Source: an optimization exercise on an open RTL-to-GDS flow (aim: small area). Production flows keep margins and buffers that such runs may drop. The RTL was checked by simulation tests, not by an equivalence proof against the original design. Some runs may be left out. An edit can pass the tests and still lose a function that they never use. No activity file was given, so power comes from the tool's default toggle rates.

==> design/flow/design.v <==
module ALU
(
    srcA_i,
    srcB_i,
    ALUctrl_i,
    ALUresult_o,
    NZCV_o
);
    input  [32-1:0] srcA_i;       
    input  [32-1:0] srcB_i;       
    input  [ 4-1:0] ALUctrl_i;    
    output [32-1:0] ALUresult_o;  
    output [ 4-1:0] NZCV_o;       
    reg    [33-1:0] result;  
    assign ALUresult_o = result[31:0];  
    assign NZCV_o[3]   = result[31];  
    assign NZCV_o[2]   = ~|result[31:0];  
    assign NZCV_o[1]   = (ALUctrl_i == 4'b0010 || ALUctrl_i == 4'b0110) ? result[32] : 1'b0;  
    assign NZCV_o[0]   = (srcA_i[31] ^ (srcA_i[31] + srcB_i[31])) & (srcB_i[31] ^ (srcA_i[31] + srcB_i[31]));  
    always @(*)
    begin
        case(ALUctrl_i) 
            4'b0000: result = srcA_i & srcB_i;                                    
            4'b0001: result = srcA_i | srcB_i;                                    
            4'b0010: result = srcA_i + srcB_i;                  
            4'b0110: result = srcA_i -{1'b1, srcB_i};                  
            4'b0111: result = ($signed(srcA_i) < $signed(srcB_i)) ? 33'd1:33'd0 ;  
            4'b1100: result = ~(srcA_i | srcB_i);                                    
            4'b1101: result = ~(srcA_i & srcB_i);                                    
            default: result = 33'd0;                               
        endcase
    end
endmodule
module ALU_Conrtoller
(
    funct_i,
    ALUop_i,
    ALUctrl_o
);
    input  [3:0] funct_i;    
    input  [1:0] ALUop_i;    
    output [3:0] ALUctrl_o;  
    reg    [2:0] ALUopcode;  
    assign ALUctrl_o = {1'b0 , ALUopcode};  
    always @(*)
    begin
        case(ALUop_i)  
            2'b00  : ALUopcode = 3'b010;  
            2'b01  : ALUopcode = 3'b110;  
            2'b10  :  
                begin
                    case(funct_i[2:0])
                        3'b000:  ALUopcode = (funct_i[3]) ? 3'b110 : 3'b010;  
                        3'b010:  ALUopcode = 3'b111;  
                        3'b110:  ALUopcode = 3'b001;  
                        3'b111:  ALUopcode = 3'b000;  
                        default: ALUopcode = 3'b000;  
                    endcase
                end
            2'b11  : ALUopcode = 3'b000;        
            default: ALUopcode = 3'b000;  
        endcase
    end
endmodule
module Controller
(
    instr_op_i,
    ALUop_o,
    RegWrite_o,
    MemWrite_o,
    MemtoReg_o,
    MemRead_o,
    ALUSrc_o,
    Branch_o,
    Jal_o,
    Jalr_o
);
    localparam OPC_OP     = 5'b01100;  
    localparam OPC_OP_IMM = 5'b00100;  
    localparam OPC_LOAD   = 5'b00000;  
    localparam OPC_STORE  = 5'b01000;  
    localparam OPC_BRANCH = 5'b11000;  
    localparam OPC_JAL    = 5'b11011;  
    localparam OPC_JALR   = 5'b11001;  
    localparam OPC_LUI    = 5'b01101;  
    localparam OPC_AUIPC  = 5'b00101;  
    localparam F3_ADDSUB = 3'b000;  
    localparam F3_SLT    = 3'b010;  
    localparam F3_SLTU   = 3'b011;  
    localparam F3_XOR    = 3'b100;  
    localparam F3_OR     = 3'b110;  
    localparam F3_AND    = 3'b111;  
    localparam F3_SLL    = 3'b001;  
    localparam F3_SR     = 3'b101;  
    input  wire [7-1:0] instr_op_i;  
    output  reg [2-1:0] ALUop_o;     
    output  reg         RegWrite_o;  
    output  reg         MemWrite_o;  
    output  reg [2-1:0] MemtoReg_o;  
    output  reg         MemRead_o;   
    output  reg         ALUSrc_o;    
    output  reg         Branch_o;    
    output  reg         Jal_o;       
    output  reg         Jalr_o;      
    always @(*)
    begin
        case (instr_op_i[6:2])  
            OPC_LOAD:  
                begin
                    RegWrite_o = 1'b1;
                    ALUSrc_o   = 1'b1;
                    MemWrite_o = 1'b0;
                    MemtoReg_o = 2'b01;
                    MemRead_o  = 1'b1;
                    Branch_o   = 1'b0;
                    Jal_o      = 1'b0;
                    Jalr_o     = 1'b0;
                    ALUop_o    = 2'b00;
                end
            OPC_STORE:  
                begin
                    RegWrite_o = 1'b0;
                    ALUSrc_o   = 1'b1;
                    MemWrite_o = 1'b1;
                    MemtoReg_o = 2'b00;
                    MemRead_o  = 1'b0;
                    Branch_o   = 1'b0;
                    Jal_o      = 1'b0;
                    Jalr_o     = 1'b0;
                    ALUop_o    = 2'b00;
                end
            OPC_BRANCH:  
                begin
                    RegWrite_o = 1'b0;
                    ALUSrc_o   = 1'b0;
                    MemWrite_o = 1'b0;
                    MemtoReg_o = 2'b00;
                    MemRead_o  = 1'b0;
                    Branch_o   = 1'b1;
                    Jal_o      = 1'b0;
                    Jalr_o     = 1'b0;
                    ALUop_o    = 2'b01;
                end
            OPC_OP:  
                begin
                    RegWrite_o = 1'b1;
                    ALUSrc_o   = 1'b0;
                    MemWrite_o = 1'b0;
                    MemtoReg_o = 2'b00;
                    MemRead_o  = 1'b0;
                    Branch_o   = 1'b0;
                    Jal_o      = 1'b0;
                    Jalr_o     = 1'b0;
                    ALUop_o    = 2'b10;
                end
            OPC_OP_IMM:  
                begin
                    RegWrite_o = 1'b1;
                    ALUSrc_o   = 1'b1;
                    MemWrite_o = 1'b0;
                    MemtoReg_o = 2'b00;
                    MemRead_o  = 1'b0;
                    Branch_o   = 1'b0;
                    Jal_o      = 1'b0;
                    Jalr_o     = 1'b0;
                    ALUop_o    = 2'b10;
                end
            OPC_JAL:  
                begin
                    RegWrite_o = 1'b1;
                    ALUSrc_o   = 1'b0;
                    MemWrite_o = 1'b0;
                    MemtoReg_o = 2'b10;
                    MemRead_o  = 1'b0;
                    Branch_o   = 1'b0;
                    Jal_o      = 1'b1;
                    Jalr_o     = 1'b0;
                    ALUop_o    = 2'b00;
                end
            OPC_JALR:  
                begin
                    RegWrite_o = 1'b1;
                    ALUSrc_o   = 1'b0;
                    MemWrite_o = 1'b0;
                    MemtoReg_o = 2'b10;
                    MemRead_o  = 1'b0;
                    Branch_o   = 1'b0;
                    Jal_o      = 1'b0;
                    Jalr_o     = 1'b1;
                    ALUop_o    = 2'b00;
                end
            OPC_AUIPC:  
                begin
                    RegWrite_o = 1'b1;
                    ALUSrc_o   = 1'b0;
                    MemWrite_o = 1'b0;
                    MemtoReg_o = 2'b11;
                    MemRead_o  = 1'b0;
                    Branch_o   = 1'b0;
                    Jal_o      = 1'b0;
                    Jalr_o     = 1'b0;
                    ALUop_o    = 2'b00;
                end
            default:  
                begin
                    RegWrite_o = 1'b0;
                    ALUSrc_o   = 1'b0;
                    MemWrite_o = 1'b0;
                    MemtoReg_o = 2'b00;
                    MemRead_o  = 1'b0;
                    Branch_o   = 1'b0;
                    Jal_o      = 1'b0;
                    Jalr_o     = 1'b0;
                    ALUop_o    = 2'b00;
                end
        endcase
    end
endmodule
module Imm_Gen
(
    instr_data_i,  
    imm_data_o     
);
    localparam OPC_OP_IMM = 5'b00100;  
    localparam OPC_LOAD   = 5'b00000;  
    localparam OPC_STORE  = 5'b01000;  
    localparam OPC_BRANCH = 5'b11000;  
    localparam OPC_JAL    = 5'b11011;  
    localparam OPC_JALR   = 5'b11001;  
    localparam OPC_LUI    = 5'b01101;  
    localparam OPC_AUIPC  = 5'b00101;  
    input      [32-1:0] instr_data_i;  
    output reg [32-1:0] imm_data_o;    
    always @(*)
    begin
        case (instr_data_i[6:2])  
            OPC_LOAD, OPC_OP_IMM, OPC_JALR:  
                imm_data_o = {{20{instr_data_i[31]}}, instr_data_i[31:20]};
            OPC_STORE:  
                imm_data_o = {{20{instr_data_i[31]}}, instr_data_i[31:25], instr_data_i[11:7]};
            OPC_BRANCH:  
                imm_data_o = {{19{instr_data_i[31]}}, instr_data_i[31], instr_data_i[7],
                              instr_data_i[30:25], instr_data_i[11:8], 1'b0};
            OPC_JAL:  
                imm_data_o = {{11{instr_data_i[31]}}, instr_data_i[31], instr_data_i[19:12],
                              instr_data_i[20], instr_data_i[30:21], 1'b0};
            OPC_LUI, OPC_AUIPC:  
                imm_data_o = {instr_data_i[31:12], 12'd0};
            default:  
                imm_data_o = 32'd0;
        endcase
    end
endmodule
module MUX_2to1
(
    select_i,  
    data0_i,   
    data1_i,   
    data_o     
);
    input           select_i;  
    input  [32-1:0] data0_i;   
    input  [32-1:0] data1_i;   
    output [32-1:0] data_o;    
    assign data_o = (select_i) ? data1_i: data0_i;
endmodule
module MUX_4to1
(
    select_i,
    data0_i,
    data1_i,
    data2_i,
    data3_i,
    data_o
);
    input  wire [ 2-1:0] select_i;  
    input  wire [32-1:0] data0_i;   
    input  wire [32-1:0] data1_i;   
    input  wire [32-1:0] data2_i;   
    input  wire [32-1:0] data3_i;   
    output reg  [32-1:0] data_o;    
    always @(*)
    begin
        case (select_i)
            2'b00:   data_o = data0_i;
            2'b01:   data_o = data1_i;
            2'b10:   data_o = data2_i;
            2'b11:   data_o = data3_i;
            default: data_o = 32'd0;  
        endcase 
    end
endmodule
module ProgramCounter
(
    clk_i,   
    rst_n,   
    load_i,  
    count_o  
);
    input  wire          clk_i;    
    input  wire          rst_n;    
    input  wire [32-1:0] load_i;   
    output reg  [32-1:0] count_o;  
    always @(posedge clk_i or negedge rst_n) 
    begin
        if(~rst_n)
            count_o <= 0;
        else
            count_o <= load_i;
    end
endmodule
module Reg_File
(
    clk_i,
    rst_n,
    RegWrite_i,
    rs1_addr_i,
    rs2_addr_i,
    rd_addr_i,
    rd_data_i,
    rs1_data_o,
    rs2_data_o
);
    input           clk_i;       
    input           rst_n;       
    input           RegWrite_i;  
    input  [ 5-1:0] rs1_addr_i;  
    input  [ 5-1:0] rs2_addr_i;  
    input  [ 5-1:0] rd_addr_i;   
    input  [32-1:0] rd_data_i;   
    output [32-1:0] rs1_data_o;  
    output [32-1:0] rs2_data_o;  
    reg signed [31:0] register [0:31];  
    assign rs1_data_o = register[rs1_addr_i];
    assign rs2_data_o = register[rs2_addr_i];
    always @(negedge rst_n or posedge clk_i) 
    begin
        if (~rst_n)  
        begin  
            register[ 0] <= 0; register[ 1] <= 0; register[ 2] <= 0; register[ 3] <= 0;
            register[ 4] <= 0; register[ 5] <= 0; register[ 6] <= 0; register[ 7] <= 0;
            register[ 8] <= 0; register[ 9] <= 0; register[10] <= 0; register[11] <= 0;
            register[12] <= 0; register[13] <= 0; register[14] <= 0; register[15] <= 0;
            register[16] <= 0; register[17] <= 0; register[18] <= 0; register[19] <= 0;
            register[20] <= 0; register[21] <= 0; register[22] <= 0; register[23] <= 0;
            register[24] <= 0; register[25] <= 0; register[26] <= 0; register[27] <= 0;
            register[28] <= 0; register[29] <= 128; register[30] <= 0; register[31] <= 0;
        end
        else
        begin
            if (RegWrite_i)  
            begin
                if(rd_addr_i != 5'd0)  
                    register[rd_addr_i] <= rd_data_i;
            end
            else 
                register[rd_addr_i] <= register[rd_addr_i];
        end
    end
endmodule
module adder
(
    srcA_i,  
    srcB_i,  
    sum_o    
);
    input  [32-1:0] srcA_i;
    input  [32-1:0] srcB_i;
    output [32-1:0] sum_o;
    assign sum_o = srcA_i + srcB_i;
endmodule
module Simple_Single_CPU
(
    clk_i,
    rst_n,
    imem_addr_o,
    imem_rdata_i,
    dmem_addr_o,
    dmem_wdata_o,
    dmem_we_o,
    dmem_re_o,
    dmem_rdata_i
);
    input         clk_i;          
    input         rst_n;          
    output [32-1:0] imem_addr_o;    
    input  [32-1:0] imem_rdata_i;   
    output [32-1:0] dmem_addr_o;    
    output [32-1:0] dmem_wdata_o;   
    output          dmem_we_o;      
    output          dmem_re_o;      
    input  [32-1:0] dmem_rdata_i;   
    wire [32-1:0] PC_next;        
    wire [32-1:0] PC_pres;        
    wire [32-1:0] instr;          
    wire [32-1:0] imm_out;        
    wire [   3:0] funct;          
    wire [   6:0] opcode;         
    wire [ 2-1:0] ALUop;          
    wire          RegWrite;       
    wire          MemWrite;       
    wire [ 2-1:0] MemtoReg;       
    wire          MemRead;        
    wire          ALUSrc;         
    wire          Branch;         
    wire          Jal;            
    wire          Jalr;           
    wire [ 5-1:0] rs1_addr;       
    wire [ 5-1:0] rs2_addr;       
    wire [ 5-1:0] rd_addr;        
    wire [32-1:0] rs1_data;       
    wire [32-1:0] rs2_data;       
    wire [32-1:0] rd_data;        
    wire [32-1:0] ALUsrcA;        
    wire [32-1:0] ALUsrcB;        
    wire [32-1:0] ALUresult;      
    wire [ 4-1:0] NZCV;           
    wire [32-1:0] PC_plusfour;    
    wire [32-1:0] PC_branch;      
    wire [32-1:0] PC_jump;        
    wire [ 4-1:0] ALUctrl;        
    wire [32-1:0] mem_data_wr;    
    wire [32-1:0] mem_data_rd;    
    wire [32-1:0] PC_target;      
    wire          target_sel;     
    ProgramCounter PC
    (
        .clk_i(clk_i),
        .rst_n(rst_n),
        .load_i(PC_next),          
        .count_o(PC_pres)          
    );
    assign imem_addr_o = PC_pres;       
    assign instr       = imem_rdata_i;  
    Imm_Gen ImmGen
    (
        .instr_data_i(instr),    
        .imm_data_o(imm_out)       
    );
    assign opcode = instr[6:0];
    Controller Control
    (
        .instr_op_i(opcode),     
        .ALUop_o(ALUop),        
        .RegWrite_o(RegWrite),     
        .MemWrite_o(MemWrite),     
        .MemtoReg_o(MemtoReg),     
        .MemRead_o(MemRead),      
        .ALUSrc_o(ALUSrc),       
        .Branch_o(Branch),       
        .Jal_o(Jal),          
        .Jalr_o(Jalr)          
    );
    assign rs1_addr = instr[19:15];
    assign rs2_addr = instr[24:20];
    assign rd_addr  = instr[11: 7];
    Reg_File RF
    (
        .clk_i(clk_i),
        .rst_n(rst_n),
        .RegWrite_i(RegWrite),     
        .rs1_addr_i(rs1_addr),     
        .rs2_addr_i(rs2_addr),     
        .rd_addr_i(rd_addr),      
        .rd_data_i(rd_data),      
        .rs1_data_o(rs1_data),     
        .rs2_data_o(rs2_data)      
    );
    MUX_2to1 MUX_ALUSrc
    (
        .data0_i(rs2_data),        
        .data1_i(imm_out),        
        .select_i(ALUSrc),      
        .data_o(ALUsrcB)          
    );
    assign ALUsrcA = rs1_data;
    ALU ALU
    (
        .srcA_i(ALUsrcA),         
        .srcB_i(ALUsrcB),         
        .ALUctrl_i(ALUctrl),      
        .ALUresult_o(ALUresult),    
        .NZCV_o(NZCV)          
    );
    assign funct = {instr[30], instr[14:12]};
    ALU_Conrtoller ALU_Conrtoller
    (
        .funct_i(funct),       
        .ALUop_i(ALUop),       
        .ALUctrl_o(ALUctrl)      
    );
    adder adder_PC_plusfour
    (
        .srcA_i(PC_pres),        
        .srcB_i(32'd4),
        .sum_o(PC_plusfour)          
    );
    assign mem_data_wr = rs2_data;
    assign dmem_addr_o  = ALUresult;     
    assign dmem_wdata_o = mem_data_wr;   
    assign dmem_re_o    = MemRead;       
    assign dmem_we_o    = MemWrite;      
    assign mem_data_rd  = dmem_rdata_i;  
    adder adder_branch_addr
    (
        .srcA_i(PC_pres),        
        .srcB_i(imm_out),        
        .sum_o(PC_branch)          
    );
    MUX_4to1 MUX_Mem_Reg
    (
        .data0_i(ALUresult),       
        .data1_i(mem_data_rd),       
        .data2_i(PC_plusfour),       
        .data3_i(PC_branch),  
        .select_i(MemtoReg),      
        .data_o(rd_data)         
    );
    assign target_sel = (Branch & NZCV[2]) | Jal;
    MUX_2to1 MUX_PC_Source
    (
        .data0_i(PC_plusfour),       
        .data1_i(PC_branch),       
        .select_i(target_sel),      
        .data_o(PC_target)         
    );
    adder adder_jalr_addr
    (
        .srcA_i(rs1_data),        
        .srcB_i(imm_out),        
        .sum_o(PC_jump)          
    );
    MUX_2to1 MUX_PC_Branch
    (
        .data0_i(PC_target),       
        .data1_i(PC_jump),       
        .select_i(Jalr),      
        .data_o(PC_next)         
    );
endmodule
==> design/flow/run.sh <==
#!/bin/bash
# synth_recipe.tcl (not shown) runs the flow's synth.tcl, then flattens the netlist and writes it again
# the make line also repeats each setting of config.mk as NAME=value (left out here)
make -C /OpenROAD-flow-scripts/flow DESIGN_CONFIG=/design/flow/config.mk WORK_HOME=/design/flow/orfs CLKGATE_MAP_FILE= SYNTH_SCRIPT=/design/flow/synth_recipe.tcl finish
==> design/flow/config.mk <==
export PLATFORM = sky130hd
export DESIGN_NAME = Simple_Single_CPU
export DESIGN_NICKNAME = Simple_Single_CPU
export VERILOG_FILES = /design/flow/design.v
export SDC_FILE = /design/flow/constraint.sdc
export NUM_CORES = 8
export LEC_CHECK = 0
export CAP_MARGIN = 20
export CORE_MARGIN = 2
export CORE_UTILIZATION = 25
export PLACE_DENSITY = 0.45
export SLEW_MARGIN = 20
==> design/flow/constraint.sdc <==
create_clock -name core_clock -period 20.0 [get_ports {clk_i}]
set_input_delay 4.0000 -clock core_clock [delete_from_list [all_inputs] [get_ports {clk_i}]]
set_output_delay 4.0000 -clock core_clock [all_outputs]
set_load 0.01 [all_outputs]
### Placed cells, one colour a class, run 1

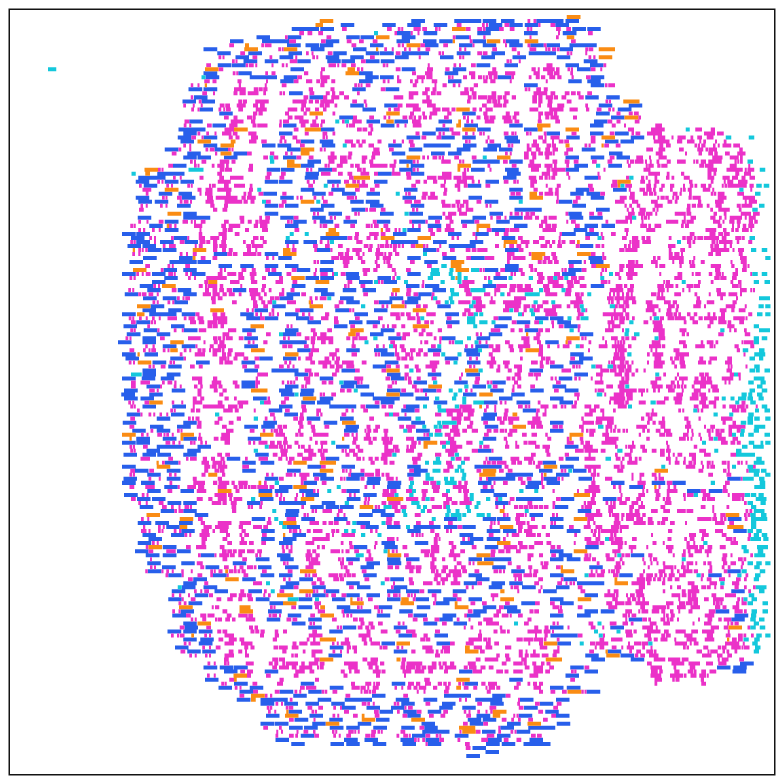
combinational and other logic -> magenta  # cells 6,139
flops -> blue  # cells 1,056
clock drivers and dummy loads -> orange  # cells 229
other buffers and delay cells -> cyan  # cells 452

### Clock distribution, run 1

Bar = 200 um.
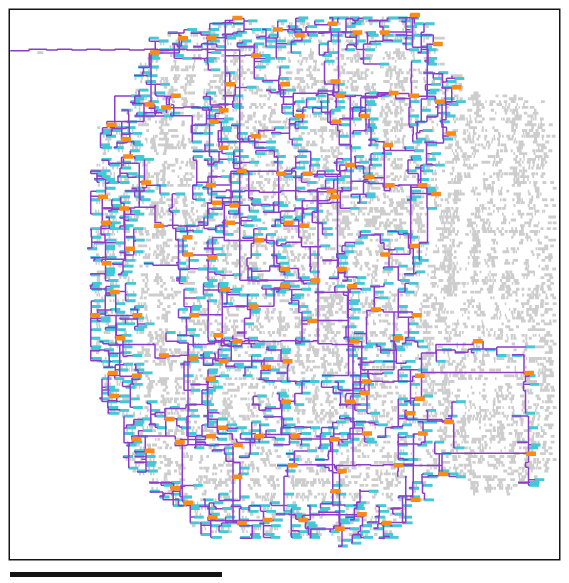
flip-flops -> cyan  # count 1,056
clock wires -> purple  # length 17,400 um
clock drivers -> orange  # count 131
routed clock nets = 132

### Clock wiring as the flow saved it, run 1

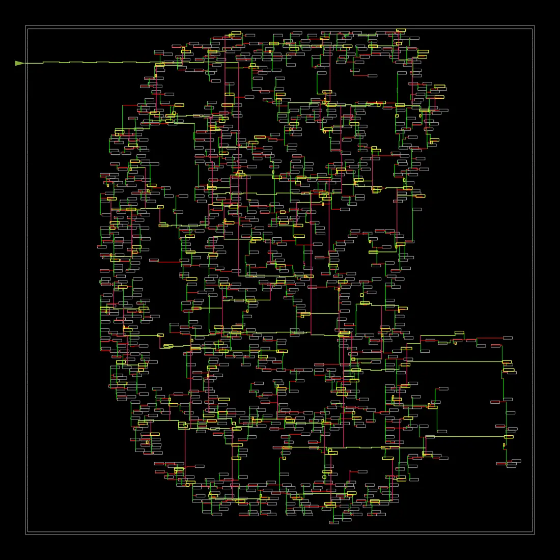
clock group power: 2.56 mW
Clock Skew: 0.0437 ns
Worst-Skew Late Latency: 0.86 ns
clock buf count: 175
sequential cells: 1,056

==> flow_summary.json, run 1 <==
{
  "placed_area_um2": 72400,
  "core-area_um2": 262000,
  "clk_pin_slew_ns": 0.05,
  "synth.distinct_cells": 100,
  "finalPower_mw": 8.26,
  "synth.avg_cell_area_um2": 8.30,
  "timing_worst_setup_path_type": "in2out",
  "use_met1_pct": 42.5,
  "die_y_um": 518,
  "top_layer": "met5",
  "ys_seq_elements": 1056,
  "route.met2.wl_mm": 193,
  "p_int_mw": 4.83,
  "ys_top_cells_by_count": "nand2_1 (1,421), o21ai_0 (1,155), dfrtp_1 (1,055), a22oi_1 (840), clkbuf_1 (677)",
  "initial_core_util_pct": 25.1,
  "netlist_instances": 7946,
  "viasPerCell": 6.76,
  "crit_fanout": 20,
  "vias": 77300,
  "whs_ns": 0.418,
  "startpoint_type": "primary input",
  "slew_violations": 0,
  "pwr-share-seq_pct": 39.0,
  "tritoncts": "built",
  "io-pin-count": 164,
  "yosysWarnings": 8,
  "hold_viol_final": 0,
  "dieArea_um2": 268000,
  "final.setup.tns_ns": 0,
  "status": "complete, no violations",
  "io_buffers": 161,
  "final_cell_mix": "nand2_1 (1,389), o21ai_0 (1,146), dfrtp_1 (1,055), a22oi_1 (840), a22o_1 (304)",
  "gr-usage-met3_pct": 15.3,
  "slew_headroom_pct": 11.9,
  "antenna_found_initial": 49,
  "h-tree-depth": 4,
  "numCtsBuffers": 131,
  "clock_sinks": 1056,
  "grt-ovfl-total": 0,
  "dp_cells": 11200,
  "post-route-period-util_pct": 84.9,
  "drtIter0Drc": 14400,
  "drive_gt1_share_pct": 9.46,
  "grt_max_degree": 150,
  "grtUsageTotal_pct": 34.9,
  "cts_resized": 0,
  "fillCellCount": 27900
}
-- run 1: logic make-up after synthesis --
logic type / count (synthesis) / synth area share [%]
adder cells (fa/ha/maj): 163 / 3.14
XOR/XNOR: 77 / 1.02
buffers and inverters: 908 / 5.31
AO/OA/AOI/OAI: 3310 / 33.9
AND/OR/NAND/NOR: 2400 / 16.0
flip-flops: 1056 / 40.1
multiplexers: 32 / 0.512
-- run 1: worst paths after layout --
path | slack, ns | startpoint | to | depth (start not counted)
max | 3.02 | imem_rdata_i[23] | dmem_addr_o[27] | 23
min | 0.42 | RF.register[0][26] | RF.register[0][26] | 0
max reg2reg | 12.20 | RF.register[10][1] | PC.count_o[13] | 21
min reg2reg | 0.42 | RF.register[0][26] | RF.register[0][26] | 0
max in group asynchronous | 14.10 | rst_n | PC.count_o[31] | 4
min in group asynchronous | 3.09 | rst_n | RF.register[20][19] | 1
-- run 1: area by class of cell --
class                           count  area (um2)  area share (%)
Multi-Input combinational cell   5982       37200            48.3
Sequential cell                  1056       26400            34.3
Tap cell                         3515        4400            5.70
Timing Repair Buffer              452        3930            5.10
Clock buffer                      175        3620            4.70
Clock inverter                     54         815            1.06
Inverter                          157         589           0.764
Antenna cell                       51         128           0.165
-- run 1: registers in the layout, summed over array words and instances, names as in the netlist --
signal       count
PC.count_o      32
RF.register   1024
-- run 1: worst max-delay path: stages --
cell and delay (ns):
clkdlybuf4s50_1 0.88, nand2b_1 0.66, nor2_4 0.91, buf_4 0.72
a22oi_1 0.15, nand3_1 0.15, nor3_1 0.09, a21oi_1 0.98
nand2_1 0.10, a21boi_0 0.22, ha_1 0.37, a211oi_1 0.41
o311ai_1 0.18, buf_4 0.20, a31oi_1 0.35, o21ai_0 0.32
a41oi_1 0.46, and2_1 0.23, o32ai_1 0.11, a221oi_1 0.32
nor2b_1 0.49, inv_1 0.08, clkdlybuf4s50_1 0.49
-- run 1: power by group through the flow --
stage	combinational, mW	clock, mW	sequential [mW]
4_1_cts	2.40	2.57	3.17
2_1_floorplan	1.36	0	2.94
3_3_place_gp	2.36	0	3.21
6_report	2.48	2.56	3.22
5_1_grt	2.65	2.65	3.24
3_5_place_dp	2.39	0	3.21
-- run 1: through the flow --
stage          utilization [%]  setup WS, ns
2_1_floorplan                -          7.41
3_5_place_dp              27.6          3.54
6_report                  29.4          3.02
4_1_cts                   29.3          3.50
3_3_place_gp              27.6          3.52
5_1_grt                   29.4          3.11
==> inputs of run 2 (changes only) <==
==> design/flow/design.v (replaced) <==
module Simple_Single_CPU
(
    clk_i,
    rst_n,
    imem_addr_o,
    imem_rdata_i,
    dmem_addr_o,
    dmem_wdata_o,
    dmem_we_o,
    dmem_re_o,
    dmem_rdata_i
);
    input           clk_i;
    input           rst_n;
    output [32-1:0] imem_addr_o;
    input  [32-1:0] imem_rdata_i;
    output [32-1:0] dmem_addr_o;
    output [32-1:0] dmem_wdata_o;
    output          dmem_we_o;
    output          dmem_re_o;
    input  [32-1:0] dmem_rdata_i;
    reg  [2:0] ph;       
    reg        init;     
    reg        pass2;    
    reg        flag;     
    reg        cm;       
    reg        cp;       
    reg [31:0] pc;
    reg [31:0] A;        
    reg [31:0] W;        
    wire p0   = (ph == 3'd0);
    wire last = (ph == 3'd7);
    wire [31:0] I  = imem_rdata_i;
    wire [4:0]  op = I[6:2];
    wire [2:0]  f3 = I[14:12];
    wire is_load  = (op == 5'b00000);
    wire is_opimm = (op == 5'b00100);
    wire is_auipc = (op == 5'b00101);
    wire is_store = (op == 5'b01000);
    wire is_op    = (op == 5'b01100);
    wire is_br    = (op == 5'b11000);
    wire is_jalr  = (op == 5'b11001);
    wire is_jal   = (op == 5'b11011);
    wire is_alu   = is_op | is_opimm;
    wire is_slt   = is_alu & (f3 == 3'b010);
    wire two_pass = is_load | is_store | is_br | is_slt;
    wire fin      = init | pass2 | ~two_pass;    
    reg [31:0] imm;
    always @(*) begin
        case (op)
            5'b01000: imm = {{20{I[31]}}, I[31:25], I[11:7]};
            5'b11000: imm = {{20{I[31]}}, I[7], I[30:25], I[11:8], 1'b0};
            5'b11011: imm = {{12{I[31]}}, I[19:12], I[20], I[30:21], 1'b0};
            5'b00101: imm = {I[31:12], 12'd0};
            default:  imm = {{20{I[31]}}, I[31:20]};
        endcase
    end
    wire [3:0] imm_d = imm[{ph, 2'b00} +: 4];
    wire [3:0] pc_d  = pc[{ph, 2'b00} +: 4];
    wire [3:0] rdig [0:31];
    assign rdig[0] = 4'd0;
    wire [3:0] r1 = rdig[I[19:15]];
    wire [3:0] r2 = rdig[I[24:20]];
    wire       inv   = is_alu & (((f3 == 3'b000) & I[30]) | (f3 == 3'b010));
    wire [3:0] x     = (is_auipc | is_jal | is_br) ? pc_d : r1;
    wire [3:0] b     = is_op ? r2 : imm_d;
    wire [3:0] y     = b ^ {4{inv}};
    wire       cin   = p0 ? inv : cm;
    wire [4:0] msum  = {1'b0, x} + {1'b0, y} + {4'd0, cin};
    wire       lt    = (x[3] ^ b[3]) ? x[3] : msum[3];
    wire [4:0] psum  = {1'b0, pc_d} + {2'd0, p0, 2'd0} + {4'd0, cp & ~p0};
    reg  [3:0] alu_d;
    always @(*) begin
        case (f3)
            3'b000:  alu_d = msum[3:0];
            3'b110:  alu_d = r1 | b;
            default: alu_d = r1 & b;
        endcase
    end
    wire wr1 = ~pass2 & ((is_alu & ~is_slt) | is_auipc | is_jal | is_jalr);
    wire wr2 =  pass2 & (is_load | is_slt);
    wire wr  = ~init & (wr1 | wr2);
    reg  [3:0] wd;
    always @(*) begin
        if (init)
            wd = 4'd0;
        else if (pass2)
            wd = is_load ? (p0 ? dmem_rdata_i[3:0] : W[3:0]) : {3'd0, flag & p0};
        else if (is_jal | is_jalr)
            wd = psum[3:0];
        else if (is_auipc)
            wd = msum[3:0];
        else
            wd = alu_d;
    end
    wire [3:0] wd29 = init ? {(ph == 3'd1), 3'd0} : wd;
    wire [4:0] rd   = I[11:7];
    genvar g;
    generate
        for (g = 1; g < 32; g = g + 1) begin : R
            reg  [31:0] q;
            wire        wen = init | (wr & (rd == g));
            wire [3:0]  din = (g == 29) ? wd29 : wd;
            always @(posedge clk_i)
                q <= {wen ? din : q[3:0], q[31:4]};
            assign rdig[g] = q[3:0];
        end
    endgenerate
    wire       a_m  = (~pass2 & (is_load | is_store | is_jal | is_jalr)) | (pass2 & is_br & flag);
    wire [3:0] a_in = init ? 4'd0 : (a_m ? msum[3:0] : psum[3:0]);
    wire [31:0] a_next = {a_in, A[31:4]};
    wire cap = pass2 & p0;
    always @(posedge clk_i) begin
        A  <= a_next;
        W  <= cap ? {dmem_rdata_i[3:0], dmem_rdata_i[31:4]} : {r2, W[31:4]};
        cm <= msum[4];
        cp <= psum[4];
        if (last & fin)
            pc <= a_next;
        if (~pass2) begin
            if (is_slt)
                flag <= lt;
            else
                flag <= (p0 | flag) & (r1 == r2);
        end
    end
    always @(posedge clk_i or negedge rst_n) begin
        if (~rst_n) begin
            ph    <= 3'd0;
            init  <= 1'b1;
            pass2 <= 1'b0;
        end else begin
            ph <= ph + 3'd1;
            if (last) begin
                init  <= 1'b0;
                pass2 <= ~init & ~pass2 & two_pass;
            end
        end
    end
    assign imem_addr_o  = pc;
    assign dmem_addr_o  = A;
    assign dmem_wdata_o = W;
    assign dmem_we_o    = cap & is_store;
    assign dmem_re_o    = cap & is_load;
endmodule
--- a/design/flow/config.mk
+++ b/design/flow/config.mk
@@ -10,2 +10,5 @@
 export CORE_UTILIZATION = 25
+export CTS_BUF_LIST = sky130_fd_sc_hd__clkbuf_16 sky130_fd_sc_hd__clkbuf_8 sky130_fd_sc_hd__clkbuf_4
+export CTS_CLUSTER_DIAMETER = 100
+export CTS_CLUSTER_SIZE = 24
 export PLACE_DENSITY = 0.45
==> run 2 against run 1 <==
Routed wire length decreased by 83%. Register-to-register slack gained 2.6 ns. Die area down 55%. Critical path type unchanged. Critical endpoint is now dmem_we_o. Setup slack gained 6.4 ns. Via count shrank 78%.
==> flow_summary.json, run 2 <==
{
  "regMostFlops": "R.q",
  "ys_seq_elements": 1096,
  "slew_headroom_pct": 26.2,
  "tritoncts": "built",
  "setup_ws_ns": 9.44,
  "grt_max_degree": 64,
  "grt-ovfl-total": 0,
  "die_y_um": 346,
  "clock_sinks": 1096,
  "clk_latency_ns": 0.66,
  "drtIter0Drc": 1428,
  "antenna_found_initial": 8,
  "initial_core_util_pct": 25.2,
  "largest_reg_flops": 992,
  "hold_viol_final": 0,
  "vias": 16800,
  "netlist_instances": 2200,
  "pre_cts_ws_ns": 9.43,
  "core-area_um2": 116000,
  "h-tree-depth": 2,
  "numCtsBuffers": 54,
  "viasPerCell": 4.33,
  "ys_top_cells_by_count": "dfxtp_1 (1,058), nand3_1 (139), o21ai_0 (104), nand2_1 (99), nor2_1 (92)",
  "finalPower_mw": 3.64,
  "post-route-period-util_pct": 52.8,
  "final_cell_mix": "dfxtp_1 (1,058), clkdlybuf4s50_1 (155), nand3_1 (139), o21ai_0 (104), nand2_1 (99)",
  "slew_violations": 0,
  "pwr-share-seq_pct": 62.3,
  "grtUsageTotal_pct": 13.3,
  "crit_fanout": 19,
  "io_buffers": 161,
  "status": "complete, no violations",
  "placed_area_um2": 32500,
  "io-pin-count": 164,
  "final.setup.tns_ns": 0,
  "synth.distinct_cells": 100,
  "timing_worst_setup_path_type": "in2out"
}
## run 2: stage by stage
step	utilization, %	hold WS (ns)
6_report	29.4	0.320
5_1_grt	29.4	0.321
4_1_cts	29.4	0.313
3_5_place_dp	28.0	0.312
3_3_place_gp	28.0	0.310
2_1_floorplan	-	0.310
## run 2: critical path: stages
cell,delay [ns]
clkdlybuf4s50_1,0.77
or4b_2,0.90
nor3_1,0.27
clkdlybuf4s50_1,0.62
## run 2: final cells by class
cell class              instances  area (um2)  area share (%)
well taps                    1524        1910            5.59
diodes                          3        7.51          0.0220
clock buffers                  58        1400            4.10
clock inverters                10         166           0.488
repair buffers                188        1780            5.23
multi-input cells             984        6460            18.9
flip-flops and latches       1096       22300            65.4
inverters                      24        90.1           0.264
## run 2: power groups by stage
| stage | registers (mW) | logic (mW) | clock network, mW |
|---|---|---|---|
| 2_1_floorplan | 2.31 | 0.0806 | 0 |
| 3_3_place_gp | 2.32 | 0.180 | 0 |
| 3_5_place_dp | 2.32 | 0.179 | 0 |
| 4_1_cts | 2.27 | 0.179 | 1.25 |
| 5_1_grt | 2.27 | 0.190 | 1.33 |
| 6_report | 2.27 | 0.179 | 1.19 |
## run 2: layer usage
layer  track usage [%]  share of wire (%)  vias up  routed length [um]
li1                  -                  -     7916                   -
met1              18.1                 46     8216               37900
met2              20.5                 43      544               35500
met3              3.30                6.6      130                5400
met4              4.76                3.4       12                2780
met5             0.520               0.19        -                 158
## run 2: path summary, 6_finish.rpt
path | slack, ns | endpoint | startpoint | depth (start not counted)
worst max-delay path | 9.44 | dmem_we_o | imem_rdata_i[2] | 4
worst min-delay path | 0.32 | R[31].q[14] | R[31].q[18] | 0
worst max register to register | 14.84 | R[10].q[30] | ph[0] | 15
worst min register to register | 0.32 | R[31].q[14] | R[31].q[18] | 0
max in group asynchronous | 16.16 | init | rst_n | 1
min in group asynchronous | 3.58 | pass2 | rst_n | 1
## run 2: kinds of logic (layout without fill, tap and decap cells)
logic type,after synthesis,count (layout),share of synthesized area (%)
muxes,89,89,3.65
xor gates and xnor gates,12,12,0.359
other,0,3,0
adders and majority gates,13,13,0.598
DFF,1096,1096,76.1
buffers and inverters,120,280,1.96
and+or+nand+nor,514,514,9.32
AOI/OAI and AO/OA,356,356,8.05
### Wiring by layer, run 2

Bar = 100 um. Only two layers are drawn.
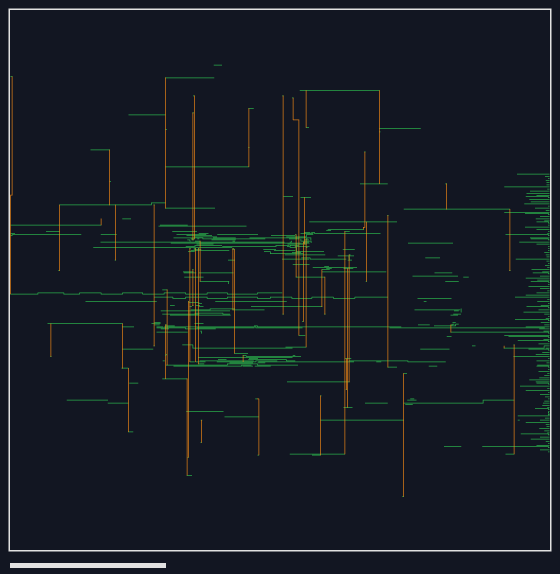
metal 4 -> orange  # wire length 2,780 um
metal 3 -> green  # wire length 5,400 um

### Placed cells, one colour a class, run 2

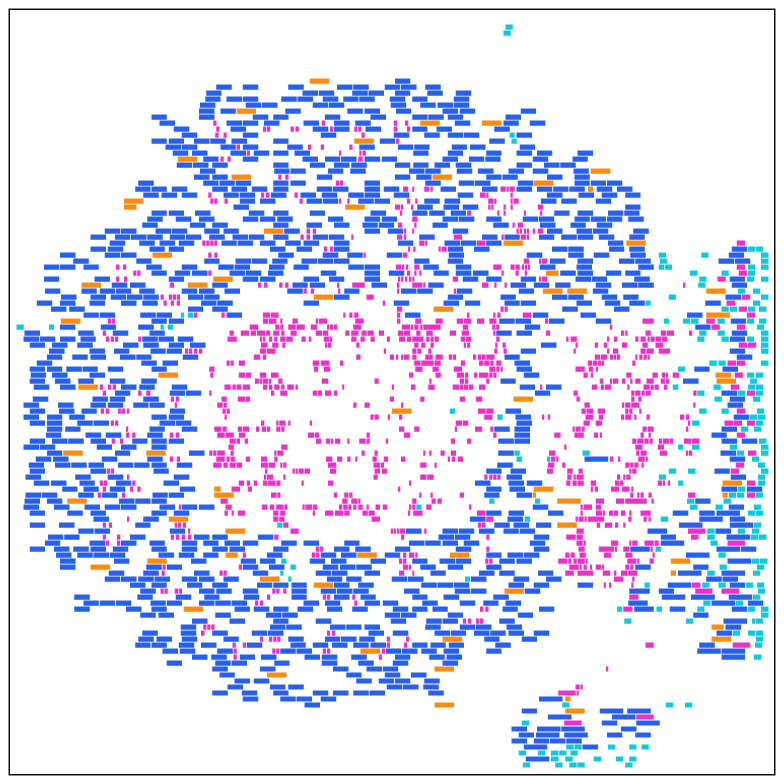
clock drivers and dummy loads -> orange  # cells 68
flops -> blue  # cells 1,096
other buffers and delay cells -> cyan  # cells 188
combinational and other logic -> magenta  # cells 1,008

==> inputs of run 3 (changes only) <==
--- a/design/flow/config.mk
+++ b/design/flow/config.mk
@@ -12,3 +12,3 @@
 export CTS_CLUSTER_DIAMETER = 100
-export CTS_CLUSTER_SIZE = 24
+export CTS_CLUSTER_SIZE = 30
 export PLACE_DENSITY = 0.45
==> run 3 against run 2 <==
Still clean. First-iteration DRC count decreased by 9.5%. Die area stayed put. Synthesized area stayed put. Cell count fell by 0.36%. Global-route usage about the same.
==> flow_summary.json, run 3 <==
{
  "io_buffers": 161,
  "holdPathStages": 0,
  "io-pin-count": 164,
  "min-delay-start": "R[31].q[18]",
  "regMostFlops": "R.q",
  "netlist_instances": 2200,
  "path_delay_family": "buffers and inverters",
  "slew_violations": 0,
  "skew_ns": 0.0364,
  "die_y_um": 346,
  "viasPerCell": 4.32,
  "post-route-period-util_pct": 52.8,
  "ys_seq_elements": 1096,
  "largest_reg_flops": 992,
  "crit_path_max_incr_delay_ns": 0.90,
  "final_cell_mix": "dfxtp_1 (1,058), clkdlybuf4s50_1 (155), nand3_1 (139), o21ai_0 (104), nand2_1 (99)",
  "grtUsageTotal_pct": 13.3,
  "setup_ws_ns": 9.44,
  "r2r_start": "ph[0]",
  "hold_viol_final": 0,
  "cp_num_buf_inv": 2,
  "clk_latency_ns": 0.67,
  "crit_chain": "clkdlybuf4s50_1 > or4b_2 > nor3_1 > clkdlybuf4s50_1",
  "startpoint_type": "primary input",
  "grt_max_degree": 64,
  "critPathLaunch": "imem_rdata_i[2]",
  "cpMostUsedCell": "clkdlybuf4s50_1",
  "clk_pin_slew_ns": 0.10,
  "initial_core_util_pct": 25.2,
  "cts_resized": 0,
  "drive_gt1_share_pct": 7.67,
  "vias": 16700,
  "yosysWarnings": 1,
  "h-tree-depth": 2,
  "ys_top_cells_by_count": "dfxtp_1 (1,058), nand3_1 (139), o21ai_0 (104), nand2_1 (99), nor2_1 (92)",
  "status": "complete, no violations",
  "timing_worst_setup_path_type": "in2out",
  "pre_cts_ws_ns": 9.43,
  "final.setup.tns_ns": 0,
  "worstReg2RegEnd": "R[10].q[30]",
  "crit_fanout": 19,
  "antenna_found_initial": 8,
  "clock_sinks": 1096,
  "hold_end": "R[31].q[14]"
}
## run 3: cell counts after synthesis
No cell type changed its count.
## run 3: worst max-delay path by stage
stage	slack [ns]	to	depth (start not counted)
after floorplan	10.79	dmem_we_o	4
after global placement	9.48	dmem_we_o	4
after detailed placement	9.43	dmem_we_o	4
after CTS	9.44	dmem_we_o	4
after global routing	9.28	dmem_we_o	4
final	9.44	dmem_we_o	4
## run 3: cell families (layout without fill, tap and decap cells)
kind of cell    after synthesis  after routing  synth area share (%)
flops                      1096           1096                  76.1
simple gates                514            514                  9.32
compound gates              356            356                  8.05
buf+inv                     120            268                  1.96
mux                          89             89                  3.65
fa+ha+maj                    13             13                 0.598
xor+xnor                     12             12                 0.359
other cells                   0              1                     0
## run 3: through the flow
| step | total power [mW] | instances | instance area [um2] | hold slack, ns |
|---|---|---|---|---|
| 2_1_floorplan | 2.39 | 2200 | 29300 | 0.310 |
| 3_3_place_gp | 2.50 | 3816 | 32500 | 0.310 |
| 3_5_place_dp | 2.50 | 3816 | 32500 | 0.312 |
| 4_1_cts | 3.58 | 3872 | 33800 | 0.309 |
| 5_1_grt | 3.67 | 3872 | 33800 | 0.308 |
| 6_report | 3.52 | 3873 | 33900 | 0.304 |
## run 3: cell type report
cell class                 instances  area [um2]
clock buffer                      47        1140
timing repair buffer             188        1780
clock inverter                     9         170
multi-input combinational        984        6460
sequential                      1096       22300
inverter                          24        90.1
antenna                            1        2.50
fill                           11800       82400
tap                             1524        1910
## run 3: routing by layer
layer / GRT usage, % / share of wire [%] / wire length, um / vias to the layer above
met2: 20.5 / 43 / 35500 / 565
met4: 4.29 / 3.0 / 2460 / 10
met1: 18.1 / 46 / 37900 / 8151
li1: - / - / - / 7877
met3: 3.67 / 7.1 / 5760 / 126
met5: 0 / 0.088 / 72 / -
## run 3: report_power, final
part | total (mW) | internal (mW) | switching, mW
clock network | 1.08 | 0.424 | 0.656
logic | 0.178 | 0.0668 | 0.112
registers | 2.27 | 2.24 | 0.0235
## run 3: worst register-to-register path: stages, from the launching register on
cell and delay (ns):
dfrtp_1 0.34, buf_4 0.31, inv_1 0.36, a211oi_1 0.50
a22oi_1 0.17, nand2_1 0.09, o311ai_0 0.33, a21oi_1 0.24
nor2b_1 0.09, fa_1 0.42, fa_1 0.48, xnor2_1 0.20
o22a_1 0.22, o211ai_1 0.16, a41o_2 0.72, o21ai_0 0.35
### Placed cells, one colour a class, run 3

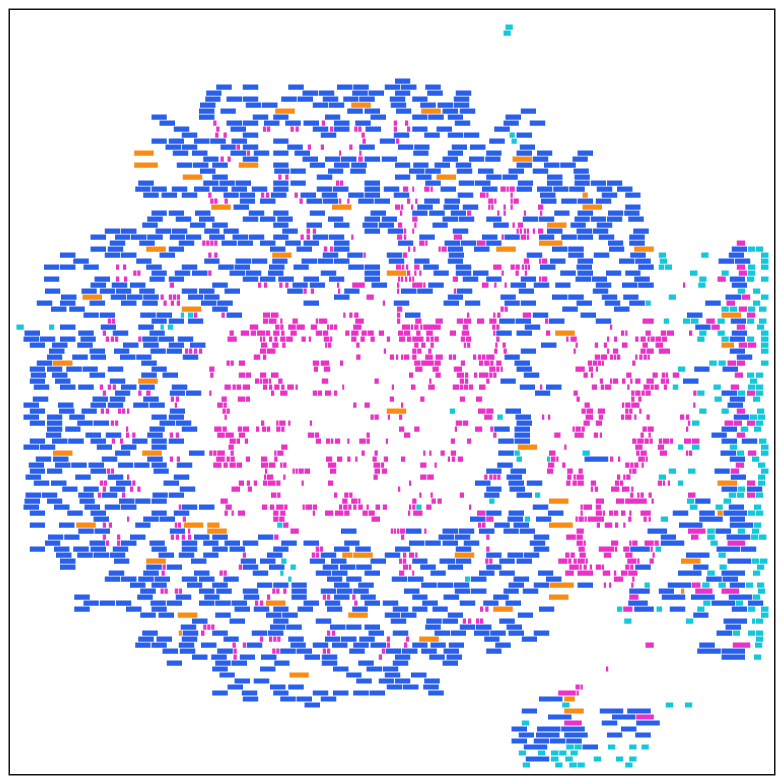
other buffers and delay cells -> cyan  # cells 188
flops -> blue  # cells 1,096
combinational and other logic -> magenta  # cells 1,008
clock drivers and dummy loads -> orange  # cells 56
final core utilization: 29.1%
Seq/total area: 65.9%
# rows: 125

### Clock distribution, run 3

Bar = 100 um.
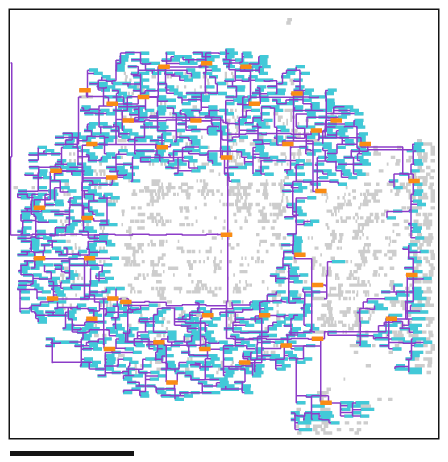
clock wires -> purple  # length 10,600 um
clock drivers -> orange  # count 44
flip-flops -> cyan  # count 1,096
routed clock nets = 45
flops lie = all over the die

==> inputs of run 4 (changes only) <==
--- a/design/flow/config.mk
+++ b/design/flow/config.mk
@@ -12,3 +12,3 @@
 export CTS_CLUSTER_DIAMETER = 100
-export CTS_CLUSTER_SIZE = 30
+export CTS_CLUSTER_SIZE = 34
 export PLACE_DENSITY = 0.45
==> run 4 against run 3 <==
Count of clock-buffer cells in the layout shrank 4. Synthesized area is the same. Setup slack lost 0.0048 ns. Critical path depth is the same. Routed wire length shrank 0.65%. Sequential power is essentially flat. Sequential share of layout area grew 0.21 points. Power shrank 0.99%. Utilization shrank 0.094 points. Fmax is essentially flat. First-iteration DRC count shrank 0.70%. Die area is the same. Critical path type unchanged. Critical endpoint unchanged. Largest cell class unchanged.
==> flow_summary.json, run 4 <==
{
  "status": "complete, no violations",
  "rows": 125,
  "route.met2.wl_mm": 35.3,
  "ys_seq_elements": 1096,
  "synth-compound-area-share_pct": 8.05,
  "drive_gt1_share_pct": 7.55,
  "top_layer": "met5",
  "post_synth_xor_area_fraction_pct": 0.359,
  "netlist_instances": 2200,
  "grtUsageTotal_pct": 13.3,
  "yosys.area_share.simple_pct": 9.32,
  "wl_met3_mm": 5.40,
  "regMostFlops": "R.q",
  "antenna_found_initial": 8,
  "drtIter0Drc": 1283,
  "core-area_um2": 116000,
  "synth_top_family_by_area": "simple AND/OR/NAND/NOR gates",
  "placed_area_um2": 32500,
  "dieArea_um2": 120000,
  "initial_core_util_pct": 25.2,
  "seqCellArea_um2": 22300,
  "io-pin-count": 164,
  "yosysWarnings": 1,
  "vias": 16600,
  "grt-ovfl-total": 0,
  "largest_reg_flops": 992,
  "crit_fanout": 19,
  "fillCellCount": 11800,
  "die_y_um": 346,
  "tritoncts": "built",
  "synth.avg_cell_area_um2": 13.3,
  "cts_resized": 0,
  "clock_sinks": 1096,
  "synthAdderAreaFrac_pct": 0.598,
  "timing_worst_setup_path_type": "in2out"
}
[run 4: cell counts after synthesis]
Identical to the previous run, type by type.
[run 4: layout make-up]
class | instances | area share, %
Multi-Input combinational cell | 984 | 19.2
Sequential cell | 1096 | 66.1
Timing Repair Buffer | 188 | 5.29
Clock buffer | 43 | 3.09
Inverter | 24 | 0.267
Antenna cell | 1 | 0.00742
Clock inverter | 10 | 0.464
Tap cell | 1524 | 5.65
[run 4: where the power goes]
group          internal (mW)  leakage [nW]  total, mW  switching, mW
clock network          0.398         0.589       1.05          0.647
logic                 0.0668          2.80      0.178          0.111
registers               2.24          8.92       2.27         0.0234
[run 4: worst paths after layout]
kind	slack, ns	to	cells past startpoint	start
max	9.44	dmem_we_o	4	imem_rdata_i[2]
min	0.31	R[5].q[11]	0	R[5].q[15]
max reg2reg	14.83	R[24].q[30]	15	ph[0]
min reg2reg	0.31	R[5].q[11]	0	R[5].q[15]
max in group asynchronous	16.16	init	1	rst_n
min in group asynchronous	3.58	pass2	1	rst_n
[run 4: cell families (layout without fill, tap and decap cells)]
kind of cell	count (synthesis)	after routing
other cells	0	1
compound gates	356	356
buf+inv	120	265
simple gates	514	514
xor+xnor	12	12
mux	89	89
flops	1096	1096
fa+ha+maj	13	13
[run 4: stage by stage]
stage	setup WS, ns	utilization [%]	hold WS (ns)	std cells	power [mW]
2_1_floorplan	10.79	-	0.310	2200	2.39
3_3_place_gp	9.48	28.0	0.310	3816	2.50
3_5_place_dp	9.43	28.0	0.312	3816	2.50
4_1_cts	9.44	29.0	0.312	3869	3.55
5_1_grt	9.28	29.0	0.316	3869	3.63
6_report	9.44	29.0	0.313	3870	3.49
[run 4: worst max-delay path, stage by stage]
cell	delay [ns]
clkdlybuf4s50_1	0.77
or4b_2	0.90
nor3_1	0.27
clkdlybuf4s50_1	0.62
[run 4: routing by layer]
layer | global-route usage (%) | vias to the layer above
met5 | 0 | -
met4 | 4.75 | 10
met3 | 3.25 | 119
met2 | 20.4 | 545
met1 | 18.1 | 8086
li1 | - | 7877
### Wiring by layer, run 4

Bar = 100 um. Only two layers are drawn.
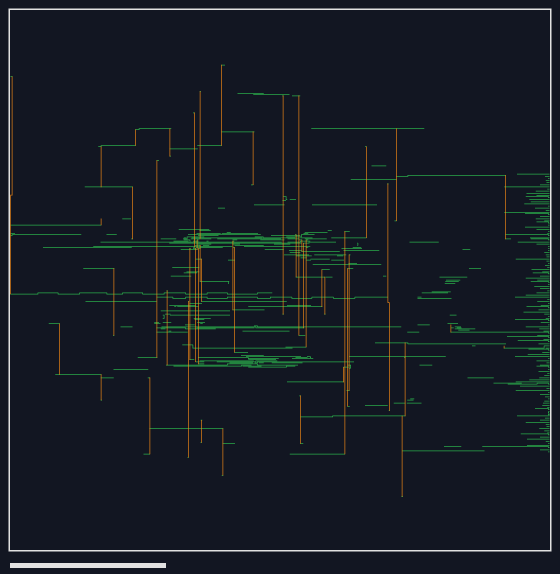
metal 3 -> green  # wire length 5,400 um
metal 4 -> orange  # wire length 2,610 um

### Clock distribution, run 4

Bar = 100 um.
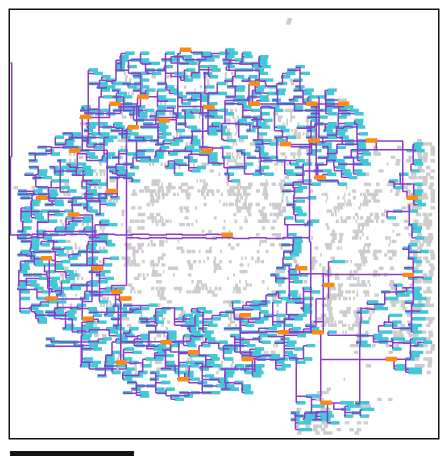
flip-flops -> cyan  # count 1,096
clock drivers -> orange  # count 41
clock wires -> purple  # length 10,300 um
routed clock nets = 42
flops lie = all over the die
Clock Skew: 0.0478 ns
clock share of power: 29.9%
Worst-Skew Late Latency: 0.64 ns

==> inputs of run 5 (changes only) <==
--- a/design/flow/config.mk
+++ b/design/flow/config.mk
@@ -7,2 +7,3 @@
 export LEC_CHECK = 0
+export ABC_AREA = 1
 export CAP_MARGIN = 20
@@ -10,5 +11,3 @@
 export CORE_UTILIZATION = 25
-export CTS_BUF_LIST = sky130_fd_sc_hd__clkbuf_16 sky130_fd_sc_hd__clkbuf_8 sky130_fd_sc_hd__clkbuf_4
-export CTS_CLUSTER_DIAMETER = 100
-export CTS_CLUSTER_SIZE = 34
+export CTS_BUF_LIST = sky130_fd_sc_hd__clkbuf_4
 export PLACE_DENSITY = 0.45
==> run 5 against run 4 <==
Die area is essentially flat. Register-to-register slack improved by 0.04 ns. Cell count grew 23%. Clock power increased by 66%. Critical path depth up 5. Design area is 6.5% higher. Critical path type unchanged.
==> flow_summary.json, run 5 <==
{
  "netSwitchingFraction_pct": 22.2,
  "synth.distinct_cells": 51,
  "antenna_found_initial": 2,
  "io-pin-count": 164,
  "hold_viol_final": 0,
  "regMostFlops": "R.q",
  "slew_headroom_pct": 32.0,
  "startpoint_type": "primary input",
  "dp_cells": 4314,
  "crit_path_max_incr_delay_ns": 0.60,
  "drive_gt1_share_pct": 15.1,
  "die_y_um": 346,
  "pwr-share-seq_pct": 54.5,
  "ys_seq_elements": 1096,
  "viasPerCell": 4.04,
  "yosysWarnings": 1,
  "status": "complete, no violations",
  "clock_sinks": 1096,
  "layout.cells.non_filler": 4761,
  "io_buffers": 161,
  "post-route-period-util_pct": 51.1,
  "clk_pin_slew_ns": 0.06,
  "grt-ovfl-total": 0,
  "reg2reg_depth": 18,
  "initial_core_util_pct": 25.2,
  "comb_power_share_pct": 3.4,
  "final_util_pct": 30.9,
  "h-tree-depth": 5,
  "cp_slowest_cell": "clkdlybuf4s50_1",
  "vias": 19300,
  "timing_worst_setup_path_type": "in2out",
  "drtIter0Drc": 1162,
  "rows": 125,
  "cpMostUsedCell": "nor2_1",
  "holdPathStages": 0,
  "crit_chain": "clkdlybuf4s50_1 > nor2_1 > nand2_1 > nor2_1 > inv_1 > nor2_1 > inv_1 > nor2_1 > clkdlybuf4s50_1",
  "slew_violations": 0,
  "netlist_instances": 2662,
  "core-area_um2": 116000,
  "tritoncts": "built",
  "grtUsageTotal_pct": 14.2,
  "pre_cts_ws_ns": 9.75,
  "cts_resized": 0,
  "crit_fanout": 6,
  "largest_reg_flops": 992,
  "grt_max_degree": 41,
  "dieArea_um2": 120000,
  "final_cell_mix": "dfxtp_1 (1,058), nand2_1 (661), clkbuf_4 (391), nor2_1 (238), inv_1 (195)",
  "p_int_mw": 3.22
}
==> run 5: cell types whose count changed in the layout (fill, tap and decap cells not counted), sizes merged, moves of 16 or more <==
cell / delta
nand2: +570
clkbuf: +348
inv: +175
nor2: +154
o21ai: -67
clkinv: +45
a211oi: -32
mux2i: -28
mux2: -24
nor2b: -23
buf: -19
a32oi: -18
and3: -16
==> run 5: worst paths after layout <==
kind / from / to / slack [ns]
min in group asynchronous: rst_n / ph[1] / 3.05
max in group asynchronous: rst_n / init / 16.60
worst max-delay path: imem_rdata_i[3] / dmem_re_o / 9.78
worst min register to register: R[29].q[16] / R[29].q[12] / 0.23
worst min-delay path: R[29].q[16] / R[29].q[12] / 0.23
worst max register to register: ph[1] / R[9].q[30] / 14.87
==> run 5: area by class of cell <==
class                           count  area (um2)  share of cell area (%)
Sequential cell                  1096       22300                    62.0
Multi-Input combinational cell   1314        6000                    16.7
Inverter                          205         769                    2.14
Tap cell                         1524        1910                    5.30
Clock buffer                      391        2940                    8.17
Timing Repair Buffer              175        1740                    4.83
Antenna cell                        4        10.0                  0.0278
Clock inverter                     52         290                   0.808
==> run 5: worst max-delay path: cells and delay by family <==
kind	cells	cell delay [ns]
AND/OR/NAND/NOR	5	0.84
buffers and inverters	4	1.36
==> run 5: kinds of logic after synthesis <==
family	Yosys count	synth area share [%]
simple gates	1126	15.6
buf+inv	252	3.53
compound gates	139	2.81
mux	28	1.08
fa+ha+maj	12	0.564
xor+xnor	9	0.269
flops	1096	76.1
==> run 5: per-layer routing <==
layer	vias up	share of wire [%]	routed length, um	GRT usage (%)
li1	9342	-	-	-
met1	9054	47	39800	18.7
met2	714	44	37300	21.5
met3	141	6.9	5900	4.27
met4	0	2.9	2440	5.92
met5	-	0	0	0
==> run 5: power groups by stage <==
stage	combinational (mW)	sequential (mW)	clock [mW]
after floorplan	0.0555	2.30	0
after global routing	0.151	2.26	1.95
after CTS	0.142	2.26	1.83
after global placement	0.143	2.30	0
after detailed placement	0.142	2.31	0
final	0.142	2.26	1.74
==> run 5: per-stage QoR <==
step | cell area (um2) | total power [mW] | hold slack (ns)
floorplan | 29300 | 2.36 | 0.310
global placement | 32700 | 2.45 | 0.310
detailed placement | 32700 | 2.45 | 0.312
CTS | 35900 | 4.22 | 0.227
global route | 35900 | 4.36 | 0.228
finish | 35900 | 4.14 | 0.235
### Clock wiring as the flow saved it, run 5

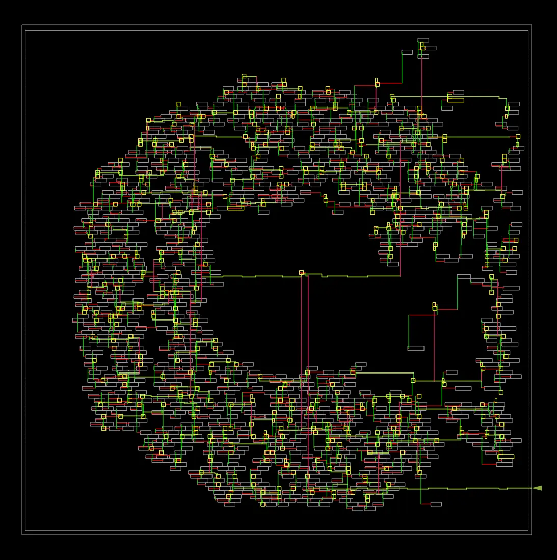
clock buf count: 391
total CTS buffers: 292
Worst-Skew Late Latency: 1.17 ns
sequential cells: 1,096
Clock Skew: 0.134 ns

### Clock distribution, run 5

Bar = 100 um.
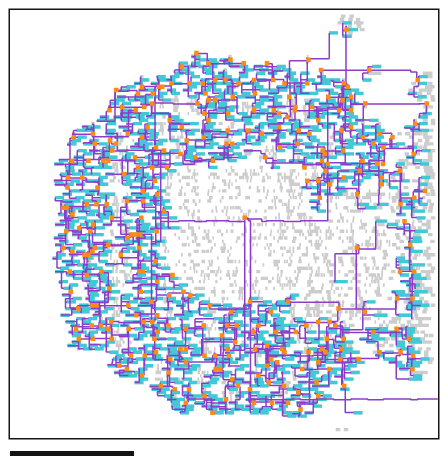
clock wires -> purple  # length 13,300 um
clock drivers -> orange  # count 292
flip-flops -> cyan  # count 1,096
routed clock nets = 293
flops lie = all over the die
clock group power: 1.74 mW
clock share of power: 42.0%

==> inputs of run 6 (changes only) <==
--- a/design/flow/config.mk
+++ b/design/flow/config.mk
@@ -11,3 +11,3 @@
 export CORE_UTILIZATION = 25
-export CTS_BUF_LIST = sky130_fd_sc_hd__clkbuf_4
+export CTS_BUF_LIST = sky130_fd_sc_hd__clkbuf_8
 export PLACE_DENSITY = 0.45
==> run 6 against run 5 <==
Synthesized area unchanged. Utilization increased by 0.15 points. Clock power increased by 4%. Clock skew down 0.070 ns. Fmax fell by 0.10%. Critical endpoint unchanged.
==> flow_summary.json, run 6 <==
{
  "status": "complete, no violations",
  "rows": 125,
  "critPathLaunch": "imem_rdata_i[3]",
  "die_y_um": 346,
  "reg2reg_setup_slack_ns": 14.93,
  "grtUsageTotal_pct": 14.0,
  "synth-compound-area-share_pct": 2.81,
  "h-tree-depth": 4,
  "hold_end": "R[30].q[5]",
  "drive_gt1_share_pct": 10.4,
  "io-pin-count": 164,
  "slew_violations": 0,
  "dieArea_um2": 120000,
  "ys_seq_elements": 1096,
  "clk_latency_ns": 0.84,
  "regMostFlops": "R.q",
  "synth_top_family_by_area": "simple AND/OR/NAND/NOR gates",
  "vias": 18600,
  "synthAdderAreaFrac_pct": 0.564,
  "slew_headroom_pct": 33.9,
  "core-area_um2": 116000,
  "antenna_found_initial": 2,
  "post-route-period-util_pct": 51.1,
  "clock_sinks": 1096,
  "drtIter0Drc": 1283,
  "timing_worst_setup_path_type": "in2out",
  "netlist_instances": 2662,
  "grt-ovfl-total": 0,
  "yosys.area_share.simple_pct": 15.6,
  "synth.distinct_cells": 51,
  "synth.avg_cell_area_um2": 11.0,
  "clk_pin_slew_ns": 0.06,
  "io_buffers": 161,
  "hold_viol_final": 0,
  "post_synth_xor_area_fraction_pct": 0.269,
  "cp-end-kind": "output port",
  "netlist.area_leader.share_pct": 72.3,
  "largest_reg_flops": 992,
  "final.setup.tns_ns": 0,
  "tritoncts": "built",
  "min-delay-start": "R[30].q[9]",
  "ys_top_cells_by_count": "dfxtp_1 (1,058), nand2_1 (662), nor2_1 (239), inv_1 (195), nand3_1 (148)",
  "holdPathStages": 0,
  "yosysWarnings": 1,
  "fillCellCount": 12000
}
[run 6: cell counts after synthesis]
Identical to the previous run, type by type.
[run 6: worst max path at each step]
stage | end | cells past startpoint
global route | dmem_re_o | 9
global placement | dmem_re_o | 9
detailed placement | dmem_re_o | 9
finish | dmem_re_o | 9
CTS | dmem_re_o | 9
floorplan | dmem_re_o | 7
[run 6: layout make-up]
cell class	count	area, um2	area share, %
sequential	1096	22300	61.7
inverter	205	769	2.13
clock inverter	96	582	1.61
clock buffer	205	2820	7.81
timing repair buffer	175	1740	4.81
multi-input combinational	1314	6000	16.6
antenna	1	2.50	0.00693
tap	1524	1910	5.28
[run 6: cells by family after synthesis]
family / count (synthesis)
xor gates and xnor gates: 9
DFF: 1096
and+or+nand+nor: 1126
AOI/OAI and AO/OA: 139
muxes: 28
adders and majority gates: 12
buffers and inverters: 252
[run 6: critical path: stages]
cell and delay (ns):
clkdlybuf4s50_1 0.49, nor2_1 0.22, nand2_1 0.12, nor2_1 0.11
inv_1 0.06, nor2_1 0.27, inv_1 0.22, nor2_1 0.13
clkdlybuf4s50_1 0.59
[run 6: routing by layer]
layer	up-vias	GRT usage, %	part of all wire [%]
met3	151	3.67	6.9
met5	-	0	0.0082
met4	2	5.28	2.9
met1	8751	19.0	47
met2	665	21.3	43
li1	8997	-	-
[run 6: metrics by stage]
stage | util (%) | instances | hold WS [ns] | worst slack [ns] | cell area (um2)
2_1_floorplan | - | 2662 | 0.310 | 11.21 | 29300
3_3_place_gp | 28.1 | 4313 | 0.310 | 9.72 | 32700
3_5_place_dp | 28.1 | 4314 | 0.312 | 9.75 | 32700
4_1_cts | 31.1 | 4615 | 0.271 | 9.75 | 36100
5_1_grt | 31.1 | 4616 | 0.286 | 9.62 | 36100
6_report | 31.1 | 4616 | 0.283 | 9.77 | 36100
[run 6: where the power goes]
group / switching (mW) / internal, mW / leakage [nW]
clock network: 0.830 / 0.984 / 1.96
registers: 0.0189 / 2.24 / 8.90
logic: 0.0921 / 0.0502 / 4.52
total: 0.941 / 3.27 / 15.4
### Clock wiring as the flow saved it, run 6

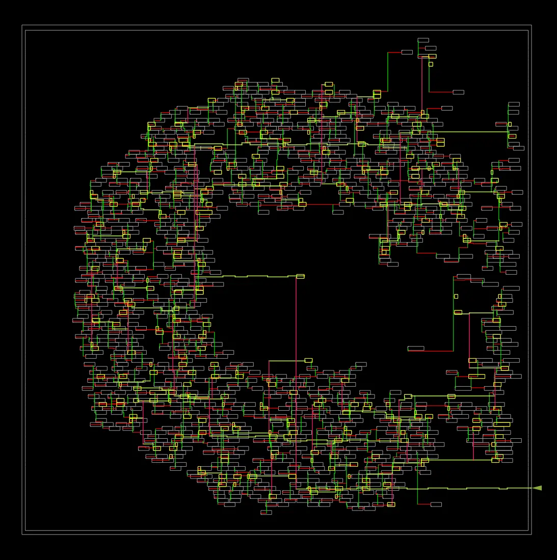
total CTS buffers: 170
clock group power: 1.81 mW

### Placed cells, one colour a class, run 6

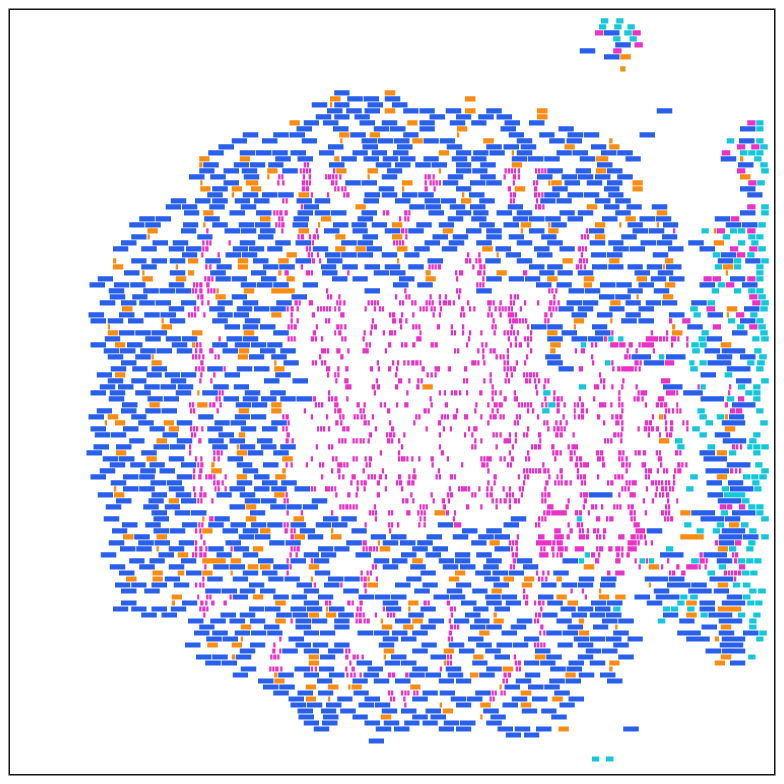
other buffers and delay cells -> cyan  # cells 175
clock drivers and dummy loads -> orange  # cells 301
combinational and other logic -> magenta  # cells 1,519
flops -> blue  # cells 1,096

==> inputs of run 7 (changes only) <==
--- a/design/flow/config.mk
+++ b/design/flow/config.mk
@@ -7,3 +7,2 @@
 export LEC_CHECK = 0
-export ABC_AREA = 1
 export CAP_MARGIN = 20
@@ -11,3 +10,2 @@
 export CORE_UTILIZATION = 25
-export CTS_BUF_LIST = sky130_fd_sc_hd__clkbuf_8
 export PLACE_DENSITY = 0.45
==> run 7 against run 6 <==
Combinational power rose by 25%. Routed wire length down 2.2%. Worst hold slack better by 0.031 ns. Cell count decreased by 13%. Critical path depth fell by 5. Flip-flop and latch count stayed put. Design area about the same.
==> flow_summary.json, run 7 <==
{
  "status": "complete, no violations",
  "drtIter0Drc": 1373,
  "regMostFlops": "R.q",
  "io-pin-count": 164,
  "largest_reg_flops": 992,
  "io_buffers": 161,
  "p_int_mw": 3.50,
  "comb_power_share_pct": 4.0,
  "path_delay_family": "buffers and inverters",
  "yosysWarnings": 1,
  "crit_path_max_incr_delay_ns": 0.90,
  "fillCellCount": 11600,
  "synth-compound-area-share_pct": 8.05,
  "viasPerCell": 4.28,
  "seqCellArea_um2": 22300,
  "final_util_pct": 31.1,
  "clock_sinks": 1096,
  "initial_core_util_pct": 25.2,
  "clk_pin_slew_ns": 0.06,
  "vias": 17200,
  "synth.avg_cell_area_um2": 13.3,
  "hold_end": "R[6].q[10]",
  "worstReg2RegEnd": "R[10].q[30]",
  "ys_seq_elements": 1096,
  "yosys.area_share.simple_pct": 9.32,
  "synth.area.mux_share_pct": 3.65,
  "tritoncts": "built",
  "startpoint_type": "primary input",
  "reg2reg_setup_slack_ns": 14.87,
  "cp_slowest_cell": "or4b_2",
  "cp-end-kind": "output port",
  "core-area_um2": 116000,
  "post_synth_xor_area_fraction_pct": 0.359,
  "netlist_instances": 2200,
  "final_cell_mix": "dfxtp_1 (1,058), clkdlybuf4s50_1 (155), nand3_1 (139), o21ai_0 (104), clkbuf_16 (104)",
  "reg2reg_depth": 15,
  "antenna_found_initial": 8
}
==> run 7: cell count changes after synthesis, moves of 21 or more <==
cell,change
nand2_1,-563
inv_1,-175
nor2_1,-147
o21ai_0,+46
a211oi_1,+32
buf_2,+30
mux2i_1,+28
nor2b_1,+23
mux2_2,+22
o21ai_1,+21
==> run 7: area by class of cell <==
type	count	area share [%]
Inverter	24	0.249
Clock inverter	43	1.58
Timing Repair Buffer	188	4.94
Antenna cell	2	0.0139
Sequential cell	1096	61.7
Clock buffer	146	8.31
Tap cell	1524	5.28
Multi-Input combinational cell	984	17.9
==> run 7: power by group through the flow <==
stage	Clock [mW]	Combinational, mW	Sequential, mW
2_1_floorplan	0	0.0806	2.31
6_report	2.00	0.178	2.27
3_3_place_gp	0	0.180	2.32
3_5_place_dp	0	0.179	2.32
5_1_grt	2.15	0.189	2.27
4_1_cts	2.06	0.179	2.27
==> run 7: cell families (layout without fill, tap and decap cells) <==
family | after synthesis | after routing
DFF | 1096 | 1096
and+or+nand+nor | 514 | 514
AOI/OAI and AO/OA | 356 | 356
buffers and inverters | 120 | 401
muxes | 89 | 89
adders and majority gates | 13 | 13
xor gates and xnor gates | 12 | 12
other | 0 | 2
==> run 7: worst max-delay path by stage <==
| stage | start | endpoint | slack (ns) | depth (start not counted) |
|---|---|---|---|---|
| global route | imem_rdata_i[2] | dmem_we_o | 9.28 | 4 |
| finish | imem_rdata_i[2] | dmem_we_o | 9.45 | 4 |
| floorplan | imem_rdata_i[2] | dmem_we_o | 10.79 | 4 |
| CTS | imem_rdata_i[2] | dmem_we_o | 9.44 | 4 |
| detailed placement | imem_rdata_i[2] | dmem_we_o | 9.43 | 4 |
| global placement | imem_rdata_i[2] | dmem_we_o | 9.48 | 4 |
==> run 7: per-layer routing <==
metal	GRT usage, %	part of all wire [%]
met1	18.4	46
met2	20.9	44
met3	3.84	6.8
met4	4.51	2.8
met5	0	0.087
==> run 7: stage by stage <==
| stage | cells | power [mW] | area (um2) | hold WS (ns) |
|---|---|---|---|---|
| floorplan | 2200 | 2.39 | 29300 | 0.310 |
| global placement | 3816 | 2.50 | 32500 | 0.310 |
| detailed placement | 3816 | 2.50 | 32500 | 0.312 |
| CTS | 4005 | 4.51 | 36100 | 0.310 |
| global route | 4005 | 4.61 | 36100 | 0.325 |
| finish | 4007 | 4.45 | 36100 | 0.314 |
### Wiring by layer, run 7

Bar = 100 um. Only two layers are drawn.
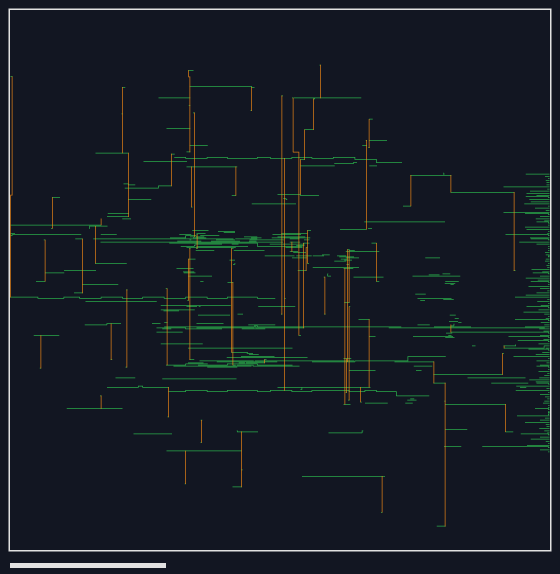
metal 3 -> green  # wire length 5,610 um
metal 4 -> orange  # wire length 2,340 um

### Clock distribution, run 7

Bar = 100 um.
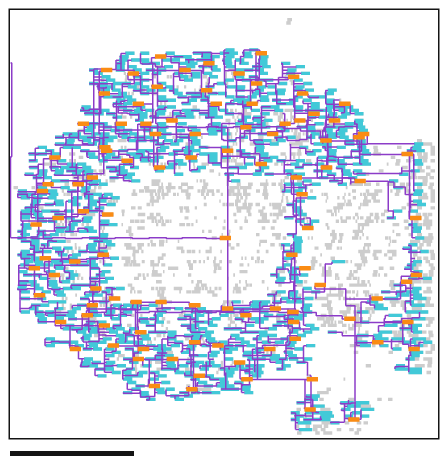
flip-flops -> cyan  # count 1,096
clock drivers -> orange  # count 104
clock wires -> purple  # length 11,900 um
flops lie = all over the die
Worst-Skew Late Latency: 0.67 ns
Clock Skew: 0.0246 ns
clock share of power: 45.0%
clock group power: 2.00 mW

==> inputs of run 8 (changes only) <==
==> design/flow/flow/run.sh (new file) <==
#!/bin/bash
# Standard ORFS flow (standard.sh), with two changes:
#  - the port buffers that global placement inserts are buf_1 cells;
#  - clock tree synthesis clusters up to 30 sinks within 100 um.
# Each ORFS step writes its own log under orfs/logs/; make's output is in flow.log.
set -euo pipefail
bash standard.sh \
  "BUFFER_PORTS_ARGS=-buffer_cell sky130_fd_sc_hd__buf_1" \
  "CTS_ARGS=-sink_clustering_enable -repair_clock_nets -sink_clustering_size 30 -sink_clustering_max_diameter 100 -buf_list {sky130_fd_sc_hd__clkbuf_16 sky130_fd_sc_hd__clkbuf_8 sky130_fd_sc_hd__clkbuf_4}" \
  finish > flow.log 2>&1
==> design/flow/standard.sh (new file) <==
#!/bin/bash
# synth_recipe.tcl (not shown) runs the flow's synth.tcl, then flattens the netlist and writes it again
# the make line also repeats each setting of config.mk as NAME=value (left out here)
make -C /OpenROAD-flow-scripts/flow DESIGN_CONFIG=/design/flow/config.mk WORK_HOME=/design/flow/orfs CLKGATE_MAP_FILE= SYNTH_SCRIPT=/design/flow/synth_recipe.tcl "${@:-finish}"
removed: design/flow/run.sh
==> run 8 against run 7 <==
First-iteration DRC count down 20%. Sequential share of layout area up 6.2 points. Register-to-register slack worse by 0.02 ns. Critical path depth up 1. Fmax up 8.2%. Highest routed layer is now met4.
==> flow_summary.json, run 8 <==
{
  "finalPower_mw": 3.48,
  "final.setup.tns_ns": 0,
  "dp_cells": 3817,
  "regMostFlops": "R.q",
  "synth.distinct_cells": 100,
  "slew_headroom_pct": 26.3,
  "h-tree-depth": 2,
  "synth_top_area_cell": "dfxtp_1",
  "clk_pin_slew_ns": 0.11,
  "ys_top_cells_by_count": "dfxtp_1 (1,058), nand3_1 (139), o21ai_0 (104), nand2_1 (99), nor2_1 (92)",
  "cp_num_buf_inv": 2,
  "cp_slowest_cell": "or4_1",
  "startpoint_type": "primary input",
  "grt_max_degree": 70,
  "die_y_um": 346,
  "post-route-period-util_pct": 48.7,
  "yosysWarnings": 1,
  "seq_area_frac_synth_pct": 76.1,
  "clock_sinks": 1096,
  "timing_worst_setup_path_type": "in2out",
  "netlist_instances": 2200,
  "cpMostUsedCell": "buf_1",
  "path_delay_family": "simple AND/OR/NAND/NOR gates",
  "cts_resized": 0,
  "dieArea_um2": 120000,
  "crit_fanout": 14,
  "numCtsBuffers": 44,
  "io-pin-count": 164,
  "cp-end-kind": "output port",
  "antenna_found_initial": 1,
  "crit_path_max_incr_delay_ns": 0.67,
  "initial_core_util_pct": 25.2,
  "die-width_um": 346,
  "layout.cells.non_filler": 3872,
  "netlist.area_leader.share_pct": 72.3,
  "synth.avg_cell_area_um2": 13.3,
  "io_buffers": 161,
  "ys_seq_elements": 1096,
  "placed_area_um2": 31600,
  "crit_chain": "buf_1 > or2_1 > or4_1 > nor2_1 > buf_1",
  "tritoncts": "built",
  "fin_area_um2": 32800,
  "drtIter0Drc": 1096,
  "diodes": 0,
  "hold_viol_final": 0,
  "grt-ovfl-total": 0,
  "status": "complete, no violations"
}
==> run 8: worst reg2reg max path: stages, from the launching register on <==
cell and delay (ns):
dfrtp_1 0.39, buf_4 0.24, o22ai_1 0.24, a31oi_1 0.06, o21ai_0 0.16, nor2_1 0.06, o311ai_0 0.80, nand3_1 0.15
nor2b_1 0.21, fa_1 0.43, fa_1 0.48, xnor2_1 0.20, o22a_1 0.23, o211ai_1 0.17, a41o_2 0.78, o21ai_0 0.37
==> run 8: routing by layer <==
layer  track usage [%]  up-vias  share of wire [%]
li1                  -     7877                  -
met1              18.3     8059                 49
met2              20.6      450                 44
met3              2.22       92                4.6
met4              3.81        0                2.3
met5                 0        -                  0
==> run 8: metrics by stage <==
step                      hold WS [ns]  util [%]  setup slack (ns)
after floorplan                  0.310         -             10.79
after CTS                        0.315      28.3             10.26
after global routing             0.325      28.3             10.17
after detailed placement         0.312      27.2             10.24
final                            0.317      28.3             10.26
after global placement           0.310      27.2             10.25
==> run 8: final timing paths <==
path                                       from           to  slack [ns]  depth (start not counted)
worst max-delay path            imem_rdata_i[3]    dmem_re_o       10.26                          5
worst min-delay path                 R[7].q[15]   R[7].q[11]        0.32                          0
worst max register to register            ph[0]  R[10].q[30]       14.85                         15
worst min register to register       R[7].q[15]   R[7].q[11]        0.32                          0
max in group asynchronous                 rst_n         init       16.51                          1
min in group asynchronous                 rst_n        ph[1]        3.21                          1
==> run 8: cell type report <==
cell class	instances	area [um2]
clock buffer	47	1140
sequential	1096	22300
clock inverter	8	106
timing repair buffer	189	826
tap	1524	1910
fill	11900	83400
inverter	24	90.1
multi-input combinational	984	6480
==> run 8: kinds of logic after synthesis <==
logic type,count (synthesis),synth area share [%]
xor+xnor,12,0.359
flops,1096,76.1
simple gates,514,9.32
compound gates,356,8.05
buf+inv,120,1.96
mux,89,3.65
fa+ha+maj,13,0.598
==> run 8: where the power goes <==
| group | switching, mW | internal [mW] |
|---|---|---|
| combinational | 0.111 | 0.0436 |
| sequential | 0.0230 | 2.24 |
| clock | 0.641 | 0.423 |
### Clock distribution, run 8

Bar = 100 um.
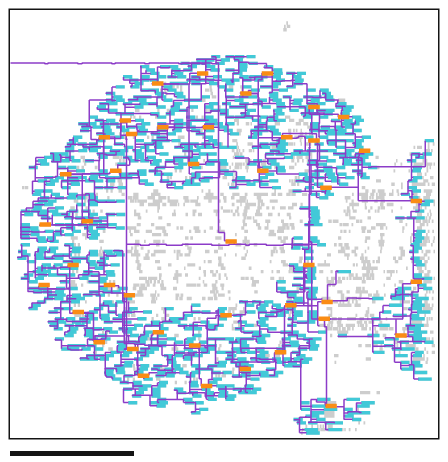
clock drivers -> orange  # count 44
flip-flops -> cyan  # count 1,096
clock wires -> purple  # length 10,300 um
flops lie = all over the die
routed clock nets = 45
clock share of power: 30.5%
clock group power: 1.06 mW
Worst-Skew Late Latency: 0.64 ns
Clock Skew: 0.0225 ns

### Wiring by layer, run 8

Bar = 100 um. Only two layers are drawn.
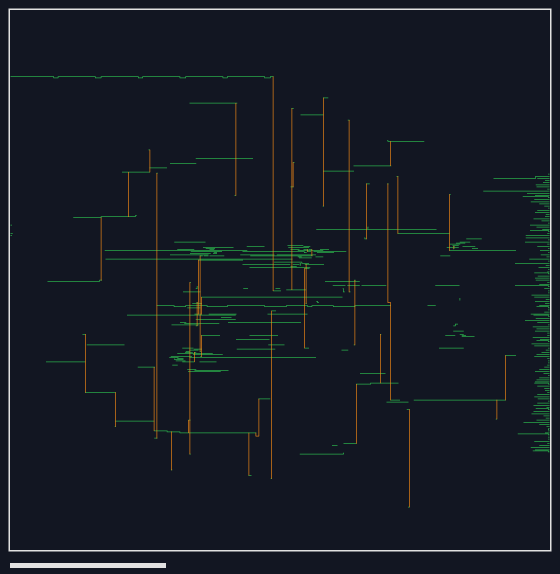
metal 4 -> orange  # wire length 1,870 um
metal 3 -> green  # wire length 3,700 um
GRT Total Usage: 13.1%
vias: 16,500

==> inputs of run 9 (changes only) <==
--- a/design/flow/flow/run.sh
+++ b/design/flow/flow/run.sh
@@ -1,7 +1,16 @@
 #!/bin/bash
-# Standard ORFS flow (standard.sh), with two changes:
+# The standard ORFS flow (standard.sh), with three changes:
+#  - synthesis maps logic with an area-only ABC script (flow/abc_area.script:
+#    strash; dch; map -a), everything else in synthesis as standard;
 #  - the port buffers that global placement inserts are buf_1 cells;
 #  - clock tree synthesis clusters up to 30 sinks within 100 um.
-# Each ORFS step writes its own log under orfs/logs/; make's output is in flow.log.
+# Each ORFS step writes its own log under orfs/logs/; make's output goes to
+# synth.log and flow.log in this folder.
 set -euo pipefail
+HERE=$(pwd)
+# ORFS scripts, with only the ABC area script replaced
+rm -rf scripts_abc
+cp -r "$FLOW_HOME/scripts" scripts_abc
+cp flow/abc_area.script scripts_abc/abc_area.script
+bash standard.sh ABC_AREA=1 "SCRIPTS_DIR=$HERE/scripts_abc" synth > synth.log 2>&1
 bash standard.sh \
==> design/flow/flow/abc_area.script (new file) <==
strash
dch
map -a
topo
--- a/design/flow/config.mk
+++ b/design/flow/config.mk
@@ -9,4 +9,4 @@
 export CORE_MARGIN = 2
-export CORE_UTILIZATION = 25
-export PLACE_DENSITY = 0.45
+export CORE_UTILIZATION = 55
+export PLACE_DENSITY = 0.7
 export SLEW_MARGIN = 20
==> run 9 against run 8 <==
Still clean on timing, DRC and antenna. Flip-flop and latch count is the same. Routed wire length shrank 19%. Sequential power is essentially flat. Synthesized cell count shrank 5.6%. Clock power shrank 6%. Sequential share of layout area grew 6.1 points. Combinational power shrank 41%. Largest power group unchanged. Highest routed layer is now met5.
==> flow_summary.json, run 9 <==
{
  "status": "complete, no violations",
  "use_met1_pct": 34.5,
  "grt_use_met2_pct": 39.5,
  "post-route-period-util_pct": 51.5,
  "min-delay-start": "R[14].q[5]",
  "core-area_um2": 49200,
  "grtUsageTotal_pct": 24.9,
  "clk_pin_slew_ns": 0.11,
  "multi_input_area_um2": 4880,
  "top_usage_layer": "met2",
  "netSwitchingFraction_pct": 20.4,
  "die_y_um": 227,
  "regMostFlops": "R.q",
  "seqCellArea_um2": 22300,
  "timing_worst_setup_path_type": "in2reg",
  "final.setup.tns_ns": 0,
  "p_int_mw": 2.67,
  "io-pin-count": 164,
  "fillCellCount": 3798,
  "synth.avg_cell_area_um2": 13.2,
  "startpoint_type": "primary input",
  "seq_area_frac_synth_pct": 81.2,
  "largest_reg_flops": 992,
  "ys_top_cells_by_count": "dfxtp_1 (1,058), nand2_1 (213), nor2_1 (175), o21ai_0 (169), a22oi_1 (105)",
  "hold_viol_final": 0,
  "cp-end-kind": "register",
  "synth.distinct_cells": 37,
  "pre_cts_ws_ns": 9.35,
  "ys_seq_elements": 1096,
  "initial_core_util_pct": 55.9,
  "pwr-share-seq_pct": 67.3,
  "final_util_pct": 61.3
}
-- run 9: per-stage QoR --
step	instance area (um2)	hold WS (ns)
2_1_floorplan	27500	0.310
3_3_place_gp	29000	0.310
3_5_place_dp	29000	0.312
4_1_cts	30100	0.328
5_1_grt	30100	0.334
6_report	30100	0.326
-- run 9: power by group through the flow --
stage               clock network [mW]  registers [mW]  logic [mW]
floorplan                            0            2.30      0.0391
global placement                     0            2.30      0.0900
detailed placement                   0            2.31      0.0902
CTS                               1.03            2.26      0.0909
global route                      1.10            2.26       0.101
finish                            1.00            2.26      0.0917
-- run 9: logic make-up after synthesis --
family / count (synthesis) / synth area share, %
AO/OA/AOI/OAI: 399 / 8.96
AND/OR/NAND/NOR: 446 / 6.49
adder cells (fa/ha/maj): 12 / 0.602
flip-flops: 1096 / 81.2
multiplexers: 32 / 1.31
XOR/XNOR: 10 / 0.319
buffers and inverters: 81 / 1.11
-- run 9: layer usage --
| layer | vias up | routed length [um] |
|---|---|---|
| met1 | 7425 | 29800 |
| li1 | 7401 | - |
| met2 | 518 | 28700 |
| met5 | - | 12 |
| met4 | 2 | 2500 |
| met3 | 125 | 3490 |
-- run 9: final cells by class --
class,instances,area share [%]
clock inverters,3,0.191
inverters,81,1.01
repair buffers,171,2.25
flip-flops and latches,1096,74.0
multi-input cells,899,16.2
well taps,664,2.76
diodes,1,0.00830
clock buffers,47,3.61
-- run 9: final timing paths --
check                      slack (ns)          end  cells past startpoint
setup / recovery                 9.70  R[18].q[30]                     24
hold / removal                   0.33   R[14].q[1]                      0
setup reg to reg                14.09  R[18].q[30]                     15
hold reg to reg                  0.33   R[14].q[1]                      0
max in group asynchronous       16.50         init                      1
min in group asynchronous        3.22        ph[0]                      1
-- run 9: worst max-delay path: stages --
cell and delay, ns:
buf_1 0.16, nor2_1 0.08, nand2_1 0.33, clkinv_1 0.37, nor2_1 0.57, clkinv_1 0.35, nor2_1 0.25, a21oi_1 0.12
clkinv_1 0.14, a21oi_1 0.05, o311ai_0 0.43, nand3_1 0.11, o311ai_0 0.17, nand2_1 0.21, xor2_1 0.20, fa_1 0.43
fa_1 0.46, xnor2_1 0.38, a21oi_1 0.13, a211oi_1 0.25, a211oi_1 0.08, o21ai_0 0.28, nand2_2 0.61, o21ai_0 0.58
### Sizing map, run 9

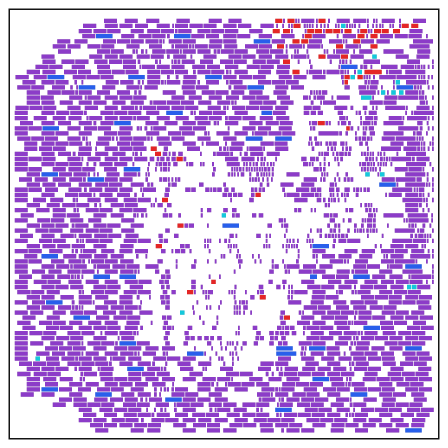
_0 and _1 cells -> purple  # cells 2,189, share 95%, most used dfxtp_1
_6 and larger -> blue  # cells 45, share 2.0%, most used clkbuf_16
_2 cells -> red  # cells 47, share 2.0%, most used mux2_2
_3 and _4 cells -> cyan  # cells 16, share 0.70%, most used buf_4
final setup margin: 9.70 ns
area grow syn2layout: 9.77%

### Clock distribution, run 9

Bar = 50 um.
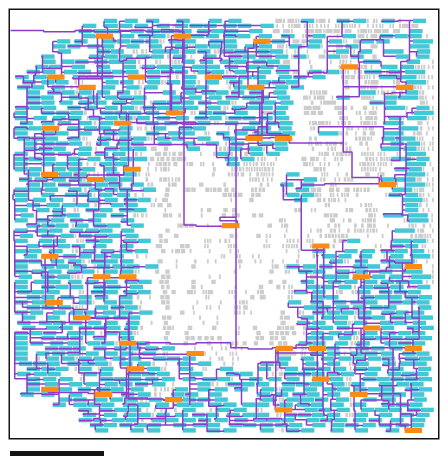
clock drivers -> orange  # count 42
flip-flops -> cyan  # count 1,096
clock wires -> purple  # length 8,700 um
routed clock nets = 43
Worst-Skew Late Latency: 0.61 ns
Clock Skew: 0.0193 ns
clock share of power: 30.0%

==> inputs of run 10 (changes only) <==
--- a/design/flow/config.mk
+++ b/design/flow/config.mk
@@ -9,4 +9,4 @@
 export CORE_MARGIN = 2
-export CORE_UTILIZATION = 55
-export PLACE_DENSITY = 0.7
+export CORE_UTILIZATION = 25
+export PLACE_DENSITY = 0.45
 export SLEW_MARGIN = 20
==> run 10 against run 9 <==
Worst hold slack lost 0.0039 ns. Register-to-register slack lost 0.66 ns. Utilization shrank 33 points. Cell count grew 25%. Via count shrank 0.58%. Synthesized cell count is the same. Non-clock buffer count grew 2. Fmax shrank 0.14%. Design area grew 3.4%. Flip-flop and latch count is the same. Largest cell class unchanged. Highest routed layer unchanged.
==> flow_summary.json, run 10 <==
{
  "crit_chain": "buf_1 > nor2_1 > nand2_1 > clkinv_1 > nor2_1 > clkinv_1 > nor2_1 > clkinv_1 > nor2_1 > o311ai_0 > nand3_1 > o311ai_0 > nand2_1 > xor2_1 > fa_1 > fa_1 > xnor2_1 > a21oi_1 > a211oi_1 > a211oi_1 > o21ai_0 > nand2_2 > o21ai_0",
  "route.met2.wl_mm": 31.7,
  "synth.avg_cell_area_um2": 13.2,
  "slew_headroom_pct": 30.6,
  "seqCellArea_um2": 22300,
  "endpoint": "R[10].q[30]",
  "clk_latency_ns": 0.60,
  "clk_pin_slew_ns": 0.11,
  "synth_top_area_cell": "dfxtp_1",
  "worstReg2RegEnd": "R[10].q[30]",
  "wl_met1_mm": 34.7,
  "grt_use_met2_pct": 19.9,
  "rows": 121,
  "regMostFlops": "R.q",
  "use_met1_pct": 17.6,
  "initial_core_util_pct": 25.2,
  "top_usage_layer": "met2",
  "cp_num_buf_inv": 4,
  "final_cell_mix": "dfxtp_1 (1,058), nand2_1 (211), nor2_1 (175), o21ai_0 (168), buf_1 (161)",
  "die-width_um": 335,
  "reg2reg_setup_slack_ns": 13.43,
  "ys_top_cells_by_count": "dfxtp_1 (1,058), nand2_1 (213), nor2_1 (175), o21ai_0 (169), a22oi_1 (105)",
  "path_delay_family": "simple AND/OR/NAND/NOR gates",
  "dp_cells": 3662,
  "post-route-period-util_pct": 51.5,
  "tritoncts": "built",
  "skew_ns": 0.0228,
  "slew_violations": 0,
  "critPathLaunch": "imem_rdata_i[3]",
  "startpoint_type": "primary input",
  "cp_num_cells": 23,
  "final.setup.tns_ns": 0,
  "layout.cells.non_filler": 3717,
  "largest_reg_flops": 992,
  "antenna_found_initial": 3,
  "seq_area_frac_synth_pct": 81.2,
  "cts_resized": 0,
  "drive_gt1_share_pct": 4.91,
  "io-pin-count": 164,
  "reg2reg_depth": 18,
  "clock_sinks": 1096,
  "synth.distinct_cells": 37,
  "status": "complete, no violations",
  "h-tree-depth": 2,
  "crit_fanout": 31,
  "fillCellCount": 11000,
  "crit_path_max_incr_delay_ns": 0.68,
  "gr-usage-met3_pct": 1.86,
  "io_buffers": 161
}
==> run 10: cell counts after synthesis <==
No cell type changed its count.
==> run 10: logic make-up after synthesis <==
| group | Yosys count | share of synthesized area, % |
|---|---|---|
| AOI/OAI and AO/OA | 399 | 8.96 |
| xor gates and xnor gates | 10 | 0.319 |
| adders and majority gates | 12 | 0.602 |
| buffers and inverters | 81 | 1.11 |
| DFF | 1096 | 81.2 |
| muxes | 32 | 1.31 |
| and+or+nand+nor | 446 | 6.49 |
==> run 10: worst reg2reg max path, stage by stage (launching register included) <==
cell	delay (ns)
dfrtp_1	0.88
clkinv_1	0.81
nor2_1	0.35
clkinv_1	0.24
o21ai_0	0.18
o21ai_0	0.11
a21oi_1	0.18
o311ai_0	0.18
nand2_1	0.19
xor2_1	0.11
fa_1	0.44
fa_1	0.47
xnor2_1	0.36
a21oi_1	0.12
a211oi_1	0.24
a211oi_1	0.07
o21ai_0	0.34
nand2_2	0.68
o21ai_0	0.51
==> run 10: worst min-delay path by stage <==
stage	from	endpoint	slack [ns]
after detailed placement	R[22].q[24]	R[22].q[20]	0.31
after global placement	R[1].q[27]	R[1].q[23]	0.31
final	R[31].q[16]	R[31].q[12]	0.32
after floorplan	R[10].q[4]	R[10].q[0]	0.31
after global routing	R[18].q[11]	R[18].q[7]	0.33
after CTS	R[29].q[12]	R[29].q[8]	0.33
==> run 10: cell type report <==
| class | instances | share of cell area [%] |
|---|---|---|
| Clock buffer | 48 | 3.57 |
| Tap cell | 1414 | 5.68 |
| Timing Repair Buffer | 173 | 2.29 |
| Sequential cell | 1096 | 71.5 |
| Clock inverter | 5 | 0.269 |
| Inverter | 81 | 0.975 |
| Antenna cell | 1 | 0.00803 |
| Multi-Input combinational cell | 899 | 15.7 |
==> run 10: per-stage QoR <==
stage | total power [mW] | area, um2 | setup WS (ns)
floorplan | 2.34 | 27500 | 11.21
global placement | 2.41 | 29900 | 9.11
detailed placement | 2.41 | 29900 | 9.14
CTS | 3.44 | 31100 | 9.76
global route | 3.53 | 31200 | 9.12
finish | 3.39 | 31200 | 9.69
==> run 10: report_power, final <==
group	internal [mW]	switching, mW
sequential	2.24	0.0196
clock	0.420	0.620
combinational	0.0247	0.0748
total	2.68	0.714
### Placed cells, one colour a class, run 10

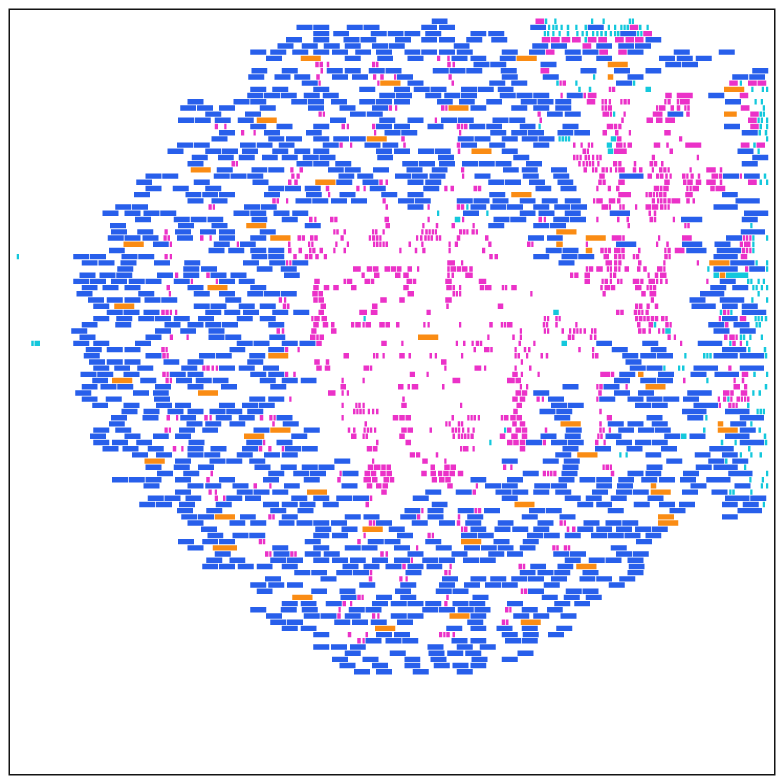
other buffers and delay cells -> cyan  # cells 173
flops -> blue  # cells 1,096
combinational and other logic -> magenta  # cells 980
clock drivers and dummy loads -> orange  # cells 53

### Wiring by layer, run 10

Bar = 100 um. Only two layers are drawn.
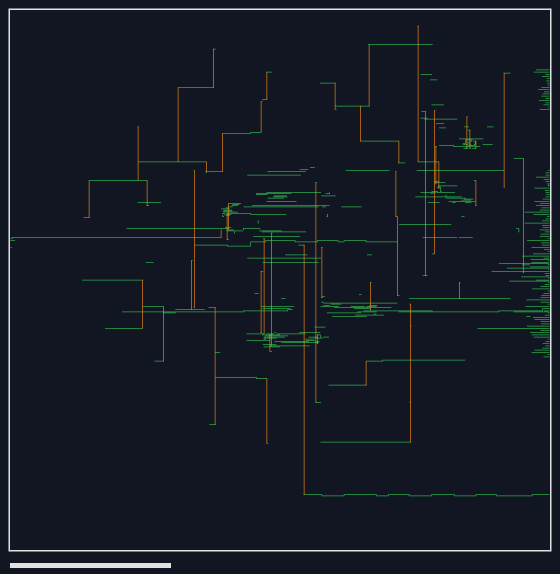
metal 4 -> orange  # wire length 1,850 um
metal 3 -> green  # wire length 3,640 um
vias: 15,400
GRT Total Usage: 12.5%

==> inputs of run 11 (changes only) <==
--- a/design/flow/design.v
+++ b/design/flow/design.v
@@ -114,3 +114,3 @@
         A  <= a_next;
-        W  <= cap ? {dmem_rdata_i[3:0], dmem_rdata_i[31:4]} : {r2, W[31:4]};
+        W  <= {r2, cap ? dmem_rdata_i[31:4] : W[31:4]};
         cm <= msum[4];
--- a/design/flow/config.mk
+++ b/design/flow/config.mk
@@ -9,4 +9,4 @@
 export CORE_MARGIN = 2
-export CORE_UTILIZATION = 25
-export PLACE_DENSITY = 0.45
+export CORE_UTILIZATION = 55
+export PLACE_DENSITY = 0.7
 export SLEW_MARGIN = 20
==> run 11 against run 10 <==
Still clean on timing, DRC and antenna. Synthesized area shrank 0.46%. Die area shrank 54%. Clock skew is 0.0063 ns higher. Critical path depth unchanged. Utilization rose by 33 points. Count of clock-buffer cells in the layout unchanged. Fmax increased by 7.1%. Non-clock buffer count down 4. Worst hold slack lost 0.0033 ns. Critical endpoint is now R[2].q[30]. Largest cell class unchanged. Highest routed layer unchanged.
==> flow_summary.json, run 11 <==
{
  "netlist_instances": 2057,
  "die_y_um": 227,
  "cts_resized": 0,
  "tritoncts": "built",
  "regMostFlops": "R.q",
  "critPathLaunch": "imem_rdata_i[6]",
  "dieArea_um2": 51500,
  "grt-ovfl-total": 0,
  "clk_latency_ns": 0.61,
  "numCtsBuffers": 42,
  "r2r_start": "ph[1]",
  "viasPerCell": 5.19,
  "crit_fanout": 31,
  "grt_max_degree": 38,
  "ys_seq_elements": 1096,
  "whs_ns": 0.319,
  "reg2reg_depth": 18,
  "synth.distinct_cells": 35,
  "synth.avg_cell_area_um2": 13.3,
  "areaGrowthSynthToFinish_pct": 9.88,
  "yosysWarnings": 1,
  "hold_viol_final": 0,
  "final.setup.tns_ns": 0,
  "antenna_found_initial": 4,
  "placed_area_um2": 28900,
  "slew_headroom_pct": 23.2,
  "fin_area_um2": 30000,
  "startpoint_type": "primary input",
  "rows": 81,
  "status": "complete, no violations"
}
## run 11: worst min path at each step
stage,startpoint,endpoint
2_1_floorplan,R[10].q[4],R[10].q[0]
3_3_place_gp,R[22].q[16],R[22].q[12]
3_5_place_dp,R[16].q[7],R[16].q[3]
4_1_cts,R[20].q[17],R[20].q[13]
5_1_grt,R[28].q[12],R[28].q[8]
6_report,R[10].q[28],R[10].q[24]
## run 11: metal layers
layer	track usage, %	up-vias	part of all wire [%]
met3	4.67	133	7.1
li1	-	7329	-
met2	37.6	592	44
met1	33.0	7230	45
met5	0	-	0.021
met4	9.36	2	3.6
## run 11: kinds of logic (layout without fill, tap and decap cells)
family,Yosys count,in the layout,share of synthesized area (%)
AO/OA/AOI/OAI,390,390,8.70
XOR/XNOR,10,10,0.320
adder cells (fa/ha/maj),12,12,0.604
buffers and inverters,80,299,1.10
flip-flops,1096,1096,81.6
multiplexers,30,30,1.23
other,0,3,0
AND/OR/NAND/NOR,439,439,6.46
## run 11: power breakdown
part           internal [mW]  total [mW]  switching, mW
Sequential              2.23        2.25         0.0182
Clock                  0.413        1.01          0.592
Combinational         0.0228      0.0897         0.0670
Total                   2.67        3.34          0.677
## run 11: per-stage QoR
stage          power [mW]  setup WS (ns)  std cells
2_1_floorplan        2.34          10.94       2057
3_3_place_gp         2.39           9.91       2890
3_5_place_dp         2.39           9.88       2890
4_1_cts              3.37          10.49       2940
5_1_grt              3.46          10.02       2942
6_report             3.34          10.38       2943
## run 11: cell type report
type / count / area (um2)
Clock buffer: 48 / 1150
Fill cell: 3904 / 18900
Antenna cell: 3 / 7.51
Sequential cell: 1096 / 22300
Inverter: 80 / 300
Multi-Input combinational cell: 881 / 4760
Tap cell: 664 / 831
Clock inverter: 2 / 21.3
Timing Repair Buffer: 169 / 664
## run 11: worst max-delay path, stage by stage
cell      delay [ns]
buf_1           0.17
clkinv_1        0.14
nand4_1         0.28
clkinv_1        0.44
nor2_1          0.51
clkinv_1        0.32
nor2_1          0.26
nor2_1          0.12
o221a_2         0.24
o21ai_0         0.26
a31oi_1         0.13
o31ai_1         0.47
xnor2_1         0.16
fa_1            0.45
fa_1            0.47
xnor2_1         0.37
a21oi_1         0.13
o21ai_0         0.09
nand3_1         0.11
a21oi_1         0.20
o21ai_2         0.07
buf_4           0.32
o21ai_0         0.35
### Wiring by layer, run 11

Bar = 50 um. Only two layers are drawn.
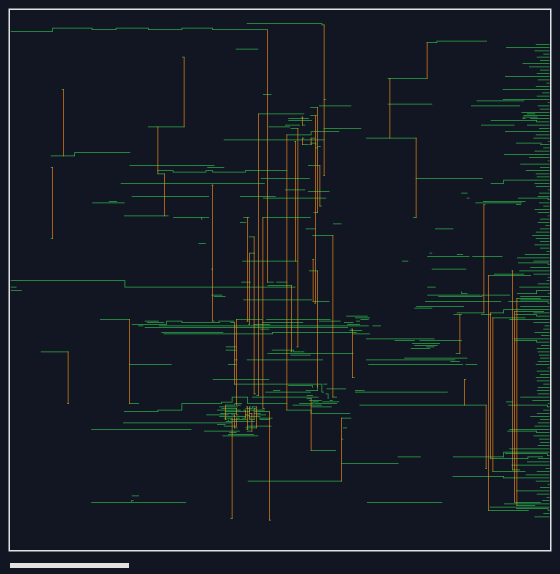
metal 3 -> green  # wire length 4,380 um
metal 4 -> orange  # wire length 2,240 um
wire length per cell: 21.0 um
GRT Total Usage: 24.0%

### Clock distribution, run 11

Bar = 50 um.
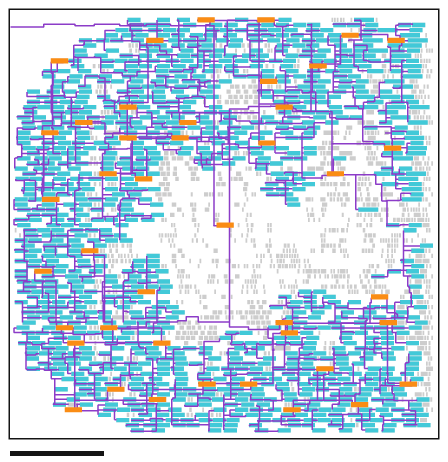
clock wires -> purple  # length 8,610 um
flip-flops -> cyan  # count 1,096
clock drivers -> orange  # count 42
routed clock nets = 43
clock group power: 1.01 mW
Clock Skew: 0.0291 ns

==> inputs of run 12 (changes only) <==
--- a/design/flow/config.mk
+++ b/design/flow/config.mk
@@ -7,6 +7,8 @@
 export LEC_CHECK = 0
-export CAP_MARGIN = 20
+export CAP_MARGIN = 0
 export CORE_MARGIN = 2
 export CORE_UTILIZATION = 55
+export GPL_ROUTABILITY_DRIVEN = 0
+export GPL_TIMING_DRIVEN = 0
 export PLACE_DENSITY = 0.7
-export SLEW_MARGIN = 20
+export SLEW_MARGIN = 0
==> run 12 against run 11 <==
Still clean on timing, DRC and antenna. Utilization rose by 0.061 points. Cell count barely moved. Non-clock buffer count fell by 4. Synthesized area did not move. Clock skew fell by 0.00058 ns. Combinational power rose by 2.2%. Sequential share of layout area fell by 0.074 points. Critical path type unchanged. Critical endpoint is now R[11].q[30]. Largest power group unchanged. Highest routed layer unchanged.
==> flow_summary.json, run 12 <==
{
  "status": "complete, no violations",
  "cp_slowest_cell": "a2111oi_0",
  "initial_core_util_pct": 55.8,
  "reg2reg_setup_slack_ns": 13.42,
  "cts_resized": 0,
  "hold_viol_final": 0,
  "multi_input_area_um2": 4780,
  "slew_violations": 0,
  "startpoint_type": "primary input",
  "seq_area_frac_synth_pct": 81.6,
  "die_y_um": 227,
  "netlist_instances": 2057,
  "slew_headroom_pct": 5.05,
  "ys_top_cells_by_count": "dfxtp_1 (1,058), nand2_1 (211), nor2_1 (175), o21ai_0 (172), a22oi_1 (109)",
  "die-width_um": 227,
  "holdPathStages": 0,
  "h-tree-depth": 2,
  "clock_sinks": 1096,
  "worstReg2RegEnd": "R[11].q[30]",
  "min-delay-start": "R[25].q[17]",
  "finalPower_mw": 3.34,
  "core-area_um2": 49000,
  "final_cell_mix": "dfxtp_1 (1,058), nand2_1 (210), nor2_1 (175), o21ai_0 (170), buf_1 (161)",
  "r2r_start": "ph[0]",
  "yosysWarnings": 1,
  "post-route-period-util_pct": 49.8,
  "io-pin-count": 164,
  "routedWlPerCell_um": 20.3,
  "viasPerCell": 5.39,
  "largest_reg_flops": 992,
  "seqCellArea_um2": 22300,
  "dieArea_um2": 51500,
  "reg2reg_depth": 18,
  "grtUsageTotal_pct": 23.0,
  "netlist.area_leader.share_pct": 77.5,
  "ys_seq_elements": 1096,
  "regMostFlops": "R.q",
  "drtIter0Drc": 2086,
  "tritoncts": "built",
  "synth.avg_cell_area_um2": 13.3,
  "grt-ovfl-total": 0,
  "crit_chain": "buf_1 > clkinv_1 > nand2_1 > nor2_1 > a22oi_1 > nand4_1 > a2111oi_0 > nand4_1 > mux2i_1 > fa_1 > fa_1 > xnor2_1 > a21oi_1 > o21ai_0 > nand3_1 > a21oi_1 > o21ai_4 > buf_16 > o21ai_0",
  "hold_end": "R[25].q[13]",
  "final.setup.tns_ns": 0,
  "synth_top_area_cell": "dfxtp_1",
  "timing_worst_setup_path_type": "in2reg",
  "crit_fanout": 18,
  "place_hpwl_mm": 42.2,
  "numCtsBuffers": 42,
  "clk_pin_slew_ns": 0.10,
  "io_buffers": 161
}
==> run 12: report_power, final <==
group / total, mW / leakage (nW) / internal, mW / switching, mW
Clock: 0.995 / 0.558 / 0.392 / 0.603
Combinational: 0.0917 / 1.85 / 0.0258 / 0.0658
Sequential: 2.25 / 8.90 / 2.23 / 0.0185
==> run 12: critical path, delay by kind of cell <==
family | cells | cell delay [ns]
AOI/OAI and AO/OA | 7 | 2.63
buffers and inverters | 3 | 1.36
and+or+nand+nor | 5 | 1.35
adders and majority gates | 2 | 0.51
muxes | 1 | 0.38
xor gates and xnor gates | 1 | 0.16
==> run 12: cell type report <==
cell class	instances	area share (%)
Sequential cell	1096	74.2
Multi-Input combinational cell	881	15.9
Clock buffer	45	3.57
Tap cell	664	2.76
Timing Repair Buffer	165	2.35
Inverter	80	0.999
Clock inverter	5	0.183
Antenna cell	6	0.0500
==> run 12: cell families after synthesis <==
group | synth area share, %
XOR/XNOR | 0.320
buffers and inverters | 1.10
AO/OA/AOI/OAI | 8.70
multiplexers | 1.23
adder cells (fa/ha/maj) | 0.604
flip-flops | 81.6
AND/OR/NAND/NOR | 6.46
==> run 12: how the worst max path moves through the flow <==
stage                           startpoint           to  slack [ns]  depth (start not counted)
after CTS                  imem_rdata_i[3]    dmem_re_o       10.61                          9
final                     imem_rdata_i[19]  R[11].q[30]       10.05                         19
after global routing      imem_rdata_i[19]  R[14].q[30]        9.98                         19
after detailed placement   imem_rdata_i[6]  R[14].q[30]        9.99                         23
after floorplan            imem_rdata_i[6]  R[10].q[30]       10.94                         21
after global placement    imem_rdata_i[19]  R[14].q[30]        6.02                         18
==> run 12: per-stage QoR <==
stage	cell area [um2]	instances	hold WS, ns	setup WS (ns)	utilization, %
after CTS	30000	2936	0.315	10.61	61.4
after global routing	30000	2938	0.324	9.98	61.4
after floorplan	27300	2057	0.310	10.94	-
after global placement	28800	2882	0.310	6.02	58.8
after detailed placement	28900	2886	0.312	9.99	59.1
final	30100	2942	0.323	10.05	61.4
==> run 12: per-layer routing <==
layer  vias up  share of wire, %  global-route usage, %
li1       7338                 -                      -
met3       249                10                   6.52
met4        10               4.6                   10.2
met2       922                43                   35.6
met5         -              0.14                      0
met1      7351                42                   30.2
### Clock distribution, run 12

Bar = 50 um.
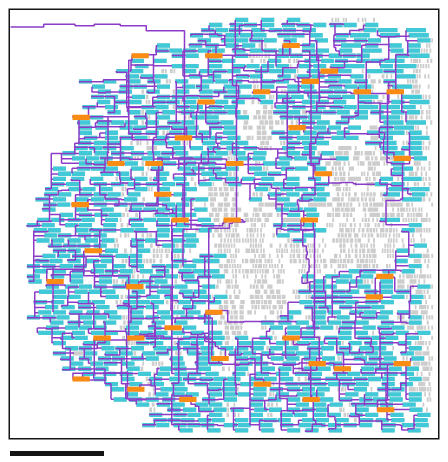
clock drivers -> orange  # count 42
flip-flops -> cyan  # count 1,096
clock wires -> purple  # length 8,820 um
flops lie = all over the die
routed clock nets = 43
clock group power: 995 uW
Clock Skew: 0.0285 ns
Worst-Skew Late Latency: 0.62 ns
clock share of power: 29.8%

### Placed cells, one colour a class, run 12

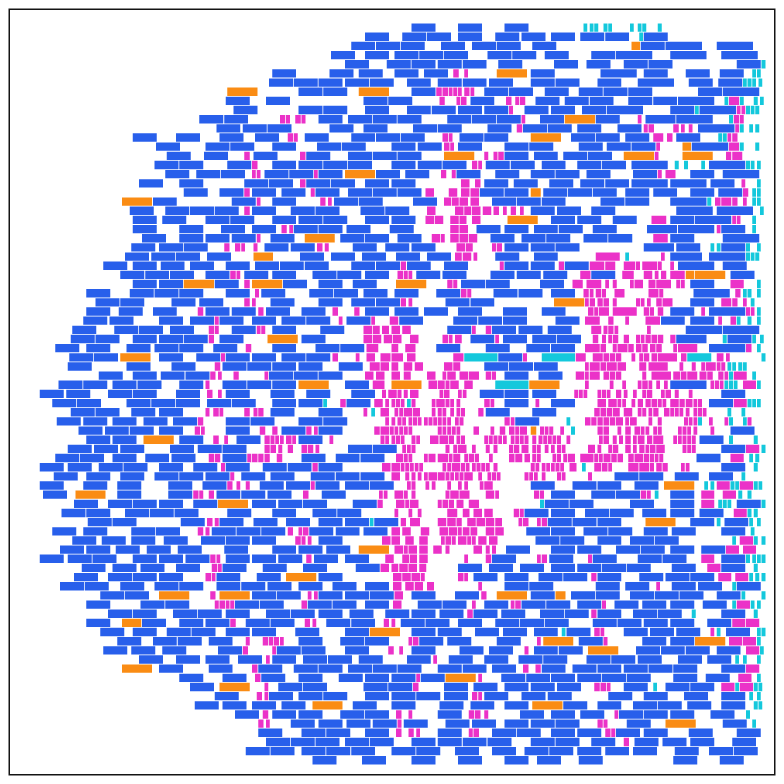
other buffers and delay cells -> cyan  # cells 165
combinational and other logic -> magenta  # cells 961
clock drivers and dummy loads -> orange  # cells 50
flops -> blue  # cells 1,096

==> inputs of run 13 (changes only) <==
--- a/design/flow/flow/run.sh
+++ b/design/flow/flow/run.sh
@@ -3,3 +3,4 @@
 #  - synthesis maps logic with an area-only ABC script (flow/abc_area.script:
-#    strash; dch; map -a), everything else in synthesis as standard;
+#    strash; &deepsyn -I 2 -J 100; dch; map -a), everything else in synthesis
+#    as standard;
 #  - the port buffers that global placement inserts are buf_1 cells;
==> design/flow/flow/abc_area.script (replaced) <==
strash
&get -n
&deepsyn -I 2 -J 100
&put
dch
map -a
topo
--- a/design/flow/config.mk
+++ b/design/flow/config.mk
@@ -7,8 +7,6 @@
 export LEC_CHECK = 0
-export CAP_MARGIN = 0
+export CAP_MARGIN = 20
 export CORE_MARGIN = 2
 export CORE_UTILIZATION = 55
-export GPL_ROUTABILITY_DRIVEN = 0
-export GPL_TIMING_DRIVEN = 0
 export PLACE_DENSITY = 0.7
-export SLEW_MARGIN = 0
+export SLEW_MARGIN = 20
==> run 13 against run 12 <==
Still clean. Power is 1.5% higher. Worst hold slack worse by 0.0016 ns. Clock power is 4% higher. First-iteration DRC count shrank 21%. Flip-flop and latch count is the same. Critical endpoint is now R[28].q[30].
==> flow_summary.json, run 13 <==
{
  "h-tree-depth": 2,
  "netlist.area_leader.share_pct": 78.2,
  "dieArea_um2": 51100,
  "io-pin-count": 164,
  "pre_cts_ws_ns": 9.78,
  "tritoncts": "built",
  "slew_headroom_pct": 25.5,
  "synth_top_area_cell": "dfxtp_1",
  "finalPower_mw": 3.39,
  "synth.avg_cell_area_um2": 13.2,
  "multi_input_area_um2": 4510,
  "antenna_found_initial": 1,
  "skew_ns": 0.0264,
  "worstReg2RegEnd": "R[28].q[30]",
  "io_buffers": 161,
  "timing_worst_setup_path_type": "in2reg",
  "regMostFlops": "R.q",
  "yosysWarnings": 1,
  "clk_pin_slew_ns": 0.10,
  "holdPathStages": 0,
  "setup_viol_count_final": 0,
  "largest_reg_flops": 992,
  "synth.area.mux_share_pct": 0,
  "areaGrowthSynthToFinish_pct": 10.5,
  "place_hpwl_mm": 45.1,
  "cts_resized": 0,
  "slew_violations": 0,
  "r2r_start": "ph[0]",
  "status": "complete, no violations",
  "die_y_um": 226,
  "drtIter0Drc": 1643,
  "whs_ns": 0.322,
  "ys_seq_elements": 1096,
  "setup_ws_ns": 10.20,
  "synth_top_family_by_area": "compound AO/OA/AOI/OAI gates",
  "reg2reg_setup_slack_ns": 13.89,
  "netlist_instances": 2056,
  "cp-end-kind": "register",
  "hold_end": "R[3].q[2]",
  "seqCellArea_um2": 22300,
  "post_synth_xor_area_fraction_pct": 0.323,
  "synth.distinct_cells": 40,
  "startpoint_type": "primary input",
  "fillCellCount": 3779,
  "initial_core_util_pct": 55.6,
  "clock_sinks": 1096,
  "ys_top_cells_by_count": "dfxtp_1 (1,058), nand2_1 (324), o21ai_0 (174), clkinv_1 (96), a22oi_1 (85)",
  "synthAdderAreaFrac_pct": 0.609,
  "reg2reg_depth": 18,
  "seq_area_frac_synth_pct": 82.3,
  "grt-ovfl-total": 0,
  "rows": 81,
  "clk_latency_ns": 0.61,
  "drive_gt1_share_pct": 4.02,
  "dp_cells": 2899,
  "diodes": 0,
  "crit_fanout": 31,
  "min-delay-start": "R[3].q[6]",
  "placed_area_um2": 28700,
  "layout.cells.non_filler": 2950
}
run 13: cell types whose count changed after synthesis, moves of 18 or more:
cell     delta
mux2_2     -28
a22oi_1    -24
nand2_1   +113
nor3_1     +18
nand3_1    +22
nand4_1    -23
nor2_1    -109
a21oi_1    -20
run 13: metal layers:
metal | global-route usage [%] | share of wire, % | vias to the layer above
met5 | 0 | 0.020 | -
met2 | 40.4 | 45 | 600
met1 | 34.2 | 45 | 7324
met3 | 4.36 | 6.6 | 129
met4 | 8.78 | 3.4 | 2
li1 | - | - | 7297
run 13: how the worst max path moves through the flow:
stage / from / endpoint / slack (ns) / cells past startpoint
after global routing: imem_rdata_i[23] / R[22].q[30] / 9.76 / 21
after floorplan: imem_rdata_i[3] / dmem_re_o / 11.11 / 7
after detailed placement: imem_rdata_i[23] / R[22].q[30] / 9.78 / 21
final: imem_rdata_i[23] / R[28].q[30] / 10.20 / 21
after CTS: imem_rdata_i[23] / R[22].q[30] / 10.40 / 21
after global placement: imem_rdata_i[23] / R[28].q[30] / 9.88 / 21
run 13: layout make-up:
type                            instances  area share (%)
Sequential cell                      1096            74.5
Inverter                               96            1.20
Tap cell                              664            2.78
Multi-Input combinational cell        864            15.1
Clock buffer                           48            3.84
Clock inverter                          3           0.176
Timing Repair Buffer                  179            2.47
run 13: kinds of logic (layout without fill, tap and decap cells):
family | Yosys count | in the layout
xor gates and xnor gates | 10 | 10
buffers and inverters | 96 | 326
DFF | 1096 | 1096
and+or+nand+nor | 457 | 457
AOI/OAI and AO/OA | 385 | 385
adders and majority gates | 12 | 12
run 13: critical path, cell delays in order:
cell and delay (ns):
buf_1 0.34, clkinv_1 0.29, nand2_1 0.28, clkinv_1 0.41
a22oi_1 0.27, nand2_1 0.07, o21ai_0 0.36, nand3_1 0.12
a2111oi_0 0.87, clkinv_1 0.40, nand2_1 0.13, nand2_1 0.10
xor2_1 0.22, clkinv_1 0.11, fa_1 0.41, xor2_1 0.24
o22ai_1 0.11, a211oi_1 0.22, o21ai_0 0.14, nand2_2 0.74
o21ai_0 0.32
run 13: power by group:
part | switching, mW | leakage (nW) | internal (mW) | total (mW)
registers | 0.0225 | 8.91 | 2.24 | 2.26
clock network | 0.611 | 0.592 | 0.419 | 1.03
logic | 0.0739 | 1.73 | 0.0247 | 0.0986
total | 0.707 | 11.2 | 2.68 | 3.39
### Wiring by layer, run 13

Bar = 50 um. Only two layers are drawn.
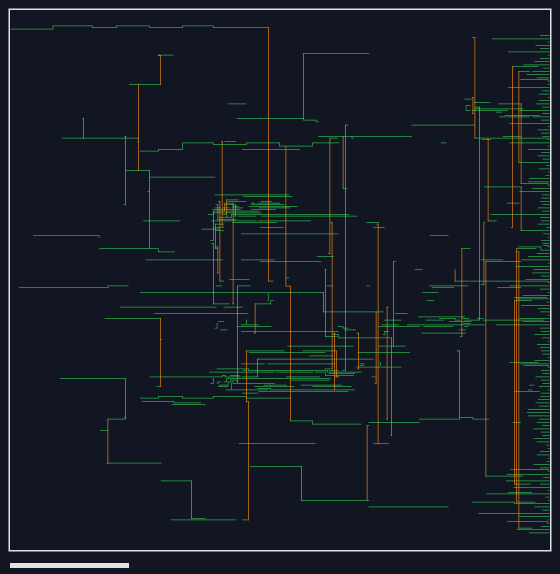
metal 3 -> green  # wire length 4,210 um
metal 4 -> orange  # wire length 2,190 um
total wire length: 64.1 mm
GRT Total Usage: 25.0%
wire length per cell: 21.7 um

### Clock distribution, run 13

Bar = 50 um.
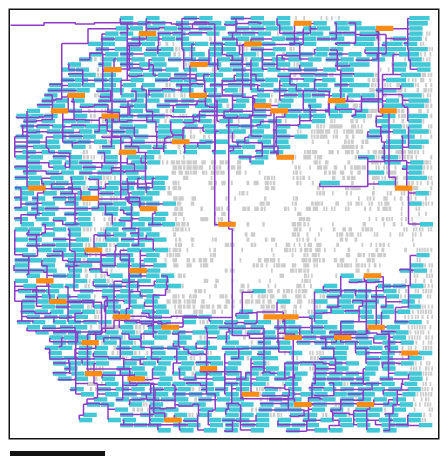
flip-flops -> cyan  # count 1,096
clock drivers -> orange  # count 43
clock wires -> purple  # length 8,910 um
flops lie = all over the die
routed clock nets = 44

==> inputs of run 14 (changes only) <==
--- a/design/flow/design.v
+++ b/design/flow/design.v
@@ -114,3 +114,3 @@
         A  <= a_next;
-        W  <= {r2, cap ? dmem_rdata_i[31:4] : W[31:4]};
+        W  <= cap ? {dmem_rdata_i[3:0], dmem_rdata_i[31:4]} : {r2, W[31:4]};
         cm <= msum[4];
--- a/design/flow/flow/run.sh
+++ b/design/flow/flow/run.sh
@@ -3,4 +3,3 @@
 #  - synthesis maps logic with an area-only ABC script (flow/abc_area.script:
-#    strash; &deepsyn -I 2 -J 100; dch; map -a), everything else in synthesis
-#    as standard;
+#    strash; dch; map -a), everything else in synthesis as standard;
 #  - the port buffers that global placement inserts are buf_1 cells;
@@ -18,3 +17,3 @@
   "BUFFER_PORTS_ARGS=-buffer_cell sky130_fd_sc_hd__buf_1" \
-  "CTS_ARGS=-sink_clustering_enable -repair_clock_nets -sink_clustering_size 30 -sink_clustering_max_diameter 100 -buf_list {sky130_fd_sc_hd__clkbuf_16 sky130_fd_sc_hd__clkbuf_8 sky130_fd_sc_hd__clkbuf_4}" \
+  "CTS_ARGS=-sink_clustering_enable -repair_clock_nets -sink_clustering_size 18 -sink_clustering_max_diameter 60 -buf_list {sky130_fd_sc_hd__clkbuf_8}" \
   finish > flow.log 2>&1
==> design/flow/flow/abc_area.script (replaced) <==
strash
dch
map -a
topo
==> run 14 against run 13 <==
Worst hold slack worse by 0.0013 ns. Die area up 1.3%. First-iteration DRC count decreased by 18%. Routed wire length rose by 0.36%. Utilization rose by 0.051 points. Highest routed layer is now met4. Critical endpoint is now R[3].q[30]. Setup slack lost 0.26 ns. Count of clock-buffer cells in the layout grew 27. Design area up 0.92%. Synthesized area is 1.3% higher. Still clean on timing, DRC and antenna. Global-route usage is essentially flat. Combinational power decreased by 7.2%.
==> flow_summary.json, run 14 <==
{
  "slew_headroom_pct": 23.8,
  "placed_area_um2": 29000,
  "worstReg2RegEnd": "R[3].q[30]",
  "ys_seq_elements": 1096,
  "synth.distinct_cells": 37,
  "wl_met3_mm": 3.62,
  "drt-total-wl_mm": 64.3,
  "pwr-share-seq_pct": 67.2,
  "fillCellCount": 3824,
  "route.met2.wl_mm": 28.7,
  "seq_area_frac_synth_pct": 81.2,
  "synth_top_family_by_area": "compound AO/OA/AOI/OAI gates",
  "p_int_mw": 2.65,
  "post_synth_xor_area_fraction_pct": 0.319,
  "final_util_pct": 61.5,
  "grt-ovfl-total": 0,
  "regMostFlops": "R.q",
  "largest_reg_flops": 992,
  "crit_fanout": 31,
  "h-tree-depth": 3,
  "final.setup.tns_ns": 0,
  "grt_max_degree": 36,
  "netSwitchingFraction_pct": 21.1,
  "hold_viol_final": 0,
  "dieArea_um2": 51700,
  "drive_gt1_share_pct": 6.12,
  "netlist_instances": 2076,
  "numCtsBuffers": 72,
  "holdPathStages": 0,
  "post-route-period-util_pct": 50.3,
  "top_layer": "met4",
  "antenna_found_initial": 2,
  "io-pin-count": 164,
  "areaGrowthSynthToFinish_pct": 10.0,
  "status": "complete, no violations"
}
==> run 14: area by class of cell <==
class / instances / share of cell area (%)
well taps: 664 / 2.75
clock buffers: 75 / 3.42
repair buffers: 171 / 2.25
inverters: 81 / 1.01
flip-flops and latches: 1096 / 73.8
clock inverters: 15 / 0.605
diodes: 2 / 0.0166
multi-input cells: 899 / 16.1
==> run 14: metal layers <==
metal / vias up / GRT usage [%]
met2: 533 / 39.3
met3: 135 / 4.80
li1: 7468 / -
met1: 7421 / 34.4
met5: - / 0
met4: 0 / 10.2
==> run 14: through the flow <==
step | setup WS, ns | std cells
floorplan | 11.21 | 2076
global placement | 9.32 | 2911
detailed placement | 9.35 | 2911
CTS | 10.08 | 3001
global route | 9.42 | 3002
finish | 9.94 | 3003
==> run 14: how the worst max path moves through the flow <==
stage / startpoint / to
after global placement: imem_rdata_i[3] / R[3].q[30]
after global routing: imem_rdata_i[3] / R[3].q[30]
after CTS: imem_rdata_i[3] / R[3].q[30]
after floorplan: imem_rdata_i[3] / dmem_re_o
final: imem_rdata_i[3] / R[3].q[30]
after detailed placement: imem_rdata_i[3] / R[3].q[30]
==> run 14: logic make-up after synthesis <==
group | after synthesis
and+or+nand+nor | 446
DFF | 1096
adders and majority gates | 12
buffers and inverters | 81
muxes | 32
AOI/OAI and AO/OA | 399
xor gates and xnor gates | 10
==> run 14: worst max-delay path: stages <==
cell and delay (ns):
buf_1 0.16, nor2_1 0.08, nand2_1 0.31, clkinv_1 0.36, nor2_1 0.56, clkinv_1 0.34, nor2_1 0.24, a21oi_1 0.11
clkinv_1 0.14, a21oi_1 0.05, o311ai_0 0.44, nand3_1 0.11, o311ai_0 0.16, nand2_1 0.20, xor2_1 0.19, fa_1 0.43
fa_1 0.46, xnor2_1 0.34, a21oi_1 0.12, a211oi_1 0.24, a211oi_1 0.07, o21ai_0 0.31, nand2_2 0.62, o21ai_0 0.54
==> run 14: power groups by stage <==
stage	Sequential, mW	Clock (mW)	Combinational, mW
global route	2.26	1.11	0.100
CTS	2.26	1.04	0.0906
finish	2.25	1.01	0.0915
detailed placement	2.31	0	0.0902
floorplan	2.30	0	0.0391
global placement	2.30	0	0.0900
### Wiring by layer, run 14

Bar = 50 um. Only two layers are drawn.
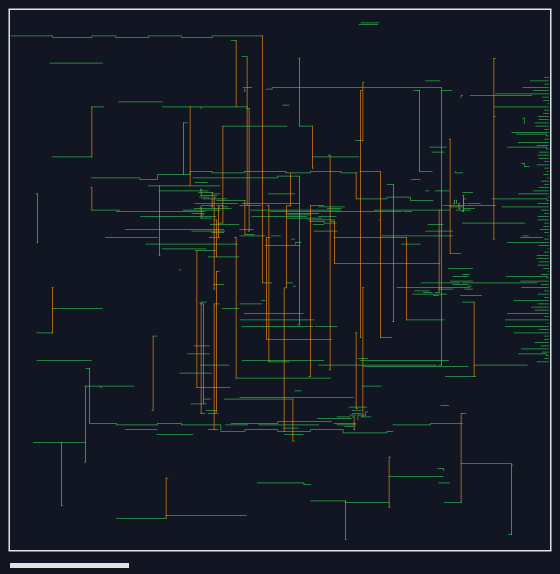
metal 3 -> green  # wire length 3,620 um
metal 4 -> orange  # wire length 2,360 um
GRT Total Usage: 25.0%
vias: 15,600
wire length per cell: 21.4 um

### Clock distribution, run 14

Bar = 50 um.
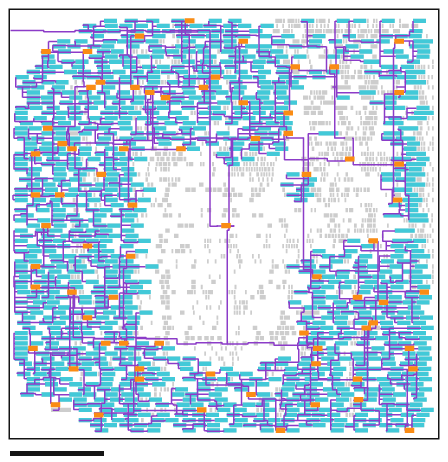
clock wires -> purple  # length 9,260 um
flip-flops -> cyan  # count 1,096
clock drivers -> orange  # count 72
flops lie = all over the die


## Gallery

Placed cells, one colour a class.
panel A
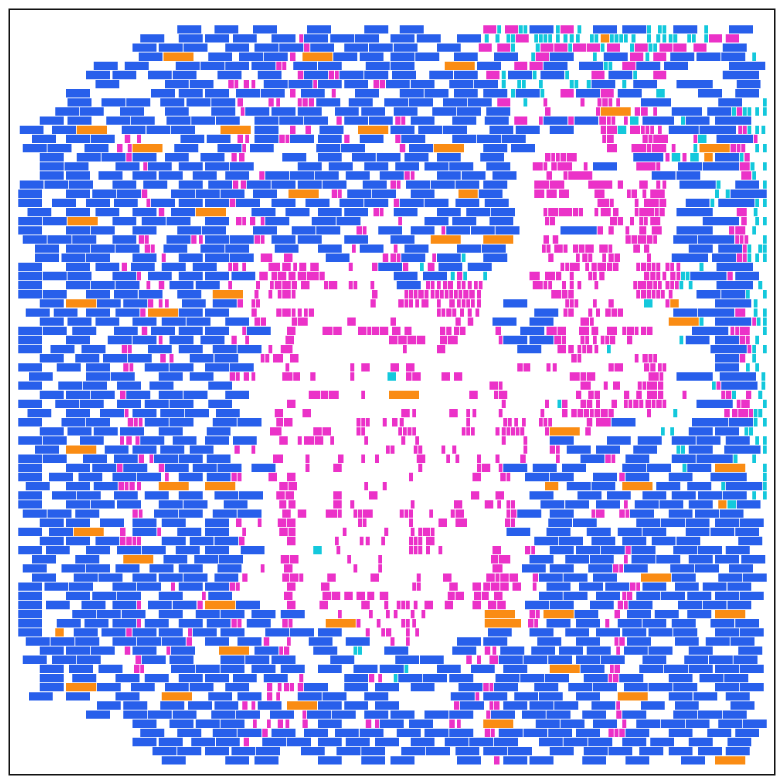
panel B
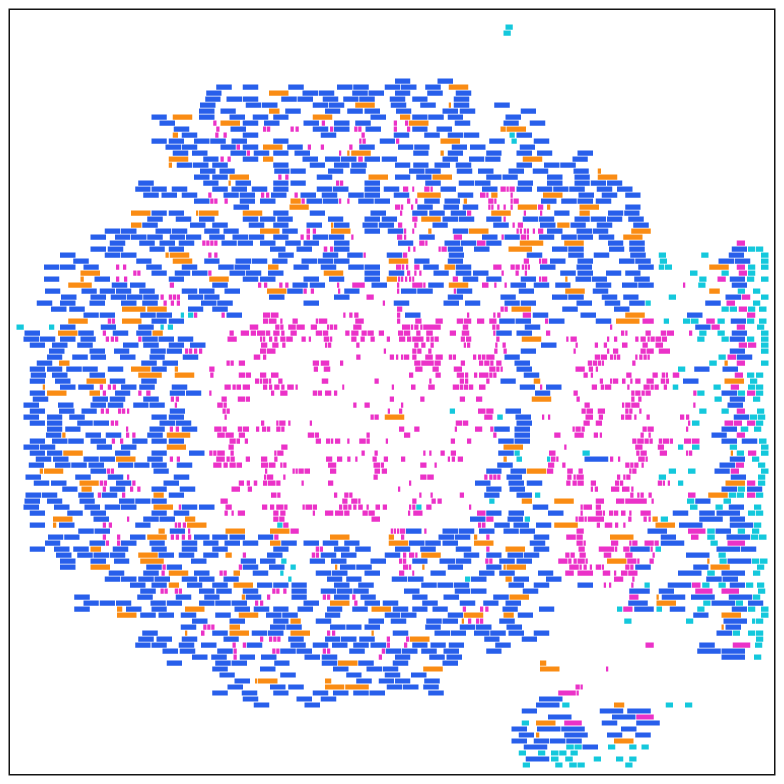
panel C
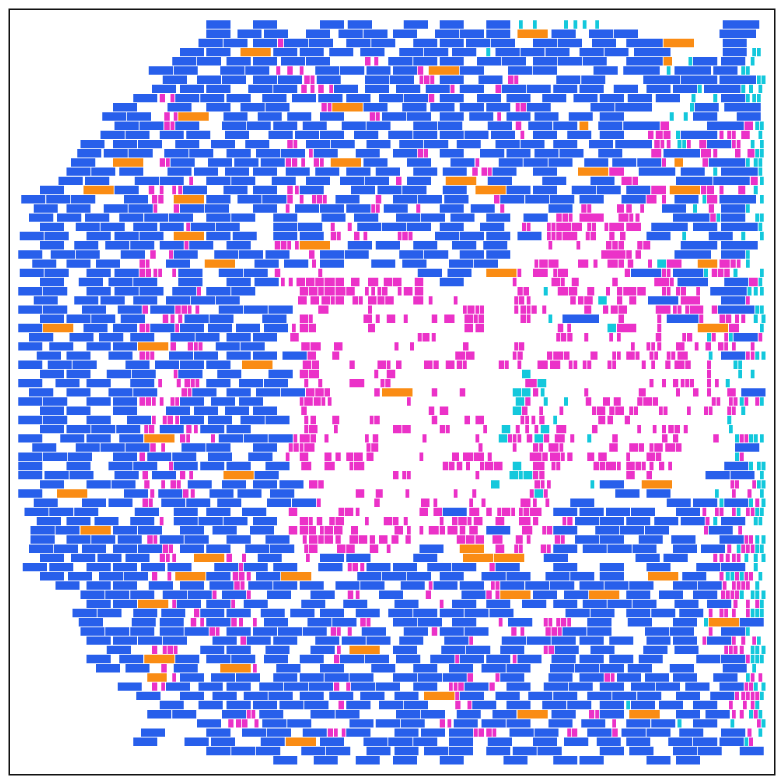
panel D
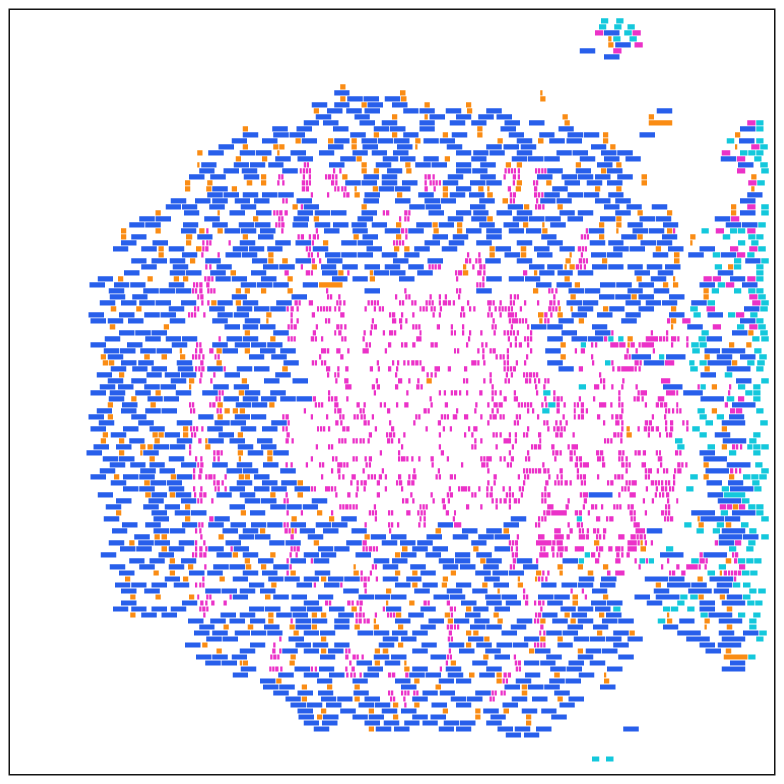
| picture | from |
|---|---|
| panel C | run 13 |
| panel A | run 9 |
| panel D | run 5 |
| panel B | run 7 |
The one with the most cells is panel D.

Key to panel B:
flops -> blue  # cells 1,096
clock drivers and dummy loads -> orange  # cells 189
combinational and other logic -> magenta  # cells 1,008
other buffers and delay cells -> cyan  # cells 188


==> screenshots <==
Placed cells, one colour a class.
picture 1
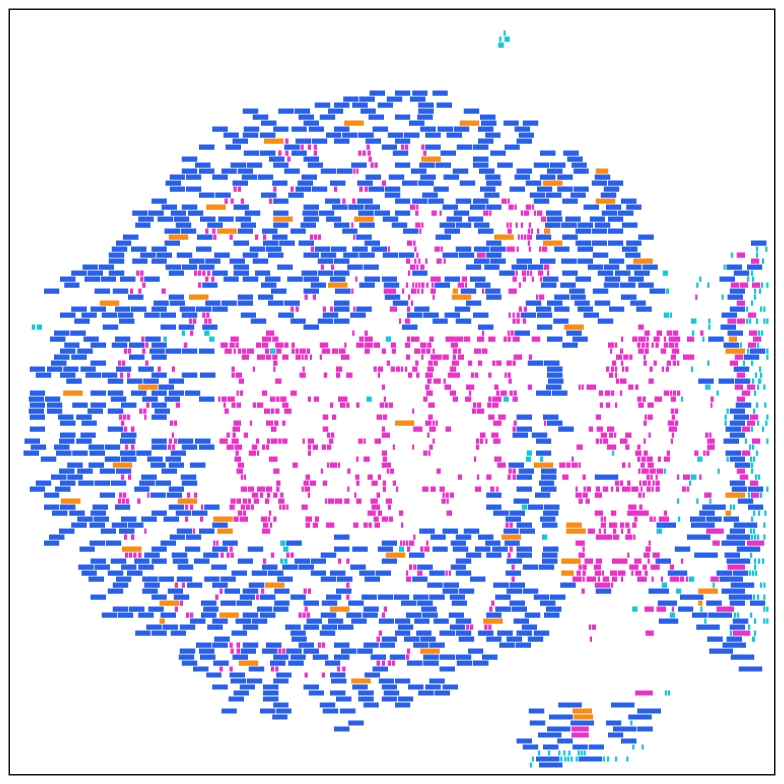
picture 2
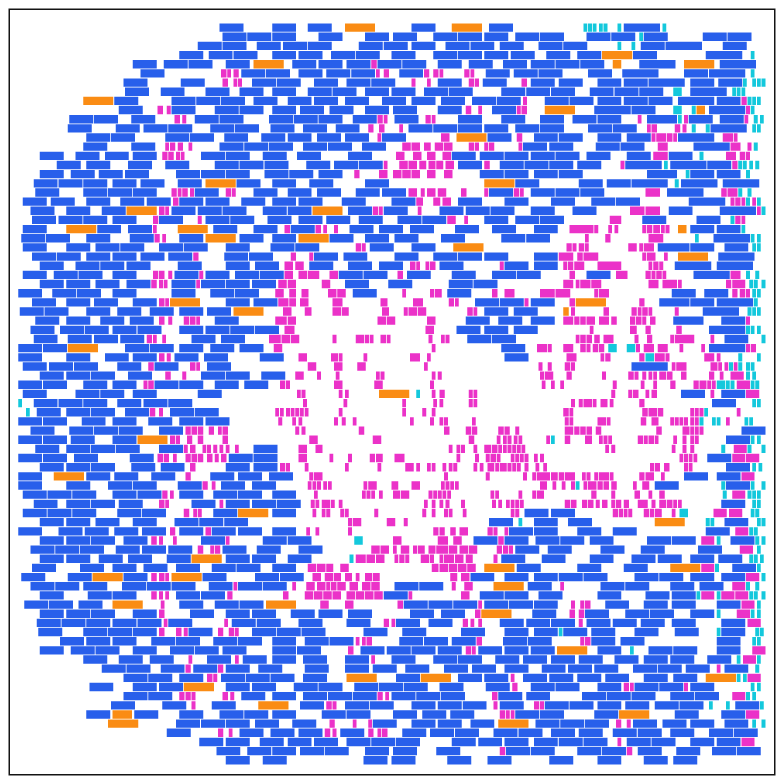
- run 8 = picture 1
- run 11 = picture 2

Key to picture 2:
combinational and other logic -> magenta  # cells 961
clock drivers and dummy loads -> orange  # cells 50
flops -> blue  # cells 1,096
other buffers and delay cells -> cyan  # cells 169

Check on run 14: ideal ports give 9.938 ns setup slack; a clkbuf_16 on the clock port and buf_2 on the inputs give 9.913 ns; moving port delays by the midpoint clock arrival (0.748 ns) as well gives 9.165 ns.
